What follows belongs to an exercise in optimizing a design on an open flow for small area; a production flow would make more cautious choices.
The RTL was checked by simulation tests, not by an equivalence proof against the original design.
Not every run is shown, and edits may drop behaviour that the tests do not exercise.
Power and IR drop assume default switching activity.

==> design/flow/design.v <==
module SonarOnChip
   (
    input wire wb_clk_i,
    input wire wb_rst_i,
    input wire wb_valid_i,
    input wire  [3:0] wbs_adr_i,
    input wire  [16-1:0] wbs_dat_i,
    input  wire  wbs_strb_i,
    output                    wbs_ack_o,
    output   [16-1:0] wbs_dat_o,
    input wire  ce_pdm,
    input wire  ce_pcm,
    input wire  pdm_data_i,
    input wire  mclear,
    output wire  cmp
	);
  localparam  CONTROL_ADDR 		=  'd0;
  localparam  A0_ADDR 			=  'd1;
  localparam  A1_ADDR 			=  'd2; 
  localparam  A2_ADDR 			=  'd3; 
  localparam  B1_ADDR 			=  'd4; 
  localparam  B2_ADDR 			=  'd5; 
  localparam  AMP_ADDR 			=  'd6; 
  localparam  THRESHOLD_ADDR 	=  'd7;
  localparam  TIMER_ADDR 	    =  'd8;
  localparam  PCM_ADDR 	        =  'd9;
  localparam  PCM_LOAD_ADDR     =  'd10;
  localparam  FB0_ADDR 	 	    =  'd11;
  localparam  FB1_ADDR	    	=  'd12;
  wire clk;
  wire rst;
  wire we_pcm;  
  wire [16-1:0] maf_o;
  wire compare_out;
  wire [16-1:0] pcm_reg_i;
  wire [16-1:0] pcm_abs;
  wire [16-1:0] mul_o;
  reg wbs_done;
  wire wb_valid;
  wire [3:0] wstrb;
  reg [7:0] control;
  reg [7:0] amp;
  reg signed [16-1:0] pcm;
  reg signed [16-1:0] pcm_load;
  reg [16-1:0] timer;
  reg signed [16-1:0] a0;
  reg signed [16-1:0] a1;
  reg signed [16-1:0] a2;
  reg signed [16-1:0] b1;
  reg signed [16-1:0] b2;
  reg signed [16-1:0] fb0;
  reg signed [16-1:0] fb1;
  reg [16-1:0] threshold;
  wire timer_we;
  wire srlatchQ;
  wire srlatchQbar;
  reg [16-1:0] rdata;
  wire [11:0] cic_out;
  wire [16-1:0] fir_out;
  wire [16-1:0] fir_in;
  wire  [16-1:0] mul_i;
  wire  [16-1:0] iir_data;
  assign wbs_ack_o = wbs_done;
  assign wbs_dat_o =  rdata;
  assign clk = wb_clk_i;
  assign rst = wb_rst_i;
	always@(posedge clk) begin
		if(rst) begin
        wbs_done <= 0;
		a0 <= 16'h0000;
		a1 <= 16'h0000;
		a2 <= 16'h0000;
		b1 <= 16'h0000;
		b2 <= 16'h0000;
        fb0 <= 0;
        fb1 <= 0;
		fb0 <= 16'h0FFF;
		fb1 <= 16'h7FFF; 
        amp <= 8'h00;
        threshold <= 0;
        control   <= 0; 
        threshold <= 16'h0400;
        control   <= 16'h04; 
		pcm_load <= 16'h0000;
        rdata <= 16'h0000;
		end
		else begin
            wbs_done <= 0;
			if (wb_valid_i) begin     
				case(wbs_adr_i)   
					CONTROL_ADDR: 
 						begin
                  rdata <= control;
                   		if(wbs_strb_i)
       						      control <= wbs_dat_i;
                      end
					A0_ADDR:
 						begin
                  rdata <= a0;
                   	if(wbs_strb_i)
       						    a0 <= wbs_dat_i;
            end
					A1_ADDR:
 						begin
                  rdata <= a1;
                   	if(wbs_strb_i)
       						    a1 <= wbs_dat_i;
            end
					A2_ADDR:
 						begin
                  rdata <= a2;
                   		if(wbs_strb_i)
       						a2 <= wbs_dat_i;
                        end
					B1_ADDR:
 						begin
                  rdata <= b1;
                   	if(wbs_strb_i)
       						    b1 <= wbs_dat_i;
            end
					B2_ADDR:
 						begin
                  rdata <= b2;
                   		if(wbs_strb_i)
       						      b2 <= wbs_dat_i;
            end
					FB0_ADDR:
 						begin
                   	         rdata <= fb0;
                   		if(wbs_strb_i)
       						fb0 <= wbs_dat_i;
                        end
					FB1_ADDR:
 						begin
                   	         rdata <= fb1;
                   		if(wbs_strb_i)
       						fb1 <= wbs_dat_i;
                        end
					PCM_ADDR:
 						begin
                   	         rdata <= pcm;
                        end
					TIMER_ADDR:
 						begin
                   	         rdata <= timer;
                        end
					PCM_LOAD_ADDR:
 						begin
                   	         rdata <= pcm_load;
                   		if(wbs_strb_i)
       						 pcm_load <= wbs_dat_i;
                        end
					AMP_ADDR:
 						begin
                   	         rdata <= amp;
                   		if(wbs_strb_i)
       						amp <= wbs_dat_i;
                        end
					THRESHOLD_ADDR:
 						begin
                   	         rdata <= threshold;
                   		if(wbs_strb_i)
       						threshold <= wbs_dat_i;
                        end
                    default:   rdata <= 0; 
				endcase
                wbs_done  <= 1;
			end
		end
   end 
  always @(posedge clk)
    begin
      if (rst)
            timer <= 0;
        else if (mclear)
            timer <= 0;
        else if (timer_we)
            timer <= timer + 1'b1;
    end
   assign  timer_we = we_pcm & (srlatchQbar); 
  assign we_pcm = ce_pcm; 
  cic  cicmodule(clk, rst, ce_pdm, pdm_data_i, cic_out);
  assign fir_in = {{4{cic_out[11]}}, cic_out };
  assign pcm_reg_i = control[3] ? pcm_load :fir_out;
  always@(posedge clk) begin
  	if(rst) 
		pcm <= 0;
    else if (we_pcm)
        pcm <= pcm_reg_i;
  end
  assign mul_i = control[2] ? pcm : iir_data; 
  multiplier mul(mul_i, amp, mul_o);
  Abs  abs(mul_o, pcm_abs);
  comparator comp(maf_o, threshold, compare_out);
  SR_latch sr(clk, rst, mclear, compare_out, srlatchQ, srlatchQbar);
  assign cmp = srlatchQ;
 Filters  filt( .clk(clk),
                .rst(rst),
                .en(we_pcm),
                .X_fir(fir_in),
                .b0_fir(fb0),
                .b1_fir(fb1),
                .Y_fir(fir_out),  
                .X_iir(pcm), 
                .a0_iir(a0),
                .a1_iir(a1), 
                .a2_iir(a2), 
                .b1_iir(b1), 
                .b2_iir(b2), 
                .Y_iir(iir_data),
                .X_maf(pcm_abs),
                .Y_maf(maf_o)
);
endmodule
module cic #(parameter N =- 2)(
  input clk, rst, we,
  input                       data_in,
  output wire signed [11:0] data_out2
);
  integer i;
  wire signed [6:0] sum1; 
  wire signed [1:0] data_1_in;
  reg         [1:0] ff1[0:32-1];
  wire        [1:0] ff1_last;
  reg         [6:0] ff1out;
  wire        [6:0] dinext1;
  wire        [6:0] ffext1;
  wire signed [11:0] sum2;   
  reg         [6:0] ff2[0:32-1];
  wire        [6:0] ff2_last;
  reg         [11:0] ff2out;
  wire        [11:0] dinext2;
  wire        [11:0] ffext2;
   assign data_1_in = (data_in == 1'b0) ? 2'b11 : 2'b01;
   assign dinext1 =  {{6{data_1_in[1]}},data_1_in};
   assign ff1_last = ff1[32-1];
   assign ffext1 =  {{5{ff1_last[1]}}, ff1_last };
   assign sum1 = dinext1-ffext1;
   assign dinext2 =  {{5{ff1out[6]}},ff1out};
   assign ff2_last =ff2[32-1];
   assign ffext2 =  {{5{ff2_last[6]}}, ff2_last };
   assign sum2 = dinext2 - ffext2;
   assign data_out2 = ff2out;
   always @(posedge clk) begin
      if (rst) begin
         ff1out <=0;
         ff2out <=0;
		 for(i = 0; i<32; i=i+1 ) begin
		     ff1[i] <= 0;
		     ff2[i] <= 0;
		 end
      end  
      else if (we) begin
    	ff1[0] <= data_1_in;   
		ff2[0] <= ff1out; 	
		for(i = 1; i<32; i=i+1 ) begin
			ff1[i] <= ff1[i-1];       
            ff2[i] <= ff2[i-1];    
        end
        ff1out <= ff1out + sum1;
        ff2out <= ff2out + sum2;   
      end
   end
endmodule
module Filters  #(parameter N  = 16)
  ( 
    input         clk,
    input         rst,
    input          en,
    input signed [N-1:0] X_fir,
    input signed [N-1:0] b0_fir,
    input signed [N-1:0] b1_fir,
    output signed [N-1:0]   Y_fir,
    input signed [N-1:0] X_iir,
    input signed [N-1:0] a0_iir,
    input signed [N-1:0] a1_iir,
    input signed [N-1:0] a2_iir,
    input signed [N-1:0] b1_iir,
    input signed [N-1:0] b2_iir,
    output signed  [N-1:0] Y_iir,
    input [N-1:0] X_maf,
    output [N-1:0] Y_maf 
    );
reg signed [N-1:0] mux_coeff;
reg signed [N-1:0] mux_xy;
wire signed [2*N-1:0] product;
wire [N-1:0] aritmetic_shift;
reg signed [N-1:0] add1;
reg signed [N-1:0] result;
reg signed [N-1:0] X1_fir, X2_fir, X3_fir, Yt_fir;
reg signed [N-1:0] X1_iir, X2_iir;
reg signed [N-1:0] Yt_iir, Y1_iir, Y2_iir;
reg  [N-1:0] X1_maf, X2_maf, X3_maf, Yt_maf;
assign Y_fir = Yt_fir;
assign Y_iir = Yt_iir;
assign Y_maf = (Yt_maf >> 2);
always@(posedge clk) begin
    if(rst) begin
        Yt_fir <= 0;
        Yt_iir <= 0;
        Yt_maf <= 0;
        X1_fir <= 0;
        X2_fir <= 0;
        X3_fir <= 0;
        Y1_iir <= 0;
        Y2_iir <= 0;
        X1_iir <= 0;
        X2_iir <= 0;
        X1_maf <= 0;
        X2_maf <= 0;
        X3_maf <= 0;
    end
    else if(en == 1) begin
        X1_fir <= X_fir;
        X2_fir <= X1_fir;
        X3_fir <= X2_fir;
        Y1_iir <= Yt_iir; 
        Y2_iir <= Y1_iir;
        X1_iir <= X_iir;
        X2_iir <= X1_iir;
        X1_maf <= X_maf;
        X2_maf <= X1_maf;
        X3_maf <= X2_maf;
    end
   else if(phase == phase4)
        Yt_fir <= result;
   else if(phase == phase10)
        Yt_iir <= result;
   else if(phase == phase15)
        Yt_maf <= result; 
end
reg [4:0] phase;  
reg [4:0] next_phase;  
parameter phase0 = 0; parameter phase1 = 1;
parameter phase2 = 2; parameter phase3 = 3;
parameter phase4 = 4; parameter phase5 = 5;
parameter phase6 = 6; parameter phase7 = 7;
parameter phase8 = 8; parameter phase9 = 9;
parameter phase10 = 10; parameter phase11 = 11;
parameter phase12 = 12; parameter phase13 = 13;
parameter phase14 = 14;
parameter phase15 = 15;
parameter phase16 = 16;
always @(posedge clk) begin 
        if (rst) 
         phase <= phase0;
        else if(en == 1 )
           phase <= phase0;
        else 
           phase <= next_phase;
end
always @(*) begin
        mux_coeff = 0;
        mux_xy = 0;
        add1 = 0;
        next_phase = phase16;
        case(phase)
            phase0    : begin
                mux_coeff = b0_fir;
                mux_xy = X_fir;
                add1 = aritmetic_shift;
                next_phase = phase1;
            end
            phase1    : begin
                mux_coeff = b1_fir;
                mux_xy = X1_fir;
                add1 = aritmetic_shift; 
                next_phase = phase2;
            end
            phase2    : begin
                mux_coeff = b1_fir;
                mux_xy = X2_fir;
                add1 = aritmetic_shift;
                next_phase = phase3;   
            end
            phase3    : begin
                mux_coeff = b0_fir;
                mux_xy = X3_fir;
                add1 = aritmetic_shift;
                next_phase = phase4;
            end
            phase4    : begin 
                next_phase = phase5;
            end
            phase5    : begin
                mux_coeff = a0_iir;
                mux_xy = X_iir;
                add1 = aritmetic_shift; 
                next_phase = phase6;
            end
            phase6    : begin
                mux_coeff = a1_iir;
                mux_xy = X1_iir;
                add1 = aritmetic_shift;
                next_phase = phase7;
            end  	
            phase7     : begin
                mux_coeff = a2_iir;
                mux_xy = X2_iir;
                add1 = aritmetic_shift;
                next_phase = phase8;
            end
            phase8    : begin
                mux_coeff = b1_iir;
                mux_xy = -Y1_iir;
                add1 = aritmetic_shift;
                next_phase = phase9;
            end
            phase9    : begin
                mux_coeff = b2_iir;
                mux_xy = -Y2_iir;
                add1 = aritmetic_shift;
                next_phase = phase10; 
            end
            phase10    : begin
                next_phase = phase11; 
            end
            phase11    : begin
                add1 = X_maf;
                next_phase = phase12;
            end
            phase12    : begin
                add1 = X1_maf;
                next_phase = phase13;
            end
            phase13    : begin
                add1 = X2_maf;
                next_phase = phase14;
            end
            phase14    : begin
                add1 = X3_maf;
                next_phase = phase15;
            end
            phase15    : begin
                next_phase = phase16;
            end
             default : begin
                add1 = aritmetic_shift;                
             end  
        endcase
end
assign product = mux_coeff * mux_xy;
assign aritmetic_shift = product >>> 15;
always @(posedge clk) begin
    if(rst ==1'b1) 
        begin
            result <= 0;
        end
    else  if (en == 1)
            result <= 0;
    else  if (phase == phase4) 
            result <= 0;
    else  if (phase == phase10) 
            result <= 0;
    else
    	result <= result + add1;   
end
endmodule
module multiplier   #(parameter n =16)  (data_i, amplify, multiplier_o);
  input   wire [n-1:0]   data_i;
  input   wire [7:0]     amplify; 
  output  wire [n-1:0]   multiplier_o;
  assign multiplier_o = data_i <<< amplify; 
endmodule
module Abs
  #(  parameter n=16)( 
  input signed  [n-1:0] data_in,
  output        [n-1:0] data_out);
  assign data_out = ~data_in[n-1] ? data_in : ~data_in; 
endmodule
module comparator #(parameter n=16) (data_i,threshold,compare_o);
  input wire    [n-1:0] data_i, threshold;  
  output wire           compare_o;  
  assign compare_o = (data_i > threshold) ? 1'b1:1'b0;
endmodule
module SR_latch(
	input clk, 
	input rst, 
	input r, 
	input s, 
	output reg q, 
	output reg qbar); 
always@(posedge clk) begin
    if(rst)	begin
		q <= 0;
		qbar <= 1;
	end
	else if(s)	begin
		q <= 1;
		qbar <= 0;
	end
	else if(r) begin
		q <= 0;
		qbar <= 1;
	end
	else if(s == 0 & r == 0) begin
			q <= q;
			qbar <= qbar;
	end
	end
endmodule 
==> design/flow/run.sh <==
#!/bin/bash
# synth_recipe.tcl (not shown) runs the flow's synth.tcl, then flattens the netlist and writes it again
# the make line also repeats each setting of config.mk as NAME=value (left out here)
make -C /OpenROAD-flow-scripts/flow DESIGN_CONFIG=/design/flow/config.mk WORK_HOME=/design/flow/orfs CLKGATE_MAP_FILE= SYNTH_SCRIPT=/design/flow/synth_recipe.tcl finish
==> design/flow/config.mk <==
export PLATFORM = sky130hd
export DESIGN_NAME = SonarOnChip
export DESIGN_NICKNAME = SonarOnChip
export VERILOG_FILES = /design/flow/design.v
export SDC_FILE = /design/flow/constraint.sdc
export NUM_CORES = 4
export LEC_CHECK = 0
export CAP_MARGIN = 20
export CORE_MARGIN = 2
export CORE_UTILIZATION = 45
export PLACE_DENSITY = 0.6
export SLEW_MARGIN = 20
==> design/flow/constraint.sdc <==
create_clock -name core_clock -period 15.0 [get_ports {wb_clk_i}]
set_input_delay 3.0000 -clock core_clock [delete_from_list [all_inputs] [get_ports {wb_clk_i}]]
set_output_delay 3.0000 -clock core_clock [all_outputs]
set_load 0.01 [all_outputs]
==> flow_summary_export.csv, run 1 <==
group,metric,value,unit
finish,syn2layout_area_growth,10.0,%
route,vias,31900,
finish,nFillCells,8524,
floorplanning,ios,46,
pwr,p_sw,0.00349,W
cts,clkTransAtPathRegs,60,ps
finish,largest_reg_flops,224,
pwr,pwr-share-clk,23.9,%
synthesis,avgSynthCellArea,8.92,µm²
worst_setup_path,cp_slowest_stage_delay,700,ps
synthesis,yosys.area.top_type,"dfxtp_1",
cts,root_buffer,"clkbuf_16",
global_routing,grt_overflow,0,
global_routing,grt_usage,24.7,%
outcome,outcome,"complete, no violations",
finish,antenna_cells,0,
floorplanning,die_h,306,µm
worst_setup_path,path_class,"reg2reg",
floorplanning,core_area,90300,µm²
cts,htreeDepth,3,
global_routing,grt_max_degree,197,
finish,layout-drive-gt1-share,5.73,%
worst_setup_path,r2r-start,"filt.phase[2]",
synthesis,ys_warn_count,6,
placed_design,gp_congestion,0.973,
sta,fin_skew,35.7,ps
route,firstDrtPassIters,14,
cts,numCtsBuffers,79,
cts,ctsResizeCount,0,
floorplanning,fp.dieArea,93800,µm²
cts,insertion_delay,660,ps
placed_design,numPortBuffers,45,
pwr,cellPowerDensity,184,nW/µm²
placed_design,dpl.cell_count,5602,
global_routing,grt_pass1_vias,30900,
sta,setup_viol,0,
finish,multi_input_area,24200,µm²
sta,rsz0062_at_grt,"false",
pwr,pwr-share-seq,24.6,%
floorplanning,row_count,110,
sta,min_period_over_period,76.3,%
worst_setup_path,cpMostUsedCell,"fa_1",
sta,hold_viol_final,0,
worst_setup_path,worst_r2r_path_depth,41,
pwr,ir_drop,0.276,mV
synthesis,ys_seq_area_share,35.5,%
route,drtIter0Drc,2895,
finish,stdcell_count,5745,
synthesis,synth_ff_type,"dfxtp_1",
synthesis,synth_area_leaders,"dfxtp_1 36%, fa_1 13%, mux2i_1 12%, nor2_1 6.8%, nand2_1 5.2%",
sta,slew_headroom,24.5,%
synthesis,synth_nets,5036,
route,post_drt_via_cell_ratio,5.56,
placed_design,dp_hpwl,82300,µm
pwr,swShare,41.8,%
sta,fin_crit,11450,ps
synthesis,ys_types,79,
sta,setup_tns,0,ps
sta,tightest_slew,1130,ps
worst_setup_path,startpoint,"filt.phase[2]",
synthesis,synth_seq_cells,730,
cts,clk_path_buf_depth,3,
worst_setup_path,worst_path_max_delay_cell,"dfxtp_1",
floorplanning,die_w,306,µm
sta,slew_violations,0,
global_routing,antenna_found_initial,1,
global_routing,grt_first_pass_wirelength,182000,µm
floorplanning,start_util,45.6,%
route,totalWireLength,116000,µm
worst_setup_path,endpoint_kind,"flip-flop",
worst_setup_path,crit_arrival,11990,ps
cts,postCtsHoldBufs,0,
sta,max_freq,87.4,MHz
synthesis,synth_edf_count,0,
synthesis,syn-cell-area,41100,µm²
worst_setup_path,cp-start-kind,"flip-flop",
finish,layout.nets,4930,
cts,cts_setup_buffers,0,
cts,cts_sinks,730,
min_path,worstHoldStart,"filt.Yt_fir[12]",
job,max-cap-violations,0,
worst_setup_path,cp_max_fo,20,
cts,cts_tree,"done",
route,drtAntennaViolNets,0,
pwr,internal-power,0.00486,W
min_path,hold_depth,2,
route,drt-wirelength-per-cell,20.2,µm
synthesis,synth_top_area_share,35.5,%
finish,top_register,"cicmodule.ff2",
pwr,leakage,19.5,nW
worst_setup_path,required,15550,ps
min_path,hp-class,"reg2reg",
synthesis,async_flop_share,0,%
pwr,p_comb_share,51.5,%
finish,reg.largest.list,"cicmodule.ff2 (224), cicmodule.ff1 (64)",
route,remaining_drc_errors,0,
synthesis,synthCells,4613,
==> run 1: cell usage after synthesis (19+ instances only) <==
cell type,number
xor2_1,42
and2_1,19
clkbuf_1,232
nand3b_1,20
a21oi_1,256
xnor2_1,72
o21ai_0,39
mux2i_1,500
nor2_1,745
a21o_1,21
nand3_1,26
a31oi_1,19
a211oi_1,36
buf_1,51
a22o_1,29
inv_1,347
ha_1,136
nor2b_1,31
a222oi_1,30
a211o_1,27
fa_1,259
dfxtp_1,730
a22oi_1,64
a221oi_1,47
nand2b_1,35
nor3_1,36
nand2_1,574
==> run 1: worst max-delay path, delay by kind of cell, from the launching register on <==
kind,cells,cell delay (ps)
compound gates,18,4570
xor+xnor,2,470
fa+ha+maj,8,3700
buf+inv,5,410
flops,1,700
simple gates,8,1450
==> run 1: placed cells by master, fill, tap and decap left out, types with 31 or more instances in the layout <==
cell               n
clkdlybuf4s50_1   42
a221oi_1          45
nor2_1           741
ha_1             136
a211oi_1          32
a21oi_1          256
inv_1            347
fa_1             259
a22oi_1           64
nand2_1          574
xnor2_1           72
mux2i_1          500
dfxtp_1          729
o21ai_0           39
buf_4             61
xor2_1            42
nand2b_1          35
clkbuf_16         79
nor2b_1           31
==> run 1: through the flow <==
step,worst slack (ps),instance area [µm²],util (%),power [W],hold WS [ps]
final,3550,45200,50.1,0.00835,456
after global placement,3490,42500,47.1,0.00631,440
after global routing,3030,45200,50.1,0.00899,475
after detailed placement,3400,42500,47.1,0.00634,447
after floorplan,5100,41100,-,0.00505,433
after CTS,3360,45200,50.1,0.00838,456
==> run 1: final cells by class <==
class / instances / area share, %
well taps: 1176 / 3.25
clock buffers: 118 / 5.22
flip-flops and latches: 730 / 32.3
repair buffers: 108 / 2.13
inverters: 349 / 2.90
multi-input cells: 3239 / 53.5
clock inverters: 25 / 0.724
==> run 1: power groups by stage <==
stage | Clock [W] | Combinational [W] | Sequential, W
floorplan | 0 | 0.00298 | 0.00206
detailed placement | 0 | 0.00424 | 0.00210
global placement | 0 | 0.00421 | 0.00210
finish | 0.00199 | 0.00430 | 0.00206
global route | 0.00211 | 0.00482 | 0.00206
CTS | 0.00203 | 0.00429 | 0.00205
==> run 1: logic make-up (layout without fill, tap and decap cells) <==
| kind of cell | Yosys count | after routing | share of synthesized area [%] |
|---|---|---|---|
| and+or+nand+nor | 1576 | 1576 | 16.0 |
| DFF | 730 | 730 | 35.5 |
| buffers and inverters | 644 | 600 | 5.93 |
| AOI/OAI and AO/OA | 636 | 636 | 10.5 |
| muxes | 518 | 518 | 12.8 |
| adders and majority gates | 395 | 395 | 16.7 |
| xor gates and xnor gates | 114 | 114 | 2.43 |
==> run 1: per-layer routing <==
metal	GRT usage, %	part of all wire (%)
met1	33.2	43
met2	38.6	45
met3	3.82	6.8
met4	12.3	5.4
met5	0	0
==> run 1: final timing paths <==
check             slack [ps]               to
setup / recovery        3550  filt.result[14]
setup reg to reg        3550  filt.result[14]
hold reg to reg          460  filt.Yt_fir[12]
hold / removal           460  filt.Yt_fir[12]
Fig. 1: run 1, sequential cells colored by instance or generate block
The bar under the picture is 100 µm long. Other sequential cells in the stronger gray, the rest of the logic in the fainter gray.
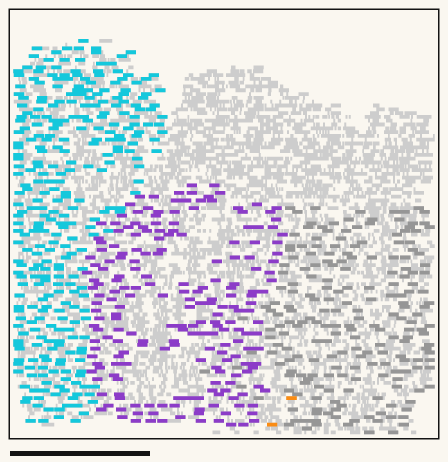
| scope | color | placed flops |
|---|---|---|
| `cicmodule` | cyan | 307 |
| `sr` | orange | 2 |
| `filt` | purple | 212 |
not colored: 209

Fig. 2: run 1, cell classes on the final placement
The bar under the picture is 100 µm long. Fill, decap, tap and diode cells in gray.
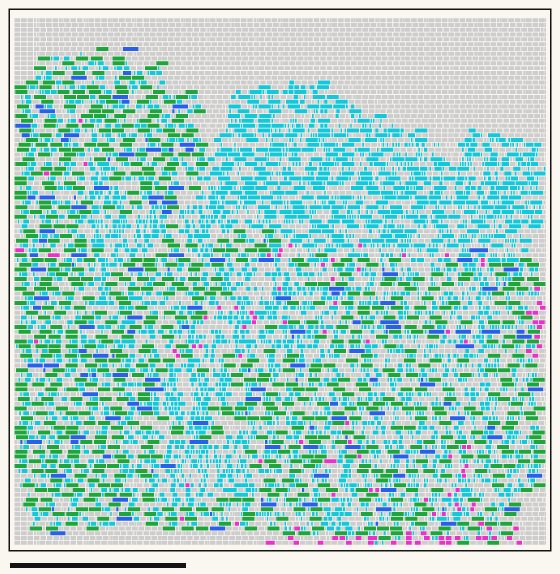
| class | color | cells | share of their area |
|---|---|---|---|
| all other logic | cyan | 3588 | 58% |
| flip-flops | green | 730 | 33% |
| other buffers and delay cells | magenta | 108 | 2.2% |
| clock drivers and dummy loads | blue | 143 | 6.1% |

Fig. 3: run 1, where the registers sit
Other sequential cells in the stronger gray, the rest of the logic in the fainter gray.
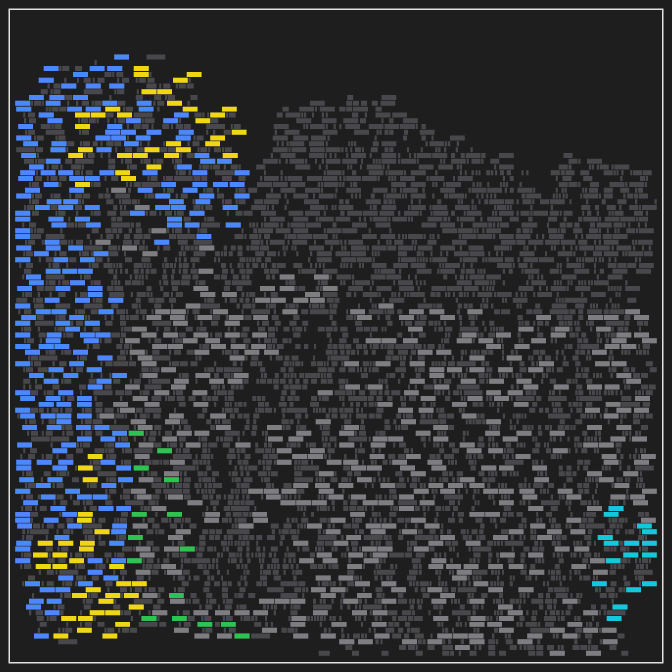
| netlist name | color | placed flops | where |
|---|---|---|---|
| `timer` | cyan | 16 | south-east |
| `filt.X2_maf` | green | 15 | south-west |
| `cicmodule.ff2` | blue | 224 | a column on the left |
| `cicmodule.ff1` | yellow | 64 | a column on the left |
Seq. cell area: 14600 µm²
Seq. pwr: 0.00206 W
fin util: 50.1%
Seq area share: 32.3%

Fig. 4: run 1, signal routing as the flow saved it
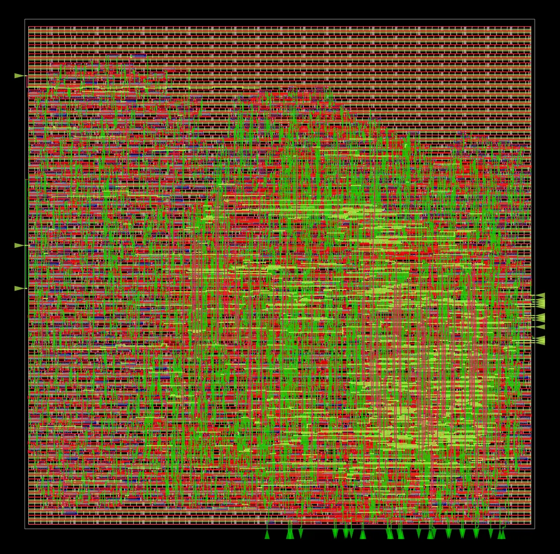

==> run 2: a larger rewrite; changed files in full <==
==> design/flow/design.v <==
module SonarOnChip (
    input  wire        wb_clk_i,
    input  wire        wb_rst_i,
    input  wire        wb_valid_i,
    input  wire [3:0]  wbs_adr_i,
    input  wire [15:0] wbs_dat_i,
    input  wire        wbs_strb_i,
    output             wbs_ack_o,
    output      [15:0] wbs_dat_o,
    input  wire        ce_pdm,
    input  wire        ce_pcm,
    input  wire        pdm_data_i,
    input  wire        mclear,
    output wire        cmp
);
  wire clk = wb_clk_i;
  wire rst = wb_rst_i;
  wire en  = ce_pcm;
  reg        ack;
  reg [15:0] rdata;
  reg [7:0]  control, amp;
  reg [15:0] a0, a1, a2, b1, b2, fb0, fb1, threshold, pcm_load;
  reg [15:0] timer, pcm;
  reg        q;
  assign wbs_ack_o = ack;
  assign wbs_dat_o = rdata;
  assign cmp = q;
  reg [15:0] rd;
  always @(*) begin
    case (wbs_adr_i)
      4'd0:  rd = {8'd0, control};
      4'd1:  rd = a0;
      4'd2:  rd = a1;
      4'd3:  rd = a2;
      4'd4:  rd = b1;
      4'd5:  rd = b2;
      4'd6:  rd = {8'd0, amp};
      4'd7:  rd = threshold;
      4'd8:  rd = timer;
      4'd9:  rd = pcm;
      4'd10: rd = pcm_load;
      4'd11: rd = fb0;
      4'd12: rd = fb1;
      default: rd = 16'd0;
    endcase
  end
  wire wr = wb_valid_i & wbs_strb_i;
  always @(posedge clk) begin
    if (rst) begin
      ack <= 1'b0;
      rdata <= 16'd0;
      control <= 8'h04;
      a0 <= 16'd0; a1 <= 16'd0; a2 <= 16'd0; b1 <= 16'd0; b2 <= 16'd0;
      amp <= 8'd0;
      threshold <= 16'h0400;
      pcm_load <= 16'd0;
      fb0 <= 16'h0FFF;
      fb1 <= 16'h7FFF;
    end else begin
      ack <= wb_valid_i;
      if (wb_valid_i) rdata <= rd;
      if (wr) begin
        case (wbs_adr_i)
          4'd0:  control <= wbs_dat_i[7:0];
          4'd1:  a0 <= wbs_dat_i;
          4'd2:  a1 <= wbs_dat_i;
          4'd3:  a2 <= wbs_dat_i;
          4'd4:  b1 <= wbs_dat_i;
          4'd5:  b2 <= wbs_dat_i;
          4'd6:  amp <= wbs_dat_i[7:0];
          4'd7:  threshold <= wbs_dat_i;
          4'd10: pcm_load <= wbs_dat_i;
          4'd11: fb0 <= wbs_dat_i;
          4'd12: fb1 <= wbs_dat_i;
          default: ;
        endcase
      end
    end
  end
  reg [63:0] h;
  reg [6:0]  cnt;
  reg signed [6:0]  sa, sc;
  reg signed [11:0] sb;
  wire v32 = cnt[6] | cnt[5];
  wire v64 = cnt[6];
  wire signed [6:0] xn  = pdm_data_i ? 7'sd1 : -7'sd1;
  wire signed [6:0] x32 = v32 ? (h[31] ? 7'sd1 : -7'sd1) : 7'sd0;
  wire signed [6:0] x64 = v64 ? (h[63] ? 7'sd1 : -7'sd1) : 7'sd0;
  always @(posedge clk) begin
    if (ce_pdm) h <= {h[62:0], pdm_data_i};
  end
  always @(posedge clk) begin
    if (rst) begin
      cnt <= 7'd0;
      sa <= 7'sd0;
      sc <= 7'sd0;
      sb <= 12'sd0;
    end else if (ce_pdm) begin
      if (!v64) cnt <= cnt + 7'd1;
      sa <= sa + xn - x32;
      sc <= sc + x32 - x64;
      sb <= sb + {{5{sa[6]}}, sa} - {{5{sc[6]}}, sc};
    end
  end
  reg [3:0]  ph;
  reg [15:0] acc;         
  reg [15:0] yfir;        
  reg [15:0] yiir;        
  reg [15:0] yprev;       
  reg [11:0] xf1, xf2, xf3;
  reg [15:0] xi1, xi2;
  reg [14:0] xm1, xm2, xm3;
  reg [13:0] ymaf;        
  wire [15:0] gin  = control[2] ? pcm : yiir;
  wire [15:0] gout = gin << amp;
  wire [14:0] xmaf = gout[15] ? ~gout[14:0] : gout[14:0];
  reg [15:0] mc, md;
  reg        neg;
  always @(*) begin
    mc = 16'd0;
    md = 16'd0;
    neg = 1'b0;
    case (ph)
      4'd0: begin mc = fb0; md = {{4{sb[11]}}, sb}; end
      4'd1: begin mc = fb1; md = {{4{xf1[11]}}, xf1}; end
      4'd2: begin mc = fb1; md = {{4{xf2[11]}}, xf2}; end
      4'd3: begin mc = fb0; md = {{4{xf3[11]}}, xf3}; end
      4'd5: begin mc = a0;  md = pcm; end
      4'd6: begin mc = a1;  md = xi1; end
      4'd7: begin mc = a2;  md = xi2; end
      4'd8: begin mc = b1;  md = -yiir; end
      4'd9: begin mc = b2;  md = -yprev; end
      default: ;
    endcase
  end
  wire signed [15:0] mcs = mc;
  wire signed [15:0] mds = md;
  wire signed [31:0] prod = mcs * mds;
  reg [15:0] addend;
  always @(*) begin
    case (ph)
      4'd11: addend = {1'b0, xmaf};
      4'd12: addend = {1'b0, xm1};
      4'd13: addend = {1'b0, xm2};
      4'd14: addend = {1'b0, xm3};
      default: addend = prod[30:15];
    endcase
  end
  always @(posedge clk) begin
    if (rst) begin
      ph <= 4'd0;
      acc <= 16'd0;
      yfir <= 16'd0;
      yiir <= 16'd0;
      yprev <= 16'd0;
      ymaf <= 14'd0;
      xf1 <= 12'd0; xf2 <= 12'd0; xf3 <= 12'd0;
      xi1 <= 16'd0; xi2 <= 16'd0;
      xm1 <= 15'd0; xm2 <= 15'd0; xm3 <= 15'd0;
      pcm <= 16'd0;
    end else if (en) begin
      ph <= 4'd0;
      acc <= 16'd0;
      xf1 <= sb; xf2 <= xf1; xf3 <= xf2;
      xi1 <= pcm; xi2 <= xi1;
      xm1 <= xmaf; xm2 <= xm1; xm3 <= xm2;
      pcm <= control[3] ? pcm_load : yfir;
    end else begin
      if (ph != 4'd15) ph <= ph + 4'd1;
      case (ph)
        4'd4:  begin yfir <= acc; acc <= 16'd0; end
        4'd10: begin yiir <= acc; yprev <= yiir; acc <= 16'd0; end
        4'd15: ymaf <= acc[15:2];
        default: acc <= acc + addend;
      endcase
    end
  end
  wire over = {2'b00, ymaf} > threshold;
  always @(posedge clk) begin
    if (rst) q <= 1'b0;
    else if (over) q <= 1'b1;
    else if (mclear) q <= 1'b0;
  end
  always @(posedge clk) begin
    if (rst | mclear) timer <= 16'd0;
    else if (en & ~q) timer <= timer + 16'd1;
  end
endmodule
Fig. 5: run 2, signal routing as the flow saved it
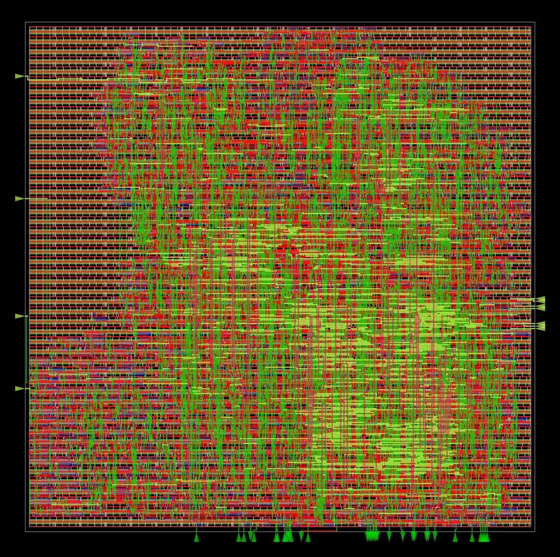
wl on met1: 46100 µm
Total GRT Usage: 27.9%
met3 WL: 9210 µm

Fig. 6: run 2, cell classes on the final placement
The bar under the picture is 100 µm long. Fill, decap, tap and diode cells in gray.
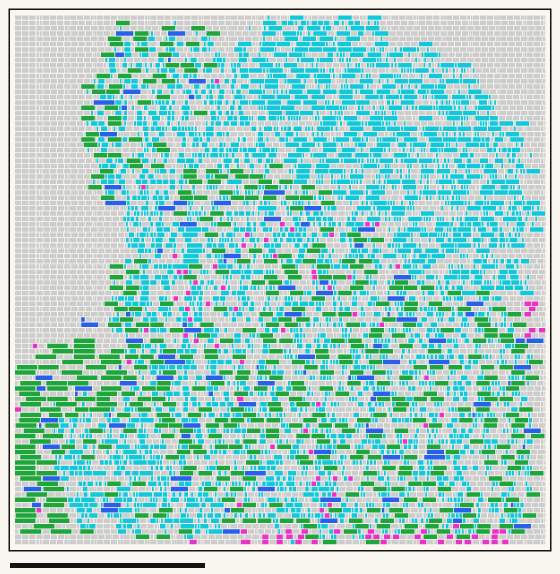
Core Region: 74200 µm²
fin util: 49.8%
Core Rows: 100
Seq area share: 29.0%
post-route cell area: 36900 µm²

Fig. 7: run 2, close-up of the layout
Region (129, 184) to (149, 204) µm. Cells in gray, sequential cells in the stronger gray; small squares are vias.
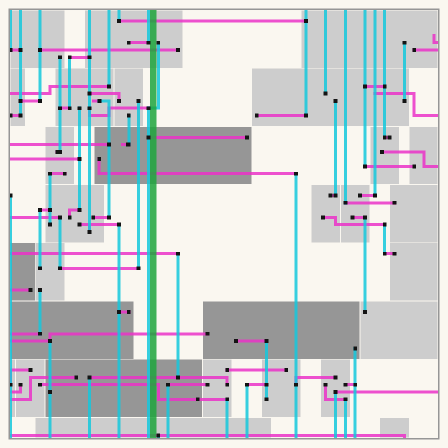
| layer | color |
|---|---|
| met2 | cyan |
| met4 | green |
| met1 | magenta |
sequential cells in the window: 4
netlist names of flops here include: `acc` (2), `yiir` (2)
cells with their middle in the window: 19
most frequent: inv_1 (4), dfxtp_1 (4), nand2_1 (3)

==> flow_summary_export.csv, run 2 <==
group,metric,value,unit
min_path,hp-class,"reg2reg",
worst_setup_path,endpoint_kind,"flip-flop",
route,drt-wirelength-per-cell,22.3,µm
global_routing,grt_overflow,0,
floorplanning,die_h,277,µm
worst_setup_path,rrSetupSlack,3910,ps
synthesis,async_flop_share,0,%
sta,slew_violations,0,
synthesis,ys_warn_count,1,
finish,layout.nets,4246,
sta,rsz0062_at_grt,"false",
cts,clkTransAtPathRegs,60,ps
global_routing,antenna_found_initial,0,
min_path,hold_depth,0,
cts,root_buffer,"clkbuf_16",
pwr,power,0.00770,W
finish,antenna_cells,0,
finish,final_common_cell,"nand2_1",
sta,tightest_slew,1230,ps
cts,clk_path_buf_depth,3,
finish,mostFrequentLayoutCells,"647 x nand2_1, 438 x dfxtp_1, 414 x nor2_1, 404 x inv_1, 307 x a21oi_1",
synthesis,synth_nets,4330,
floorplanning,die_w,277,µm
cts,htreeDepth,2,
worst_setup_path,cp-start-kind,"flip-flop",
pwr,swShare,43.7,%
finish,nFillCells,6971,
floorplanning,start_util,45.3,%
synthesis,synth_edf_count,64,
synthesis,ys_types,78,
cts,postCtsHoldBufs,0,
pwr,p_sw,0.00337,W
synthesis,synth_area_leaders,"dfxtp_1 26%, fa_1 17%, nand2_1 7.2%, edfxtp_1 5.7%, ha_1 5.3%",
synthesis,yosys-top-cells-count,"647 x nand2_1, 438 x dfxtp_1, 419 x nor2_1",
cts,cts_setup_buffers,0,
pwr,leakage,15.6,nW
worst_setup_path,required,15580,ps
cts,numCtsBuffers,56,
sta,fin_skew,45.4,ps
worst_setup_path,crit_arrival,11670,ps
min_path,worstHoldStart,"h[14]",
global_routing,grt_pass1_vias,26800,
synthesis,synth_seq_cells,502,
worst_setup_path,cp_slowest_stage_delay,830,ps
finish,largest_reg_flops,64,
global_routing,grt_first_pass_wirelength,166000,µm
sta,setup_tns,0,ps
synthesis,syn-cell-area,33600,µm²
synthesis,ys_seq_area_share,31.8,%
global_routing,grt_max_degree,89,
sta,slew_headroom,17.6,%
pwr,internal-power,0.00433,W
floorplanning,ios,46,
sta,hold_viol_final,0,
worst_setup_path,reg2reg_to,"acc[12]",
finish,top_register,"h",
synthesis,synthCells,3881,
placed_design,gp_congestion,0.963,
sta,worst_slack,3910,ps
synthesis,synth_ff_type,"dfxtp_1",
pwr,p_comb_share,60.4,%
cts,cts_tree,"done",
finish,layout-drive-gt1-share,5.44,%
pwr,ir_drop,0.305,mV
sta,setup_viol,0,
worst_setup_path,path_class,"reg2reg",
route,remaining_drc_errors,0,
pwr,pwr-share-seq,19.7,%
placed_design,numPortBuffers,45,
route,firstDrtPassIters,10,
sta,max_freq,90.2,MHz
sta,fin_crit,11090,ps
placed_design,dp_hpwl,77800,µm
worst_setup_path,r2r-start,"ph[0]",
synthesis,synth_top_area_share,26.1,%
synthesis,yosys.area.top_type,"dfxtp_1",
placed_design,dpl-instance-area,34900,µm²
worst_setup_path,cp_max_fo,16,
cts,cts_sinks,502,
cts,ctsResizeCount,0,
job,max-cap-violations,0,
worst_setup_path,worst_path_max_delay_cell,"nor3b_2",
pwr,pwr-share-clk,19.9,%
finish,syn2layout_area_growth,9.87,%
synthesis,avgSynthCellArea,8.66,µm²
route,drtIter0Drc,3182,
cts,insertion_delay,650,ps
worst_setup_path,worst_r2r_path_depth,37,
pwr,cellPowerDensity,208,nW/µm²
sta,min_period_over_period,73.9,%
route,totalWireLength,107000,µm
route,drtAntennaViolNets,0,
min_path,worstHoldEndpoint,"h[15]",
route,post_drt_via_cell_ratio,5.74,
outcome,outcome,"complete, no violations",
route,vias,27600,
floorplanning,fp.dieArea,76900,µm²
synthesis,synth.most_common_cell,"nand2_1",
placed_design,pre_cts_slack,4160,ps
[run 2: changes by cell type in the layout (fill, tap and decap cells not counted), sizes merged, moves of 12 or more]
cell    change
mux2i     -329
nor2      -326
dfxtp     -292
nand2      +73
edfxtp     +64
inv        +55
a21oi      +51
clkbuf     -39
a211o      -25
a222oi     +25
nand3      +25
fa         +19
nand3b     -13
a221oi     -12
[run 2: worst max-delay path by stage]
stage,from,endpoint,slack (ps),cells after the start
2_1_floorplan,ph[0],acc[15],5470,42
3_3_place_gp,ph[0],acc[15],4340,38
3_5_place_dp,ph[0],acc[15],4160,38
4_1_cts,ph[0],acc[15],4120,38
5_1_grt,ph[0],acc[12],3340,37
6_report,ph[0],acc[12],3910,37
[run 2: cell families (layout without fill, tap and decap cells)]
group,after synthesis,in the layout,share of synthesized area [%]
AO/OA/AOI/OAI,687,687,13.5
flip-flops,502,502,31.8
AND/OR/NAND/NOR,1323,1323,16.7
adder cells (fa/ha/maj),421,421,21.9
other,2,2,0.0223
multiplexers,186,186,5.83
XOR/XNOR,110,110,2.87
buffers and inverters,650,613,7.36
[run 2: final cells by class]
type | count | area, µm² | share of cell area, %
clock buffer | 79 | 1640 | 4.45
sequential | 502 | 10700 | 29.0
timing repair buffer | 100 | 867 | 2.35
tap | 969 | 1210 | 3.28
clock inverter | 26 | 423 | 1.15
inverter | 408 | 1530 | 4.15
multi-input combinational | 2729 | 20600 | 55.7
[run 2: critical path: cells and delay by family, from the launching register on]
family | cells | cell delay (ps)
fa+ha+maj | 9 | 3950
flops | 1 | 340
compound gates | 13 | 2710
xor+xnor | 1 | 250
simple gates | 8 | 3200
buf+inv | 6 | 550
[run 2: power by group through the flow]
| stage | combinational (W) | clock, W | sequential [W] |
|---|---|---|---|
| 3_5_place_dp | 0.00461 | 0 | 0.00154 |
| 6_report | 0.00465 | 0.00153 | 0.00151 |
| 4_1_cts | 0.00465 | 0.00155 | 0.00151 |
| 3_3_place_gp | 0.00456 | 0 | 0.00154 |
| 5_1_grt | 0.00532 | 0.00161 | 0.00152 |
| 2_1_floorplan | 0.00348 | 0 | 0.00149 |
[run 2: through the flow]
step / hold WS [ps] / cells
floorplan: 400 / 3881
global placement: 402 / 4708
detailed placement: 405 / 4708
CTS: 419 / 4813
global route: 423 / 4813
finish: 418 / 4813
[run 2: per-layer routing]
metal | global-route usage, % | share of wire [%]
met4 | 11.6 | 4.6
met5 | 0 | 0
met3 | 4.43 | 8.6
met1 | 39.1 | 43
met2 | 42.9 | 44
Fig. 8: run 2, M3 wires
The bar under the picture is 100 µm long.
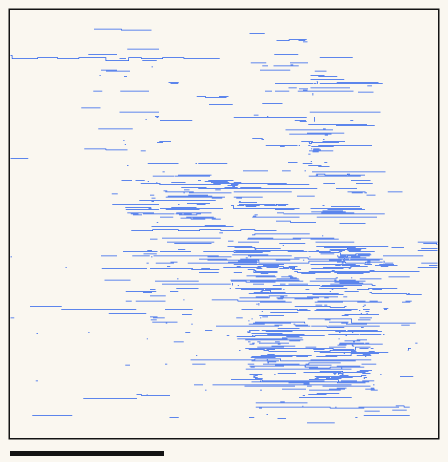

--- run 3: outline of the changes from run 2 ---
design/flow/design.v: 188 -> 1092 lines; modules unchanged: 0
  SonarOnChip: edited, 188 -> 177 lines
  mac: new, 915 lines
==> module SonarOnChip as of run 3 <==
module SonarOnChip (
    input  wire        wb_clk_i,
    input  wire        wb_rst_i,
    input  wire        wb_valid_i,
    input  wire [3:0]  wbs_adr_i,
    input  wire [15:0] wbs_dat_i,
    input  wire        wbs_strb_i,
    output             wbs_ack_o,
    output      [15:0] wbs_dat_o,
    input  wire        ce_pdm,
    input  wire        ce_pcm,
    input  wire        pdm_data_i,
    input  wire        mclear,
    output wire        cmp
);
  wire clk = wb_clk_i;
  wire rst = wb_rst_i;
  wire en  = ce_pcm;
  reg        ack;
  reg [15:0] rdata;
  reg [7:0]  control, amp;
  reg [15:0] a0, a1, a2, b1, b2, fb0, fb1, threshold, pcm_load;
  reg [15:0] timer, pcm;
  reg        q;
  assign wbs_ack_o = ack;
  assign wbs_dat_o = rdata;
  assign cmp = q;
  reg [15:0] rd;
  always @(*) begin
    case (wbs_adr_i)
      4'd0:  rd = {8'd0, control};
      4'd1:  rd = a0;
      4'd2:  rd = a1;
      4'd3:  rd = a2;
      4'd4:  rd = b1;
      4'd5:  rd = b2;
      4'd6:  rd = {8'd0, amp};
      4'd7:  rd = threshold;
      4'd8:  rd = timer;
      4'd9:  rd = pcm;
      4'd10: rd = pcm_load;
      4'd11: rd = fb0;
      4'd12: rd = fb1;
      default: rd = 16'd0;
    endcase
  end
  wire wr = wb_valid_i & wbs_strb_i;
  always @(posedge clk) rdata <= rd;
  always @(posedge clk) begin
    if (rst) begin
      ack <= 1'b0;
      control <= 8'h04;
      a0 <= 16'd0; a1 <= 16'd0; a2 <= 16'd0; b1 <= 16'd0; b2 <= 16'd0;
      amp <= 8'd0;
      threshold <= 16'h0400;
      pcm_load <= 16'd0;
      fb0 <= 16'h0FFF;
      fb1 <= 16'h7FFF;
    end else begin
      ack <= wb_valid_i;
      if (wr) begin
        case (wbs_adr_i)
          4'd0:  control <= wbs_dat_i[7:0];
          4'd1:  a0 <= wbs_dat_i;
          4'd2:  a1 <= wbs_dat_i;
          4'd3:  a2 <= wbs_dat_i;
          4'd4:  b1 <= wbs_dat_i;
          4'd5:  b2 <= wbs_dat_i;
          4'd6:  amp <= wbs_dat_i[7:0];
          4'd7:  threshold <= wbs_dat_i;
          4'd10: pcm_load <= wbs_dat_i;
          4'd11: fb0 <= wbs_dat_i;
          4'd12: fb1 <= wbs_dat_i;
          default: ;
        endcase
      end
    end
  end
  reg [63:0] h;
  reg [6:0]  cnt;
  reg signed [6:0]  sa, sc;
  reg signed [11:0] sb;
  wire v32 = cnt[6] | cnt[5];
  wire v64 = cnt[6];
  wire signed [6:0] xn  = pdm_data_i ? 7'sd1 : -7'sd1;
  wire signed [6:0] x32 = v32 ? (h[31] ? 7'sd1 : -7'sd1) : 7'sd0;
  wire signed [6:0] x64 = v64 ? (h[63] ? 7'sd1 : -7'sd1) : 7'sd0;
  always @(posedge clk) begin
    if (ce_pdm) h <= {h[62:0], pdm_data_i};
  end
  always @(posedge clk) begin
    if (rst) begin
      cnt <= 7'd0;
      sa <= 7'sd0;
      sc <= 7'sd0;
      sb <= 12'sd0;
    end else if (ce_pdm) begin
      if (!v64) cnt <= cnt + 7'd1;
      sa <= sa + xn - x32;
      sc <= sc + x32 - x64;
      sb <= sb + {{5{sa[6]}}, sa} - {{5{sc[6]}}, sc};
    end
  end
  reg [3:0]  ph;
  reg [15:0] acc;         
  reg [15:0] yfir;        
  reg [15:0] yiir;        
  reg [15:0] yprev;       
  reg [11:0] xf1, xf2, xf3;
  reg [15:0] xi1, xi2;
  reg [14:0] xm1, xm2, xm3;
  reg [13:0] ymaf;        
  wire [15:0] gin  = control[2] ? pcm : yiir;
  wire [15:0] gout = gin << amp;
  wire [14:0] xmaf = gout[15] ? ~gout[14:0] : gout[14:0];
  reg [15:0] me, mm;
  reg        mng;
  always @(*) begin
    me = 16'd0;
    mm = 16'd0;
    mng = 1'b0;
    case (ph)
      4'd0:  begin me = fb0; mm = {{4{sb[11]}}, sb}; end
      4'd1:  begin me = fb1; mm = {{4{xf1[11]}}, xf1}; end
      4'd2:  begin me = fb1; mm = {{4{xf2[11]}}, xf2}; end
      4'd3:  begin me = fb0; mm = {{4{xf3[11]}}, xf3}; end
      4'd5:  begin me = a0;  mm = pcm; end
      4'd6:  begin me = a1;  mm = xi1; end
      4'd7:  begin me = a2;  mm = xi2; end
      4'd8:  begin me = b1;  mm = yiir;  mng = (yiir != 16'h8000); end
      4'd9:  begin me = b2;  mm = yprev; mng = (yprev != 16'h8000); end
      4'd11: begin me = 16'h8000; mm = {1'b0, xmaf}; mng = 1'b1; end
      4'd12: begin me = 16'h8000; mm = {1'b0, xm1};  mng = 1'b1; end
      4'd13: begin me = 16'h8000; mm = {1'b0, xm2};  mng = 1'b1; end
      4'd14: begin me = 16'h8000; mm = {1'b0, xm3};  mng = 1'b1; end
      default: ;
    endcase
  end
  wire [15:0] macc;
  mac u_mac (.e(me), .m(mm), .ng(mng), .a(acc), .y(macc));
  always @(posedge clk) if (!en && ph == 4'd4) yfir <= acc;
  always @(posedge clk) begin
    if (rst) begin
      ph <= 4'd0;
      acc <= 16'd0;
      yiir <= 16'd0;
      yprev <= 16'd0;
      ymaf <= 14'd0;
      xf1 <= 12'd0; xf2 <= 12'd0; xf3 <= 12'd0;
      xi1 <= 16'd0; xi2 <= 16'd0;
      xm1 <= 15'd0; xm2 <= 15'd0; xm3 <= 15'd0;
      pcm <= 16'd0;
    end else if (en) begin
      ph <= 4'd0;
      acc <= 16'd0;
      xf1 <= sb; xf2 <= xf1; xf3 <= xf2;
      xi1 <= pcm; xi2 <= xi1;
      xm1 <= xmaf; xm2 <= xm1; xm3 <= xm2;
      pcm <= control[3] ? pcm_load : yfir;
    end else begin
      if (ph != 4'd15) ph <= ph + 4'd1;
      acc <= (ph == 4'd4 || ph == 4'd10) ? 16'd0 : macc;
      if (ph == 4'd10) begin yiir <= acc; yprev <= yiir; end
      if (ph == 4'd15) ymaf <= acc[15:2];
    end
  end
  wire over = {2'b00, ymaf} > threshold;
  always @(posedge clk) begin
    if (rst) q <= 1'b0;
    else if (over) q <= 1'b1;
    else if (mclear) q <= 1'b0;
  end
  always @(posedge clk) begin
    if (rst | mclear) timer <= 16'd0;
    else if (en & ~q) timer <= timer + 16'd1;
  end
endmodule
Fig. 9: run 3, M3 wires
The bar under the picture is 100 µm long.
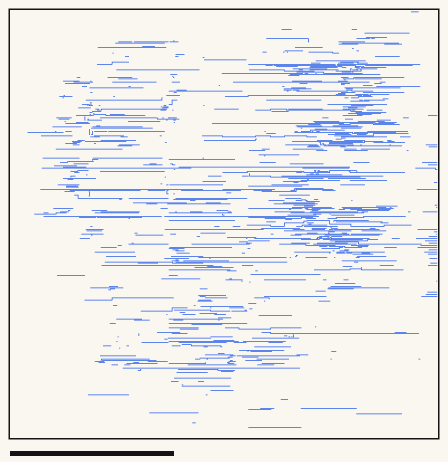
longest straight run: 108 µm
wire length on this layer: 10400 µm
share of all routed wire: 10%
routed via count: 25300
met3 GRT Util: 6.89%
drt total wl: 103000 µm

Fig. 10: run 3, close-up of the layout
Region (120, 172) to (140, 192) µm. Cells in gray, sequential cells in the stronger gray; small squares are vias.
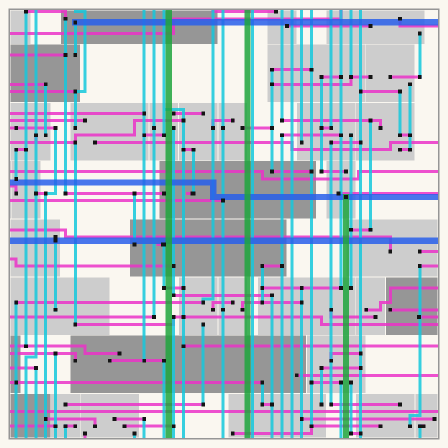

==> flow_summary_export.csv, run 3 <==
group,metric,value,unit
job,max-cap-violations,0,
sta,fin_skew,39.7,ps
pwr,internal-power,0.00350,W
route,remaining_drc_errors,0,
cts,insertion_delay,650,ps
global_routing,grt_util_met1,41.8,%
worst_setup_path,path_class,"reg2reg",
synthesis,ys_types,87,
global_routing,met2_usage,46.6,%
finish,antenna_cells,0,
floorplanning,fp.dieArea,67900,µm²
floorplanning,die_h,261,µm
cts,ctsResizeCount,0,
finish,top_register,"h",
sta,slew_headroom,22.0,%
sta,fin_crit,12580,ps
global_routing,grt_overflow,0,
finish,syn2layout_area_growth,10.7,%
floorplanning,ios,46,
global_routing,grt_usage,30.2,%
synthesis,synth_ff_type,"dfxtp_1",
synthesis,synthCells,3271,
synthesis,avgSynthCellArea,9.05,µm²
worst_setup_path,crit_arrival,13070,ps
synthesis,yosys.area.top_type,"dfxtp_1",
worst_setup_path,endpoint_kind,"flip-flop",
cts,cts_sinks,502,
synthesis,ys_seq_area_share,36.6,%
sta,tightest_slew,1170,ps
min_path,hp-class,"reg2reg",
pwr,ir_drop,0.338,mV
cts,postCtsHoldBufs,0,
cts,cts_setup_buffers,0,
route,post_drt_via_cell_ratio,6.14,
worst_setup_path,cp_max_fo,23,
synthesis,synth_area_leaders,"dfxtp_1 29%, fa_1 9.3%, edfxtp_1 8.1%, nand2_1 6.0%, mux2i_1 5.4%",
sta,max_freq,79.5,MHz
route,drtIter0Drc,3030,
floorplanning,row_count,94,
sta,hold_viol_final,0,
global_routing,grt_first_pass_wirelength,156000,µm
worst_setup_path,required,15490,ps
worst_setup_path,cp-start-kind,"flip-flop",
route,drt-wirelength-per-cell,25.1,µm
outcome,outcome,"complete, no violations",
placed_design,gp_congestion,0.996,
global_routing,antenna_found_initial,0,
placed_design,numPortBuffers,45,
finish,layout.nets,3433,
cts,cts_tree,"done",
pwr,pwr-share-clk,25.0,%
synthesis,async_flop_share,0,%
finish,final_common_cell,"nand2_1",
placed_design,dp_hpwl,72300,µm
worst_setup_path,worst_path_max_delay_cell,"o2111ai_2",
sta,hold_ws,410,ps
cts,htreeDepth,2,
global_routing,grt_max_degree,135,
cts,numCtsBuffers,56,
synthesis,synth_seq_cells,502,
synthesis,yosys-top-cells-count,"472 x nand2_1, 422 x dfxtp_1, 250 x nor2_1",
route,drtAntennaViolNets,0,
finish,mostFrequentLayoutCells,"472 x nand2_1, 422 x dfxtp_1, 248 x nor2_1, 227 x a21oi_1, 204 x inv_1",
cts,clk_path_buf_depth,3,
worst_setup_path,cpMostUsedCell,"fa_1",
global_routing,grt_pass1_vias,24900,
pwr,p_sw,0.00231,W
worst_setup_path,cp_slowest_stage_delay,830,ps
finish,layout-drive-gt1-share,7.65,%
route,firstDrtPassIters,8,
floorplanning,die_w,261,µm
pwr,swShare,39.8,%
sta,rsz0062_at_grt,"false",
pwr,leakage,12.3,nW
synthesis,ys_warn_count,1,
cts,clkTransAtPathRegs,70,ps
pwr,cellPowerDensity,178,nW/µm²
cts,root_buffer,"clkbuf_16",
synthesis,synth.most_common_cell,"nand2_1",
finish,design_area,32800,µm²
synthesis,synth_top_area_share,28.5,%
finish,largest_reg_flops,64,
sta,setup_tns,0,ps
pwr,p_comb_share,48.6,%
floorplanning,core_area,65500,µm²
floorplanning,start_util,45.2,%
pwr,pwr-share-seq,26.4,%
sta,setup_viol,0,
synthesis,syn-cell-area,29600,µm²
sta,slew_violations,0,
global_routing,top_usage_layer,"met2",
placed_design,dpl-instance-area,30800,µm²
synthesis,synth_edf_count,80,
sta,min_period_over_period,83.9,%
synthesis,synth_nets,3498,
Fig. 11: run 3, signal routing as the flow saved it
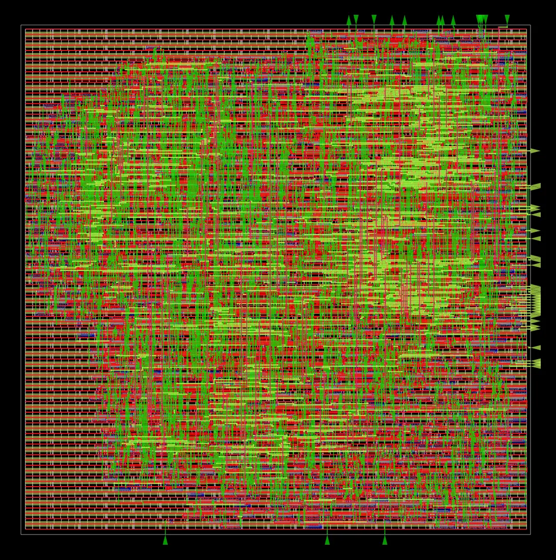
top layer in use: met4
met3 WL: 10400 µm
WL met2: 45100 µm

==> run 3: cells by family (layout without fill, tap and decap cells) <==
group                    count (synthesis)  after routing  synth area share, %
AND/OR/NAND/NOR                        992            992                 14.7
AO/OA/AOI/OAI                          719            719                 16.8
flip-flops                             502            502                 36.6
buffers and inverters                  445            428                 5.94
XOR/XNOR                               216            216                 6.45
adder cells (fa/ha/maj)                201            201                 12.0
multiplexers                           194            194                 7.44
other                                    2              2               0.0254
==> run 3: per-layer routing <==
metal	part of all wire, %	wire [µm]	up-vias
met2	44	45100	1327
met5	0	0	-
met4	3.4	3520	0
li1	-	-	11200
met3	10	10400	253
met1	43	44200	12500
==> run 3: cell type report <==
type | count | area (µm²)
Fill cell | 6020 | 32700
Multi-Input combinational cell | 2324 | 17100
Sequential cell | 502 | 10900
Clock buffer | 71 | 1530
Tap cell | 864 | 1080
Timing Repair Buffer | 116 | 987
Inverter | 206 | 773
Clock inverter | 35 | 424
==> run 3: worst max-delay path: cells and delay by family, from the launching register on <==
family	cells	cell delay (ps)
AO/OA/AOI/OAI	7	2290
XOR/XNOR	3	540
adder cells (fa/ha/maj)	19	5960
buffers and inverters	11	980
flip-flops	1	310
multiplexers	1	290
AND/OR/NAND/NOR	8	2050
==> run 3: worst paths after layout <==
check | start | end | slack, ps | cells past startpoint
worst max-delay path | amp[1] | acc[15] | 2420 | 49
worst min-delay path | h[22] | h[23] | 410 | 0
worst max register to register | amp[1] | acc[15] | 2420 | 49
worst min register to register | h[22] | h[23] | 410 | 0
==> run 3: power by group through the flow <==
stage          Clock [W]  Sequential (W)  Combinational (W)
5_1_grt          0.00153         0.00154            0.00329
4_1_cts          0.00147         0.00154            0.00286
3_3_place_gp           0         0.00156            0.00277
3_5_place_dp           0         0.00157            0.00282
6_report         0.00146         0.00154            0.00283
2_1_floorplan          0         0.00152            0.00210
==> run 3: stage by stage <==
stage,utilization [%],cells,worst slack [ps],power (W)
floorplan,-,3271,4170,0.00362
global placement,47.0,4012,2590,0.00433
global route,50.0,4118,1790,0.00636
CTS,50.0,4118,2440,0.00587
detailed placement,47.0,4012,2480,0.00438
finish,50.0,4118,2420,0.00582
Fig. 12: run 3, cell classes on the final placement
The bar under the picture is 100 µm long. Fill, decap, tap and diode cells in gray.
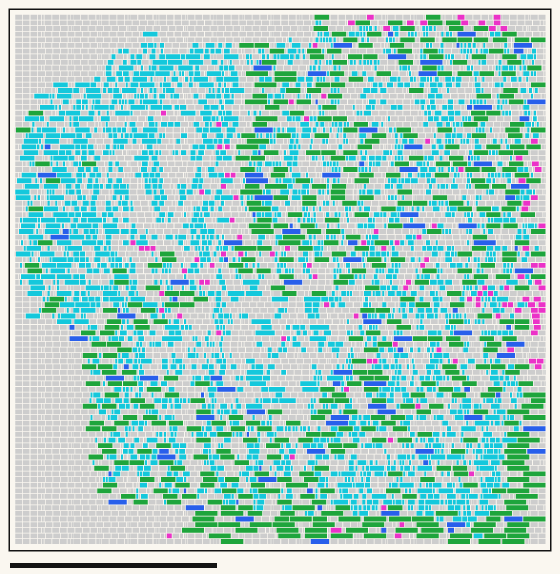

## Run 4: what changed since run 3
--- a/design/flow/design.v
+++ b/design/flow/design.v
@@ -112,2 +112,3 @@
   reg [13:0] ymaf;        
+  reg        v1, v2, v3;
   wire [15:0] gin  = control[2] ? pcm : yiir;
@@ -123,14 +124,14 @@
       4'd0:  begin me = fb0; mm = {{4{sb[11]}}, sb}; end
-      4'd1:  begin me = fb1; mm = {{4{xf1[11]}}, xf1}; end
-      4'd2:  begin me = fb1; mm = {{4{xf2[11]}}, xf2}; end
-      4'd3:  begin me = fb0; mm = {{4{xf3[11]}}, xf3}; end
+      4'd1:  begin me = fb1; if (v1) mm = {{4{xf1[11]}}, xf1}; end
+      4'd2:  begin me = fb1; if (v2) mm = {{4{xf2[11]}}, xf2}; end
+      4'd3:  begin me = fb0; if (v3) mm = {{4{xf3[11]}}, xf3}; end
       4'd5:  begin me = a0;  mm = pcm; end
-      4'd6:  begin me = a1;  mm = xi1; end
-      4'd7:  begin me = a2;  mm = xi2; end
-      4'd8:  begin me = b1;  mm = yiir;  mng = (yiir != 16'h8000); end
-      4'd9:  begin me = b2;  mm = yprev; mng = (yprev != 16'h8000); end
+      4'd6:  begin me = a1;  if (v1) mm = xi1; end
+      4'd7:  begin me = a2;  if (v2) mm = xi2; end
+      4'd8:  begin me = b1;  if (v1) mm = yiir;  mng = (yiir != 16'h8000); end
+      4'd9:  begin me = b2;  if (v2) mm = yprev; mng = (yprev != 16'h8000); end
       4'd11: begin me = 16'h8000; mm = {1'b0, xmaf}; mng = 1'b1; end
-      4'd12: begin me = 16'h8000; mm = {1'b0, xm1};  mng = 1'b1; end
-      4'd13: begin me = 16'h8000; mm = {1'b0, xm2};  mng = 1'b1; end
-      4'd14: begin me = 16'h8000; mm = {1'b0, xm3};  mng = 1'b1; end
+      4'd12: begin me = 16'h8000; if (v1) mm = {1'b0, xm1}; mng = 1'b1; end
+      4'd13: begin me = 16'h8000; if (v2) mm = {1'b0, xm2}; mng = 1'b1; end
+      4'd14: begin me = 16'h8000; if (v3) mm = {1'b0, xm3}; mng = 1'b1; end
       default: ;
@@ -143,10 +144,20 @@
     if (rst) begin
+      v1 <= 1'b0; v2 <= 1'b0; v3 <= 1'b0;
+    end else if (en) begin
+      v1 <= 1'b1; v2 <= v1; v3 <= v2;
+    end
+  end
+  always @(posedge clk) begin
+    if (en) begin
+      xf1 <= sb; xf2 <= xf1; xf3 <= xf2;
+      xi1 <= pcm; xi2 <= xi1;
+      xm1 <= xmaf; xm2 <= xm1; xm3 <= xm2;
+    end
+    if (!en && ph == 4'd10) begin yiir <= acc; yprev <= yiir; end
+  end
+  always @(posedge clk) begin
+    if (rst) begin
       ph <= 4'd0;
       acc <= 16'd0;
-      yiir <= 16'd0;
-      yprev <= 16'd0;
       ymaf <= 14'd0;
-      xf1 <= 12'd0; xf2 <= 12'd0; xf3 <= 12'd0;
-      xi1 <= 16'd0; xi2 <= 16'd0;
-      xm1 <= 15'd0; xm2 <= 15'd0; xm3 <= 15'd0;
       pcm <= 16'd0;
@@ -155,5 +166,2 @@
       acc <= 16'd0;
-      xf1 <= sb; xf2 <= xf1; xf3 <= xf2;
-      xi1 <= pcm; xi2 <= xi1;
-      xm1 <= xmaf; xm2 <= xm1; xm3 <= xm2;
       pcm <= control[3] ? pcm_load : yfir;
@@ -162,3 +170,2 @@
       acc <= (ph == 4'd4 || ph == 4'd10) ? 16'd0 : macc;
-      if (ph == 4'd10) begin yiir <= acc; yprev <= yiir; end
       if (ph == 4'd15) ymaf <= acc[15:2];
--- a/design/flow/config.mk
+++ b/design/flow/config.mk
@@ -10,2 +10,3 @@
 export CORE_UTILIZATION = 45
+export CTS_BUF_LIST = sky130_fd_sc_hd__clkbuf_4
 export PLACE_DENSITY = 0.6
Fig. 13: run 4, cell classes on the final placement
The bar under the picture is 100 µm long. Fill, decap, tap and diode cells in gray.
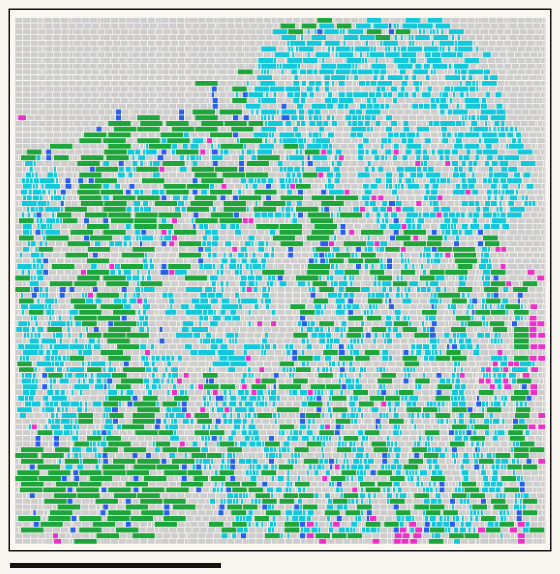
| class | color | cells | share of their area |
|---|---|---|---|
| flip-flops | green | 505 | 40% |
| other buffers and delay cells | magenta | 125 | 3.4% |
| clock drivers and dummy loads | blue | 244 | 5.8% |
| all other logic | cyan | 2206 | 51% |

Fig. 14: run 4, signal routing as the flow saved it
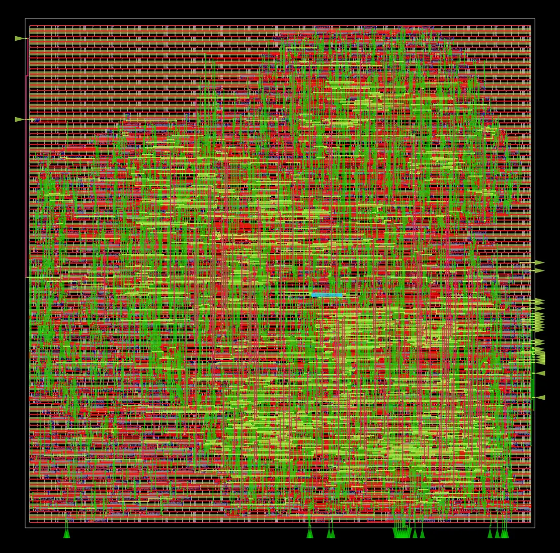
drt total wl: 99700 µm
top layer in use: met5
WL met2: 44200 µm
Total GRT Usage: 30.2%
routed via count: 23900

Fig. 15: run 4, cell sizes after repair
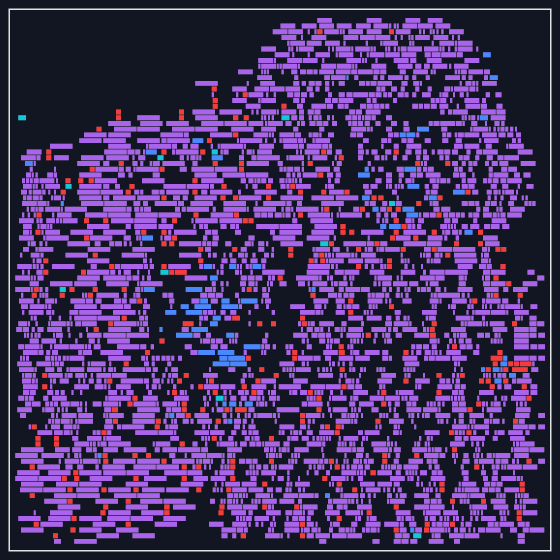
| size | color | cells |
|---|---|---|
| drive 6 and up | cyan | 11 |
| drive 3 to 4 | red | 302 |
| drive 2 | blue | 68 |
| drive 1 or less | purple | 2699 |

==> flow_summary_export.csv, run 4 <==
group,metric,value,unit
min_path,hp-class,"reg2reg",
cts,insertion_delay,1020,ps
floorplanning,fp.dieArea,65800,µm²
floorplanning,start_util,45.5,%
synthesis,synth_area_leaders,"edfxtp_1 24%, dfxtp_1 20%, fa_1 9.6%, nand2_1 5.8%, a22oi_1 3.6%",
worst_setup_path,r2r-start,"ph[0]",
worst_setup_path,cp_top_family,"adder cells",
sta,hold_ws,390,ps
cts,htreeDepth,4,
pwr,ir_drop,0.260,mV
global_routing,grt_max_degree,101,
global_routing,met2_usage,45.7,%
finish,layout-drive-gt1-share,12.4,%
pwr,pwr-share-seq,28.4,%
global_routing,grt_first_pass_wirelength,150000,µm
route,drtAntennaViolNets,0,
pwr,swShare,40.5,%
finish,utilization,50.7,%
cts,cts_sinks,505,
synthesis,synthCells,2918,
worst_setup_path,crit_arrival,13570,ps
route,post_drt_via_cell_ratio,6.09,
finish,final_common_cell,"nand2_1",
floorplanning,die_h,257,µm
worst_setup_path,cp.buffers_inverters,13,
synthesis,synth_edf_count,225,
cts,cts_setup_buffers,0,
sta,fin_skew,73.8,ps
worst_setup_path,startpoint,"ph[0]",
synthesis,synth_top_area_share,23.5,%
synthesis,synth_ff_type,"dfxtp_1",
synthesis,avgSynthCellArea,9.83,µm²
global_routing,grt_overflow,0,
pwr,internal-power,0.00342,W
route,remaining_drc_errors,0,
cts,numCtsBuffers,137,
synthesis,ys_warn_count,1,
floorplanning,die_w,257,µm
placed_design,dp_hpwl,68700,µm
synthesis,yosys.area.top_type,"edfxtp_1",
worst_setup_path,cp_max_fo,13,
synthesis,async_flop_share,0,%
finish,layout.nets,3202,
sta,max_freq,79.0,MHz
job,max-cap-violations,0,
synthesis,synth_nets,3145,
route,drtIter0Drc,3023,
pwr,cellPowerDensity,180,nW/µm²
pwr,leakage,11.8,nW
worst_setup_path,endpoint_kind,"flip-flop",
placed_design,numPortBuffers,45,
cts,cts_tree,"done",
finish,syn2layout_area_growth,11.4,%
cts,root_buffer,"clkbuf_4",
finish,largest_reg_flops,64,
placed_design,dpl-instance-area,30200,µm²
route,drt-wirelength-per-cell,25.4,µm
worst_setup_path,required,15910,ps
worst_setup_path,cp-start-kind,"flip-flop",
sta,slew_headroom,20.5,%
cts,clkTransAtPathRegs,70,ps
global_routing,top_usage_layer,"met2",
sta,setup_viol,0,
floorplanning,ios,46,
finish,design_area,32000,µm²
finish,mostFrequentLayoutCells,"443 x nand2_1, 280 x dfxtp_1, 225 x edfxtp_1, 209 x clkbuf_4, 198 x inv_1",
cts,clk_path_buf_depth,3,
synthesis,ys_types,76,
sta,setup_tns,0,ps
global_routing,grt_util_met1,39.7,%
synthesis,synth_seq_cells,505,
cts,postCtsHoldBufs,0,
sta,tightest_slew,1190,ps
worst_setup_path,path_class,"reg2reg",
synthesis,synth.most_common_cell,"nand2_1",
worst_setup_path,rrSetupSlack,2340,ps
global_routing,antenna_found_initial,6,
worst_setup_path,worst_path_max_delay_cell,"and3b_1",
global_routing,grt_pass1_vias,23900,
cts,ctsResizeCount,0,
sta,hold_viol_final,0,
worst_setup_path,cp_slowest_stage_delay,650,ps
worst_setup_path,cpMostUsedCell,"fa_1",
sta,slew_violations,0,
synthesis,yosys-top-cells-count,"443 x nand2_1, 280 x dfxtp_1, 225 x edfxtp_1",
sta,min_period_over_period,84.4,%
sta,fin_crit,12660,ps
pwr,p_comb_share,49.3,%
synthesis,syn-cell-area,28700,µm²
floorplanning,row_count,92,
synthesis,ys_seq_area_share,43.1,%
placed_design,gp_congestion,0.974,
pwr,pwr-share-clk,22.2,%
pwr,p_sw,0.00233,W
floorplanning,core_area,63100,µm²
min_path,worstHoldStart,"h[28]",
outcome,outcome,"complete, no violations",
finish,top_register,"h",
route,firstDrtPassIters,8,
sta,rsz0062_at_grt,"false",
global_routing,use_met3,6.93,%
==> run 4: power by group through the flow <==
stage	logic (W)	registers, W	clock network, W
2_1_floorplan	0.00209	0.00161	0
6_report	0.00284	0.00163	0.00128
5_1_grt	0.00332	0.00164	0.00137
3_3_place_gp	0.00283	0.00166	0
4_1_cts	0.00287	0.00163	0.00130
3_5_place_dp	0.00282	0.00166	0
==> run 4: final cells by class <==
| cell class | count | area, µm² |
|---|---|---|
| tap | 846 | 1060 |
| fill | 5843 | 31100 |
| inverter | 201 | 754 |
| multi-input combinational | 2005 | 14900 |
| clock buffer | 209 | 1570 |
| antenna | 5 | 12.5 |
| sequential | 505 | 12400 |
| clock inverter | 35 | 211 |
| timing repair buffer | 125 | 1050 |
==> run 4: per-layer routing <==
metal	wire, µm	vias to the layer above
li1	-	10500
met1	39500	11700
met2	44200	1428
met3	10200	319
met4	5710	2
met5	13	-
==> run 4: kinds of logic (layout without fill, tap and decap cells) <==
family | Yosys count | after routing | share of synthesized area, %
AO/OA/AOI/OAI | 682 | 682 | 16.3
XOR/XNOR | 210 | 210 | 6.41
adder cells (fa/ha/maj) | 203 | 203 | 12.4
buffers and inverters | 408 | 570 | 5.43
flip-flops | 505 | 505 | 43.1
multiplexers | 85 | 85 | 3.62
other | 2 | 7 | 0.0262
AND/OR/NAND/NOR | 823 | 823 | 12.7
==> run 4: path summary, 6_finish.rpt <==
path	end	cells past startpoint
setup / recovery	acc[15]	53
hold / removal	h[29]	0
setup reg to reg	acc[15]	53
hold reg to reg	h[29]	0
==> run 4: through the flow <==
| step | cells | total power [W] | setup WS [ps] |
|---|---|---|---|
| final | 3931 | 0.00575 | 2340 |
| after global routing | 3929 | 0.00633 | 1500 |
| after CTS | 3926 | 0.00581 | 2410 |
| after detailed placement | 3682 | 0.00448 | 2340 |
| after global placement | 3682 | 0.00449 | 2470 |
| after floorplan | 2918 | 0.00371 | 3640 |
Fig. 16: run 4, close-up of the layout
Region (118, 170) to (138, 190) µm. Cells in gray, sequential cells in the stronger gray; small squares are vias.
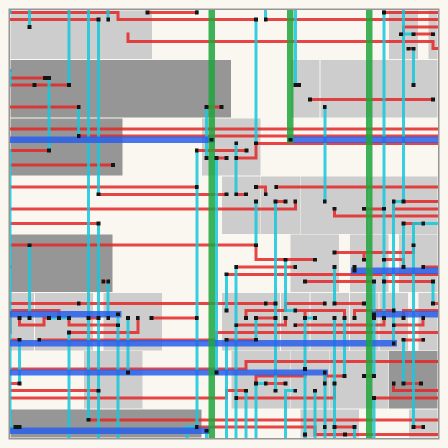

## Run 5: what changed since run 4
--- a/design/flow/config.mk
+++ b/design/flow/config.mk
@@ -9,5 +9,7 @@
 export CORE_MARGIN = 2
-export CORE_UTILIZATION = 45
-export CTS_BUF_LIST = sky130_fd_sc_hd__clkbuf_4
-export PLACE_DENSITY = 0.6
+export CORE_UTILIZATION = 70
+export CTS_BUF_LIST = sky130_fd_sc_hd__clkbuf_8
+export CTS_CLUSTER_DIAMETER = 50
+export CTS_CLUSTER_SIZE = 15
+export PLACE_DENSITY = 0.8
 export SLEW_MARGIN = 20
Fig. 17: run 5, close-up of the layout
Region (93, 135) to (113, 155) µm. Cells in gray, sequential cells in the stronger gray; small squares are vias.
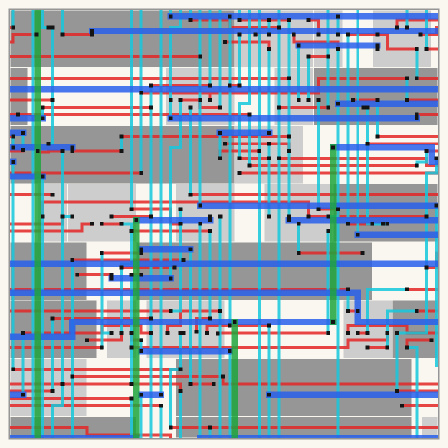
| layer | color |
|---|---|
| met4 | green |
| met3 | blue |
| met1 | red |
| met2 | cyan |
cells with their middle in the window: 19
most frequent: edfxtp_1 (5), a22o_1 (3), nand2_1 (3)
sequential cells in the window: 5
netlist names of flops here include: `yprev` (2)

Fig. 18: run 5, cell sizes after repair
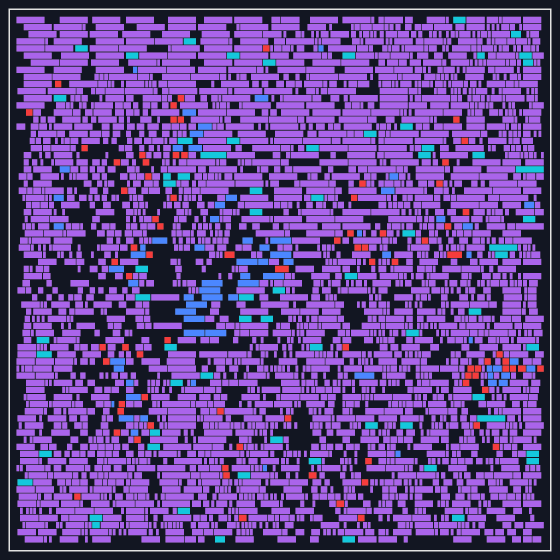
| size | color | cells |
|---|---|---|
| drive 1 or less | purple | 2697 |
| drive 3 to 4 | red | 80 |
| drive 6 and up | cyan | 68 |
| drive 2 | blue | 69 |

Fig. 19: run 5, cell classes on the final placement
The bar under the picture is 50 µm long. Fill, decap, tap and diode cells in gray.
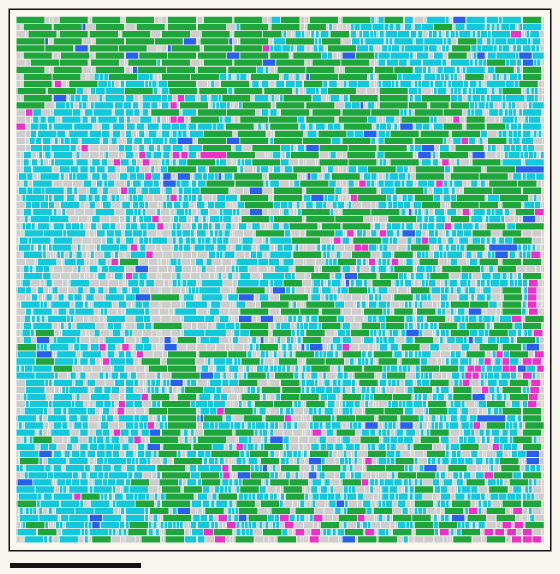
Core Region: 40600 µm²
fin util: 75.6%

==> flow_summary_export.csv, run 5 <==
group,metric,value,unit
outcome,outcome,"complete, no violations",
route,drtAntennaViolNets,0,
min_path,hp-class,"reg2reg",
sta,rsz0062_at_grt,"false",
sta,slew_violations,0,
sta,slew_headroom,23.1,%
synthesis,synth.most_common_cell,"nand2_1",
worst_setup_path,cp_slowest_stage_delay,820,ps
synthesis,syn-cell-area,28700,µm²
synthesis,ys_seq_area_share,43.1,%
global_routing,grt_usage,42.5,%
cts,cts_setup_buffers,0,
route,drt-wirelength-per-cell,26.1,µm
sta,tightest_slew,1150,ps
worst_setup_path,worst_path_max_delay_cell,"nor3_2",
worst_setup_path,required,15600,ps
sta,fin_skew,94.0,ps
worst_setup_path,worst_r2r_path_depth,51,
placed_design,dp_hpwl,63500,µm
worst_setup_path,cp_max_fo,25,
synthesis,ys_warn_count,1,
global_routing,antenna_found_initial,5,
finish,syn2layout_area_growth,7.10,%
floorplanning,die_w,206,µm
synthesis,avgSynthCellArea,9.83,µm²
synthesis,synth_area_leaders,"edfxtp_1 24%, dfxtp_1 20%, fa_1 9.6%, nand2_1 5.8%, a22oi_1 3.6%",
synthesis,yosys-top-cells-count,"443 x nand2_1, 280 x dfxtp_1, 225 x edfxtp_1",
global_routing,grt_max_degree,95,
sta,hold_viol_final,0,
synthesis,yosys.area.top_type,"edfxtp_1",
finish,seq_area,12400,µm²
cts,ctsResizeCount,0,
synthesis,synth_edf_count,225,
pwr,cellPowerDensity,175,nW/µm²
cts,clkTransAtPathRegs,90,ps
route,remaining_drc_errors,0,
finish,multi_input_area,14900,µm²
finish,layout-drive-gt1-share,7.45,%
finish,nFillCells,2772,
cts,cts_sinks,505,
synthesis,synthCells,2918,
floorplanning,row_count,74,
pwr,power,0.00537,W
finish,layout.nets,3106,
route,vias,23700,
synthesis,ys_types,76,
placed_design,gp_congestion,0.997,
route,post_drt_via_cell_ratio,6.88,
worst_setup_path,cp-start-kind,"flip-flop",
finish,final_common_cell,"nand2_1",
finish,top_register,"h",
min_path,hold_depth,0,
synthesis,synth_ff_type,"dfxtp_1",
placed_design,numPortBuffers,45,
global_routing,grt_first_pass_wirelength,135000,µm
worst_setup_path,endpoint_kind,"flip-flop",
cts,root_buffer,"clkbuf_8",
worst_setup_path,path_class,"reg2reg",
sta,fin_crit,13260,ps
pwr,ir_drop,0.396,mV
floorplanning,ios,46,
global_routing,grt_overflow,0,
synthesis,synth_nets,3145,
cts,htreeDepth,2,
sta,setup_viol,0,
sta,setup_tns,0,ps
cts,insertion_delay,710,ps
worst_setup_path,cpMostUsedCell,"fa_1",
cts,cts_tree,"done",
synthesis,async_flop_share,0,%
global_routing,grt_pass1_vias,22900,
sta,max_freq,75.4,MHz
synthesis,synth_seq_cells,505,
## run 5: cell counts after synthesis
Identical to the previous run, type by type.
## run 5: final timing paths
| check | start | endpoint | slack [ps] |
|---|---|---|---|
| setup / recovery | control[2] | acc[15] | 1740 |
| hold / removal | h[61] | h[62] | 410 |
| setup reg to reg | control[2] | acc[15] | 1740 |
| hold reg to reg | h[61] | h[62] | 410 |
## run 5: per-stage QoR
stage	instances	cell area, µm²	setup slack, ps	hold WS (ps)
after floorplan	2918	28700	3640	400
after global placement	3358	29600	2130	401
after detailed placement	3359	29700	2000	405
after CTS	3445	30700	1920	401
after global routing	3446	30700	1110	424
final	3448	30700	1740	413
## run 5: where the power goes
| part | switching (W) | total (W) | internal [W] |
|---|---|---|---|
| logic | 0.00160 | 0.00283 | 0.00123 |
| clock network | 0.000523 | 0.000915 | 0.000391 |
| registers | 0.0000827 | 0.00163 | 0.00154 |
| total | 0.00220 | 0.00537 | 0.00317 |
## run 5: worst max-delay path, delay by kind of cell (launching register included)
family                     cells  cell delay, ps
buffers and inverters         10            1380
and+or+nand+nor                7            2100
AOI/OAI and AO/OA              7             850
DFF                            1             330
xor gates and xnor gates       4             770
muxes                          2             880
adders and majority gates     21            6800
## run 5: layout make-up
type	instances	share of cell area [%]
clock inverter	34	1.06
clock buffer	52	2.33
antenna	2	0.0163
inverter	201	2.45
timing repair buffer	117	3.29
multi-input combinational	2005	48.5
sequential	505	40.2
tap	532	2.17
## run 5: logic make-up (layout without fill, tap and decap cells)
kind of cell / count (synthesis) / count (layout) / share of synthesized area, %
xor+xnor: 210 / 210 / 6.41
compound gates: 682 / 682 / 16.3
other cells: 2 / 4 / 0.0262
fa+ha+maj: 203 / 203 / 12.4
buf+inv: 408 / 404 / 5.43
simple gates: 823 / 823 / 12.7
mux: 85 / 85 / 3.62
flops: 505 / 505 / 43.1
## run 5: layer usage
metal | wire length, µm | global-route usage, %
met4 | 4950 | 19.2
met1 | 32800 | 56.1
met3 | 13200 | 13.9
met5 | 53 | 0.595
met2 | 38900 | 63.9
Fig. 20: run 5, M3 wires
The bar under the picture is 50 µm long.
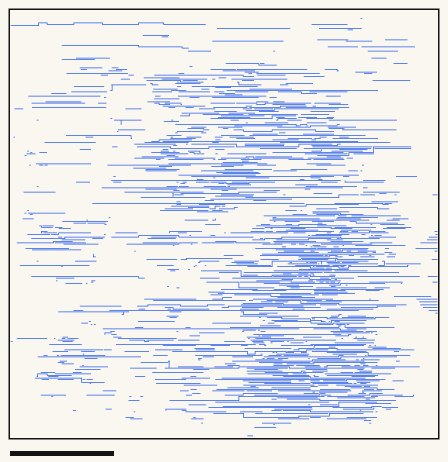

## Run 6: what changed since run 5
--- a/design/flow/design.v
+++ b/design/flow/design.v
@@ -48,31 +48,18 @@
   always @(posedge clk) rdata <= rd;
+  always @(posedge clk) ack <= wb_valid_i & ~rst;
+  wire [15:0] wz = wbs_dat_i & {16{~rst}};
+  wire [15:0] wo = wbs_dat_i | {16{rst}};
+  wire [15:0] we = {16{wr}} & (16'd1 << wbs_adr_i);
   always @(posedge clk) begin
-    if (rst) begin
-      ack <= 1'b0;
-      control <= 8'h04;
-      a0 <= 16'd0; a1 <= 16'd0; a2 <= 16'd0; b1 <= 16'd0; b2 <= 16'd0;
-      amp <= 8'd0;
-      threshold <= 16'h0400;
-      pcm_load <= 16'd0;
-      fb0 <= 16'h0FFF;
-      fb1 <= 16'h7FFF;
-    end else begin
-      ack <= wb_valid_i;
-      if (wr) begin
-        case (wbs_adr_i)
-          4'd0:  control <= wbs_dat_i[7:0];
-          4'd1:  a0 <= wbs_dat_i;
-          4'd2:  a1 <= wbs_dat_i;
-          4'd3:  a2 <= wbs_dat_i;
-          4'd4:  b1 <= wbs_dat_i;
-          4'd5:  b2 <= wbs_dat_i;
-          4'd6:  amp <= wbs_dat_i[7:0];
-          4'd7:  threshold <= wbs_dat_i;
-          4'd10: pcm_load <= wbs_dat_i;
-          4'd11: fb0 <= wbs_dat_i;
-          4'd12: fb1 <= wbs_dat_i;
-          default: ;
-        endcase
-      end
-    end
+    if (we[0]  | rst) control   <= {wz[7:3], wo[2], wz[1:0]};
+    if (we[1]  | rst) a0        <= wz;
+    if (we[2]  | rst) a1        <= wz;
+    if (we[3]  | rst) a2        <= wz;
+    if (we[4]  | rst) b1        <= wz;
+    if (we[5]  | rst) b2        <= wz;
+    if (we[6]  | rst) amp       <= wz[7:0];
+    if (we[7]  | rst) threshold <= {wz[15:11], wo[10], wz[9:0]};
+    if (we[10] | rst) pcm_load  <= wz;
+    if (we[11] | rst) fb0       <= {wz[15:12], wo[11:0]};
+    if (we[12] | rst) fb1       <= {wz[15], wo[14:0]};
   end
@@ -80,3 +67,3 @@
   reg [6:0]  cnt;
-  reg signed [6:0]  sa, sc;
+  reg signed [7:0]  sd;
   reg signed [11:0] sb;
@@ -84,5 +71,5 @@
   wire v64 = cnt[6];
-  wire signed [6:0] xn  = pdm_data_i ? 7'sd1 : -7'sd1;
-  wire signed [6:0] x32 = v32 ? (h[31] ? 7'sd1 : -7'sd1) : 7'sd0;
-  wire signed [6:0] x64 = v64 ? (h[63] ? 7'sd1 : -7'sd1) : 7'sd0;
+  wire signed [7:0] xn  = pdm_data_i ? 8'sd1 : -8'sd1;
+  wire signed [7:0] x32 = v32 ? (h[31] ? 8'sd2 : -8'sd2) : 8'sd0;
+  wire signed [7:0] x64 = v64 ? (h[63] ? 8'sd1 : -8'sd1) : 8'sd0;
   always @(posedge clk) begin
@@ -93,4 +80,3 @@
       cnt <= 7'd0;
-      sa <= 7'sd0;
-      sc <= 7'sd0;
+      sd <= 8'sd0;
       sb <= 12'sd0;
@@ -98,5 +84,4 @@
       if (!v64) cnt <= cnt + 7'd1;
-      sa <= sa + xn - x32;
-      sc <= sc + x32 - x64;
-      sb <= sb + {{5{sa[6]}}, sa} - {{5{sc[6]}}, sc};
+      sd <= sd + xn - x32 + x64;
+      sb <= sb + {{4{sd[7]}}, sd};
     end
@@ -130,4 +115,4 @@
       4'd7:  begin me = a2;  if (v2) mm = xi2; end
-      4'd8:  begin me = b1;  if (v1) mm = yiir;  mng = (yiir != 16'h8000); end
-      4'd9:  begin me = b2;  if (v2) mm = yprev; mng = (yprev != 16'h8000); end
+      4'd8:  begin me = b1;  if (v1) begin mm = yiir;  mng = (yiir != 16'h8000); end end
+      4'd9:  begin me = b2;  if (v2) begin mm = yprev; mng = (yprev != 16'h8000); end end
       4'd11: begin me = 16'h8000; mm = {1'b0, xmaf}; mng = 1'b1; end
--- a/design/flow/config.mk
+++ b/design/flow/config.mk
@@ -9,3 +9,3 @@
 export CORE_MARGIN = 2
-export CORE_UTILIZATION = 70
+export CORE_UTILIZATION = 60
 export CTS_BUF_LIST = sky130_fd_sc_hd__clkbuf_8
@@ -13,3 +13,3 @@
 export CTS_CLUSTER_SIZE = 15
-export PLACE_DENSITY = 0.8
+export PLACE_DENSITY = 0.7
 export SLEW_MARGIN = 20
Fig. 21: run 6, M3 wires
The bar under the picture is 50 µm long.
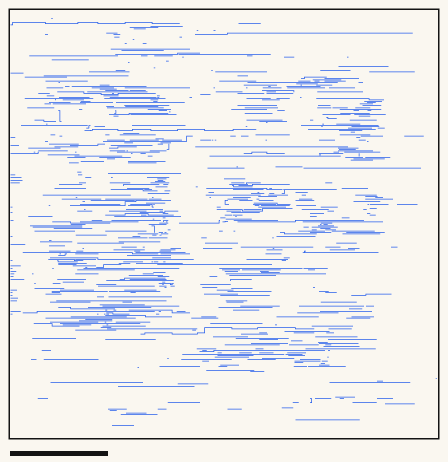
routed via count: 19500
drt total wl: 80100 µm

Fig. 22: run 6, close-up of the layout
Region (99, 142) to (119, 162) µm. Cells in gray, sequential cells in the stronger gray; small squares are vias.
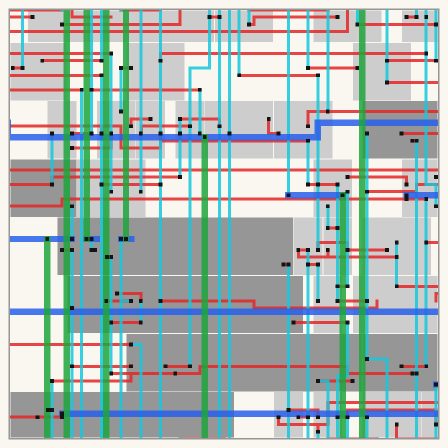
| layer | color |
|---|---|
| met4 | green |
| met3 | blue |
| met2 | cyan |
| met1 | red |
most frequent: buf_4 (8), nand2_1 (5), edfxtp_1 (4)
sequential cells in the window: 4
cells with their middle in the window: 29
netlist names of flops here include: `yiir` (4)

Fig. 23: run 6, signal routing as the flow saved it
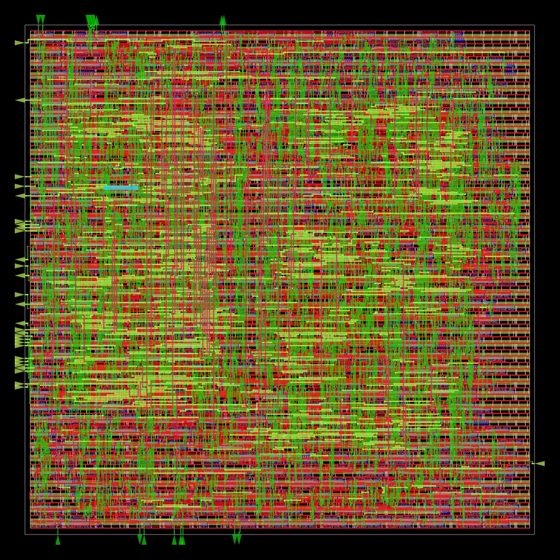
met3 WL: 8620 µm
Total GRT Usage: 34.4%
WL met2: 36100 µm

==> flow_summary_export.csv, run 6 <==
group,metric,value,unit
outcome,outcome,"complete, no violations",
sta,rsz0062_at_grt,"false",
finish,nFillCells,3475,
cts,clk_path_buf_depth,3,
pwr,pwr-share-seq,32.0,%
placed_design,gp_congestion,0.931,
sta,tightest_slew,1220,ps
worst_setup_path,crit_arrival,13440,ps
worst_setup_path,cp_slowest_stage_delay,1030,ps
sta,fin_crit,12910,ps
global_routing,grt_overflow,0,
finish,syn2layout_area_growth,8.01,%
pwr,p_comb_share,50.7,%
synthesis,async_flop_share,0,%
floorplanning,start_util,60.5,%
sta,setup_viol,0,
min_path,hold_depth,0,
pwr,cellPowerDensity,185,nW/µm²
synthesis,synth.most_common_cell,"edfxtp_1",
pwr,swShare,39.8,%
route,drtIter0Drc,2322,
finish,mostFrequentLayoutCells,"385 x edfxtp_1, 217 x a22oi_1, 161 x inv_1, 128 x fa_1, 125 x xnor2_1",
synthesis,avgSynthCellArea,12.2,µm²
cts,ctsResizeCount,0,
cts,clkTransAtPathRegs,100,ps
finish,layout.nets,2452,
synthesis,syn-cell-area,27300,µm²
pwr,p_sw,0.00218,W
cts,cts_sinks,499,
global_routing,grt_first_pass_wirelength,121000,µm
job,max-cap-violations,0,
global_routing,grt_max_degree,77,
synthesis,ys_seq_area_share,50.7,%
finish,top_register,"h",
sta,slew_violations,0,
sta,max_freq,77.5,MHz
route,drtAntennaViolNets,0,
synthesis,synth_nets,2455,
finish,final_common_cell,"edfxtp_1",
worst_setup_path,cp-start-kind,"flip-flop",
worst_setup_path,endpoint_kind,"flip-flop",
route,firstDrtPassIters,7,
global_routing,grt_pass1_vias,19400,
cts,numCtsBuffers,48,
sta,min_period_over_period,86.0,%
finish,antenna_cells,0,
worst_setup_path,path_class,"reg2reg",
worst_setup_path,cpMostUsedCell,"fa_1",
synthesis,synth_seq_cells,499,
finish,layout-drive-gt1-share,9.55,%
finish,seq_area,13800,µm²
synthesis,synth_area_leaders,"edfxtp_1 42%, fa_1 9.4%, dfxtp_1 8.4%, a22oi_1 6.0%, xnor2_1 4.0%",
placed_design,dp_hpwl,54800,µm
synthesis,synth_top_area_share,42.3,%
synthesis,synth_edf_count,385,
cts,insertion_delay,700,ps
cts,cts_setup_buffers,0,
min_path,worstHoldStart,"h[32]",
synthesis,yosys-top-cells-count,"385 x edfxtp_1, 217 x a22oi_1, 147 x inv_1",
min_path,hp-class,"reg2reg",
synthesis,synth_ff_type,"edfxtp_1",
placed_design,pre_cts_slack,2140,ps
route,drt-wirelength-per-cell,27.8,µm
route,remaining_drc_errors,0,
worst_setup_path,cp_max_fo,31,
cts,htreeDepth,2,
pwr,pwr-share-clk,17.3,%
floorplanning,fp.dieArea,47300,µm²
cts,postCtsHoldBufs,0,
placed_design,numPortBuffers,45,
cts,cts_tree,"done",
pwr,leakage,10.8,nW
floorplanning,core_area,45200,µm²
synthesis,synthCells,2246,
worst_setup_path,required,15540,ps
sta,setup_tns,0,ps
floorplanning,die_w,217,µm
sta,hold_viol_final,0,
synthesis,ys_types,80,
cts,root_buffer,"clkbuf_8",
finish,largest_reg_flops,64,
worst_setup_path,worst_r2r_path_depth,46,
sta,worst_slack,2090,ps
synthesis,ys_warn_count,1,
pwr,internal-power,0.00329,W
floorplanning,die_h,217,µm
route,post_drt_via_cell_ratio,6.75,
worst_setup_path,r2r-start,"ph[3]",
sta,fin_skew,65.4,ps
sta,slew_headroom,18.4,%
worst_setup_path,startpoint,"ph[3]",
finish,multi_input_area,12500,µm²
synthesis,yosys.area.top_type,"edfxtp_1",
floorplanning,ios,46,
floorplanning,row_count,78,
worst_setup_path,worst_path_max_delay_cell,"dfxtp_1",
global_routing,antenna_found_initial,1,
pwr,ir_drop,0.360,mV
finish,utilization,65.3,%
[run 6: power groups by stage]
stage	logic [W]	registers, W	clock network (W)
after detailed placement	0.00279	0.00178	0
after global placement	0.00274	0.00177	0
after global routing	0.00327	0.00176	0.00100
after CTS	0.00282	0.00175	0.000960
final	0.00277	0.00175	0.000948
after floorplan	0.00219	0.00171	0
[run 6: kinds of logic (layout without fill, tap and decap cells)]
family	Yosys count	after routing	share of synthesized area, %
AO/OA/AOI/OAI	519	519	14.4
flip-flops	499	499	50.7
AND/OR/NAND/NOR	462	462	8.32
buffers and inverters	293	330	4.33
XOR/XNOR	199	199	6.38
adder cells (fa/ha/maj)	183	183	11.9
multiplexers	91	91	3.98
[run 6: area by class of cell]
type	instances	area share [%]
sequential	499	46.9
multi-input combinational	1454	42.2
timing repair buffer	91	2.70
tap	600	2.54
clock buffer	50	2.33
inverter	149	1.90
clock inverter	40	1.41
[run 6: critical path: cells and delay by family, from the launching register on]
family                     cells  cell delay (ps)
muxes                          1              290
DFF                            1             1030
buffers and inverters          9              890
adders and majority gates     19             6220
AOI/OAI and AO/OA              8             1380
and+or+nand+nor                6             2460
xor gates and xnor gates       3              500
[run 6: worst paths after layout]
path,endpoint,slack (ps)
max,acc[15],2090
min,h[33],420
max reg2reg,acc[15],2090
min reg2reg,h[33],420
[run 6: metal layers]
metal / up-vias / part of all wire [%] / wire length, µm / GRT usage, %
met5: - / 0.015 / 12 / 0
met4: 2 / 5.3 / 4210 / 16.2
met3: 234 / 11 / 8620 / 6.47
met2: 1271 / 45 / 36100 / 53.2
met1: 9620 / 39 / 31200 / 47.2
li1: 8347 / - / - / -
[run 6: metrics by stage]
stage	power (W)	instance area (µm²)	hold slack (ps)	std cells
2_1_floorplan	0.00390	27300	400	2246
3_3_place_gp	0.00451	28400	400	2792
3_5_place_dp	0.00456	28400	405	2793
4_1_cts	0.00552	29500	421	2883
5_1_grt	0.00604	29500	427	2883
6_report	0.00547	29500	417	2883
Fig. 24: run 6, cell classes on the final placement
The bar under the picture is 50 µm long. Fill, decap, tap and diode cells in gray.
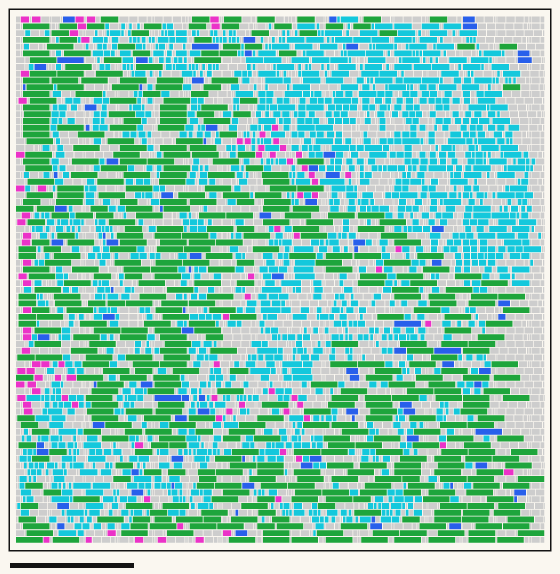

## Run 7: what changed since run 6
--- a/design/flow/design.v
+++ b/design/flow/design.v
@@ -77,2 +77,28 @@
   end
+  wire [7:0] dx = xn - x32 + x64;
+  wire [7:0] sd_n;
+  wire [8:0] sd_c;
+  assign sd_c[0] = 1'b0;
+  wire [11:0] sb_a = {{4{sd[7]}}, sd};
+  wire [11:0] sb_n;
+  wire [12:0] sb_c;
+  assign sb_c[0] = 1'b0;
+  wire [6:0] cnt_n;
+  wire [7:0] cnt_c;
+  assign cnt_c[0] = 1'b1;
+  genvar gi;
+  generate
+    for (gi = 0; gi < 8; gi = gi + 1) begin : g_sd
+      assign sd_n[gi] = sd[gi] ^ dx[gi] ^ sd_c[gi];
+      assign sd_c[gi+1] = (sd[gi] & dx[gi]) | (sd[gi] & sd_c[gi]) | (dx[gi] & sd_c[gi]);
+    end
+    for (gi = 0; gi < 12; gi = gi + 1) begin : g_sb
+      assign sb_n[gi] = sb[gi] ^ sb_a[gi] ^ sb_c[gi];
+      assign sb_c[gi+1] = (sb[gi] & sb_a[gi]) | (sb[gi] & sb_c[gi]) | (sb_a[gi] & sb_c[gi]);
+    end
+    for (gi = 0; gi < 7; gi = gi + 1) begin : g_cnt
+      assign cnt_n[gi] = cnt[gi] ^ cnt_c[gi];
+      assign cnt_c[gi+1] = cnt[gi] & cnt_c[gi];
+    end
+  endgenerate
   always @(posedge clk) begin
@@ -83,5 +109,5 @@
     end else if (ce_pdm) begin
-      if (!v64) cnt <= cnt + 7'd1;
-      sd <= sd + xn - x32 + x64;
-      sb <= sb + {{4{sd[7]}}, sd};
+      if (!v64) cnt <= cnt_n;
+      sd <= sd_n;
+      sb <= sb_n;
     end
@@ -158,3 +184,18 @@
   end
-  wire over = {2'b00, ymaf} > threshold;
+  wire [15:0] cmp_a = {2'b00, ymaf};
+  wire [16:0] gt_c;
+  assign gt_c[0] = 1'b0;
+  wire [15:0] timer_n;
+  wire [16:0] timer_c;
+  assign timer_c[0] = en & ~q;
+  generate
+    for (gi = 0; gi < 16; gi = gi + 1) begin : g_cmp
+      assign gt_c[gi+1] = (cmp_a[gi] & ~threshold[gi]) | (cmp_a[gi] & gt_c[gi]) | (~threshold[gi] & gt_c[gi]);
+    end
+    for (gi = 0; gi < 16; gi = gi + 1) begin : g_timer
+      assign timer_n[gi] = timer[gi] ^ timer_c[gi];
+      assign timer_c[gi+1] = timer[gi] & timer_c[gi];
+    end
+  endgenerate
+  wire over = gt_c[16];
   always @(posedge clk) begin
@@ -166,3 +207,3 @@
     if (rst | mclear) timer <= 16'd0;
-    else if (en & ~q) timer <= timer + 16'd1;
+    else timer <= timer_n;
   end
Fig. 25: run 7, cell classes on the final placement
The bar under the picture is 50 µm long. Fill, decap, tap and diode cells in gray.
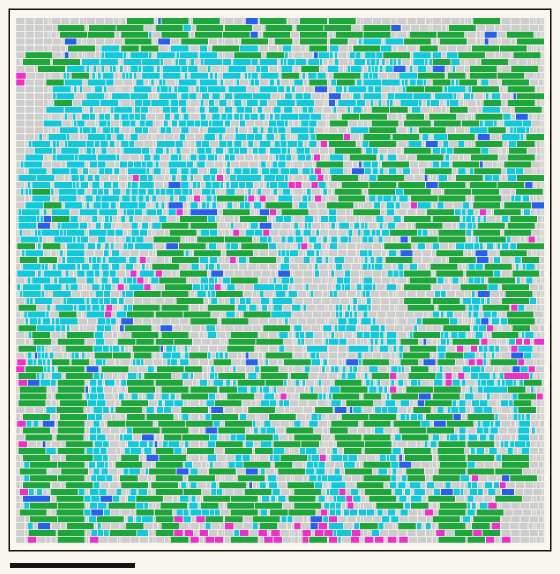
Seq area share: 47.7%
Core Rows: 77
post-route cell area: 29000 µm²

Fig. 26: run 7, close-up of the layout
Region (98, 141) to (118, 161) µm. Cells in gray, sequential cells in the stronger gray; small squares are vias.
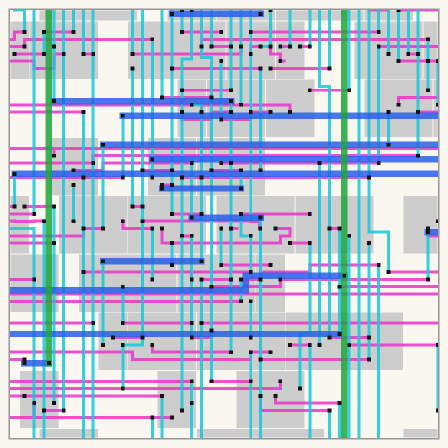
| layer | color |
|---|---|
| met3 | blue |
| met2 | cyan |
| met1 | magenta |
| met4 | green |
sequential cells in the window: 0
cells with their middle in the window: 28
most frequent: xor2_1 (6), nor2_1 (4), maj3_1 (3)

==> flow_summary_export.csv, run 7 <==
group,metric,value,unit
synthesis,ys_types,72,
cts,htreeDepth,2,
floorplanning,die_w,215,µm
worst_setup_path,cp-start-kind,"flip-flop",
route,firstDrtPassIters,9,
outcome,outcome,"complete, no violations",
sta,slew_headroom,14.0,%
placed_design,dp_hpwl,53800,µm
floorplanning,ios,46,
floorplanning,die_h,215,µm
pwr,power,0.00476,W
global_routing,antenna_found_initial,2,
synthesis,synth.most_common_cell,"edfxtp_1",
synthesis,syn-cell-area,26800,µm²
placed_design,gp_congestion,0.942,
synthesis,synth_area_leaders,"edfxtp_1 43%, fa_1 10%, dfxtp_1 8.5%, xnor2_1 3.5%, a22oi_1 3.4%",
floorplanning,fp.dieArea,46300,µm²
synthesis,synth_nets,2414,
finish,utilization,65.7,%
worst_setup_path,cp_slowest_stage_delay,910,ps
route,post_drt_via_cell_ratio,6.69,
finish,final_common_cell,"edfxtp_1",
sta,rsz0062_at_grt,"false",
finish,stdcell_count,2841,
route,totalWireLength,76800,µm
finish,nFillCells,3410,
cts,clkTransAtPathRegs,90,ps
cts,ctsResizeCount,0,
synthesis,ys_warn_count,1,
synthesis,avgSynthCellArea,12.1,µm²
floorplanning,start_util,60.7,%
synthesis,synth_edf_count,385,
min_path,hold_depth,0,
sta,setup_tns,0,ps
finish,top_register,"h",
cts,cts_tree,"done",
sta,tightest_slew,1290,ps
global_routing,grt_overflow,0,
sta,fin_crit,12710,ps
synthesis,yosys-top-cells-count,"385 x edfxtp_1, 149 x inv_1, 135 x fa_1",
cts,clk_path_buf_depth,3,
global_routing,grt_first_pass_wirelength,116000,µm
synthesis,synthCells,2208,
placed_design,dpl.cell_count,2755,
sta,fin_skew,43.7,ps
cts,root_buffer,"clkbuf_8",
worst_setup_path,cpMostUsedCell,"fa_1",
route,drtIter0Drc,2909,
synthesis,synth_top_area_share,43.2,%
sta,setup_viol,0,
placed_design,numPortBuffers,45,
sta,slew_violations,0,
floorplanning,core_area,44100,µm²
pwr,cellPowerDensity,164,nW/µm²
route,drtAntennaViolNets,0,
cts,numCtsBuffers,46,
finish,mostFrequentLayoutCells,"385 x edfxtp_1, 162 x inv_1, 135 x fa_1, 121 x a22oi_1, 120 x nand2_1",
sta,hold_viol_final,0,
worst_setup_path,worst_r2r_path_depth,47,
finish,syn2layout_area_growth,8.34,%
route,remaining_drc_errors,0,
finish,layout-drive-gt1-share,10.3,%
synthesis,async_flop_share,0,%
cts,insertion_delay,680,ps
worst_setup_path,crit_arrival,13320,ps
global_routing,grt_max_degree,93,
route,drt-wirelength-per-cell,27.0,µm
pwr,ir_drop,0.327,mV
pwr,leakage,10.6,nW
synthesis,ys_seq_area_share,51.7,%
synthesis,yosys.area.top_type,"edfxtp_1",
synthesis,synth_ff_type,"edfxtp_1",
cts,cts_setup_buffers,0,
sta,max_freq,78.7,MHz
sta,min_period_over_period,84.7,%
cts,postCtsHoldBufs,0,
global_routing,grt_pass1_vias,18900,
finish,layout.nets,2418,
worst_setup_path,cp_max_fo,22,
job,max-cap-violations,0,
global_routing,grt_usage,33.5,%
synthesis,synth_seq_cells,499,
worst_setup_path,path_class,"reg2reg",
cts,cts_sinks,499,
min_path,hp-class,"reg2reg",
worst_setup_path,endpoint_kind,"flip-flop",
worst_setup_path,worst_path_max_delay_cell,"edfxtp_1",
finish,largest_reg_flops,64,
worst_setup_path,required,15610,ps
Fig. 27: run 7, signal routing as the flow saved it
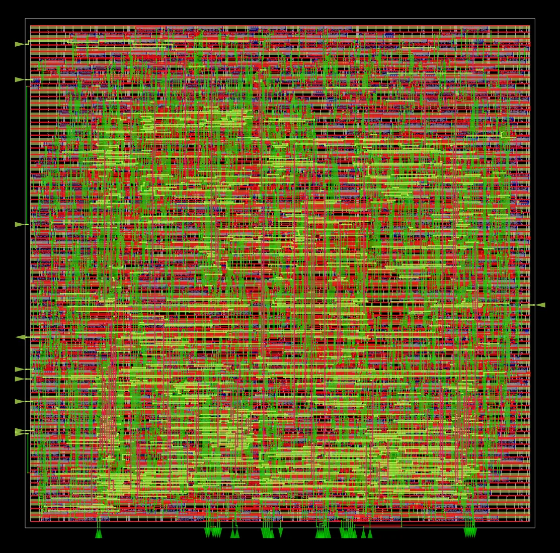
routed via count: 19000
top layer in use: met4

-- run 7: worst paths after layout --
path | from | to | slack, ps
worst max-delay path | amp[1] | acc[15] | 2290
worst min-delay path | h[27] | h[28] | 410
worst max register to register | amp[1] | acc[15] | 2290
worst min register to register | h[27] | h[28] | 410
-- run 7: layout make-up --
class,count,area [µm²],share of cell area [%]
diodes,1,2.50,0.00863
inverters,154,578,1.99
well taps,592,741,2.55
flip-flops and latches,499,13800,47.7
clock inverters,35,269,0.927
clock buffers,49,674,2.33
repair buffers,105,921,3.18
multi-input cells,1406,12000,41.3
-- run 7: cell families (layout without fill, tap and decap cells) --
| family | Yosys count | in the layout | share of synthesized area (%) |
|---|---|---|---|
| compound gates | 508 | 508 | 14.1 |
| other cells | 0 | 1 | 0 |
| flops | 499 | 499 | 51.7 |
| xor+xnor | 180 | 180 | 5.89 |
| buf+inv | 303 | 343 | 4.26 |
| mux | 76 | 76 | 3.15 |
| simple gates | 448 | 448 | 8.17 |
| fa+ha+maj | 194 | 194 | 12.8 |
-- run 7: metal layers --
metal,up-vias,global-route usage (%),routed length [µm]
li1,8176,-,-
met3,203,7.69,9120
met5,-,0,0
met1,9362,48.3,30500
met4,0,12.9,3160
met2,1265,49.8,34000
-- run 7: per-stage QoR --
step | cell area, µm² | setup slack [ps] | hold WS, ps
2_1_floorplan | 26800 | 3360 | 400
3_3_place_gp | 28000 | 2540 | 401
3_5_place_dp | 28000 | 2180 | 405
4_1_cts | 29000 | 2140 | 412
5_1_grt | 29000 | 1710 | 419
6_report | 29000 | 2290 | 408
-- run 7: report_power, final --
| group | internal, W | switching [W] |
|---|---|---|
| Combinational | 0.000966 | 0.00124 |
| Sequential | 0.00161 | 0.0000981 |
| Clock | 0.000352 | 0.000486 |
| Total | 0.00293 | 0.00183 |
-- run 7: critical path: cells and delay by family, from the launching register on --
kind	cells	cell delay, ps
AOI/OAI and AO/OA	7	2140
adders and majority gates	19	6080
xor gates and xnor gates	4	700
and+or+nand+nor	4	540
buffers and inverters	11	1570
muxes	2	640
DFF	1	910

==> screenshots <==
Cell sizes after repair.
panel A
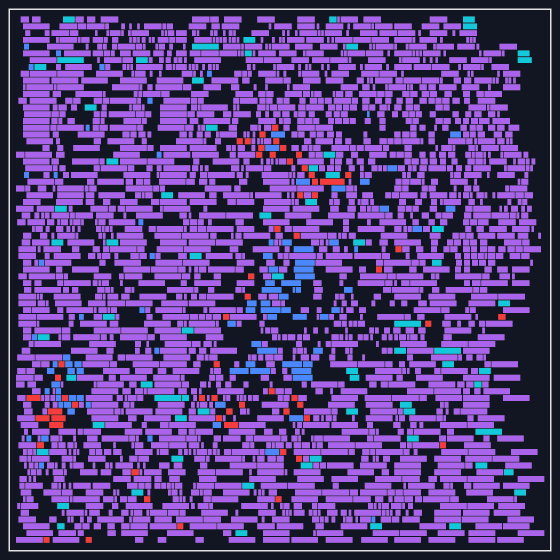
panel B
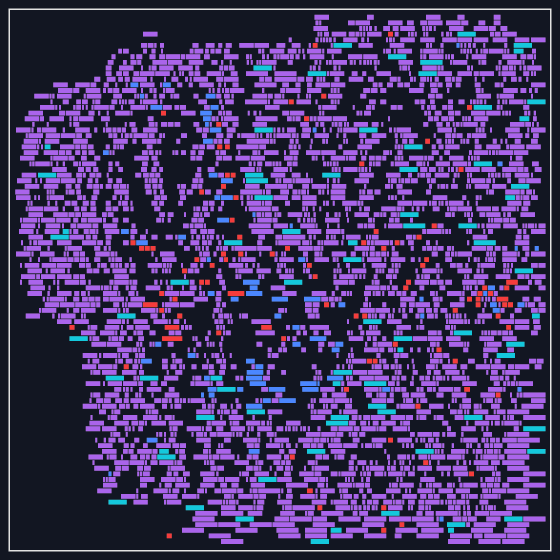
panel C
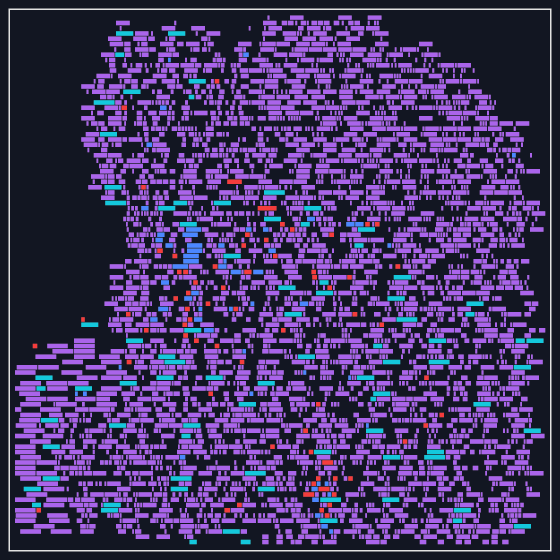
panel D
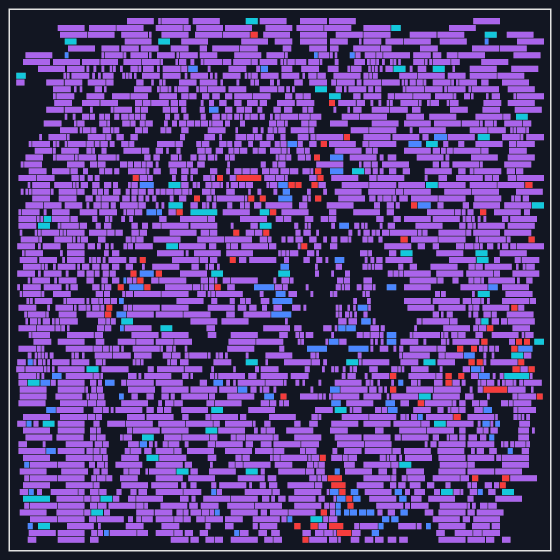
Panel D comes from run 7.
Panel B comes from run 3.
Panel C comes from run 2.
Panel A comes from run 6.
- most cells: panel C

## port drivers added, routing unchanged
In the flow no input, the clock included, has a driving cell. The finished layouts below were timed again as built, in two steps.
Step 1: set_driving_cell puts a clkbuf_16 on wb_clk_i and a buf_2 on each other input, an assumption about the parent block.
Step 2 times the ports against the registers' clock, not the clock port: input delays grow and output delays shrink by t, the midpoint of the rising clock arrivals with the driver on.
a / b / c = ideal / step 1 / step 2; a / b = the first two.
run | t (ns) | setup slack, ns | worst hold slack (ns) | worst setup path at the end
run 1 | 0.712 | 3.553 / 3.553 / 3.553 | 0.456 / 0.456 / 0.456 | register to register
run 2 | 0.695 | 3.908 / 3.908 / 3.908 | 0.418 / 0.418 / 0.418 | register to register
run 3 | 0.694 | 2.420 / 2.420 / 2.420 | 0.410 / 0.410 / 0.410 | register to register
run 4 | 1.047 | 2.336 / 2.336 / 2.336 | 0.390 / 0.390 / 0.390 | register to register
run 5 | 0.721 | 1.741 / 1.741 / 1.741 | 0.413 / 0.413 / 0.413 | register to register
run 6 | 0.722 | 2.093 / 2.093 / 2.093 | 0.417 / 0.417 / 0.417 | register to register
run 7 | 0.718 | 2.289 / 2.289 / 2.289 | 0.408 / 0.408 / 0.408 | register to register
After both steps setup and hold are still met in every run listed.
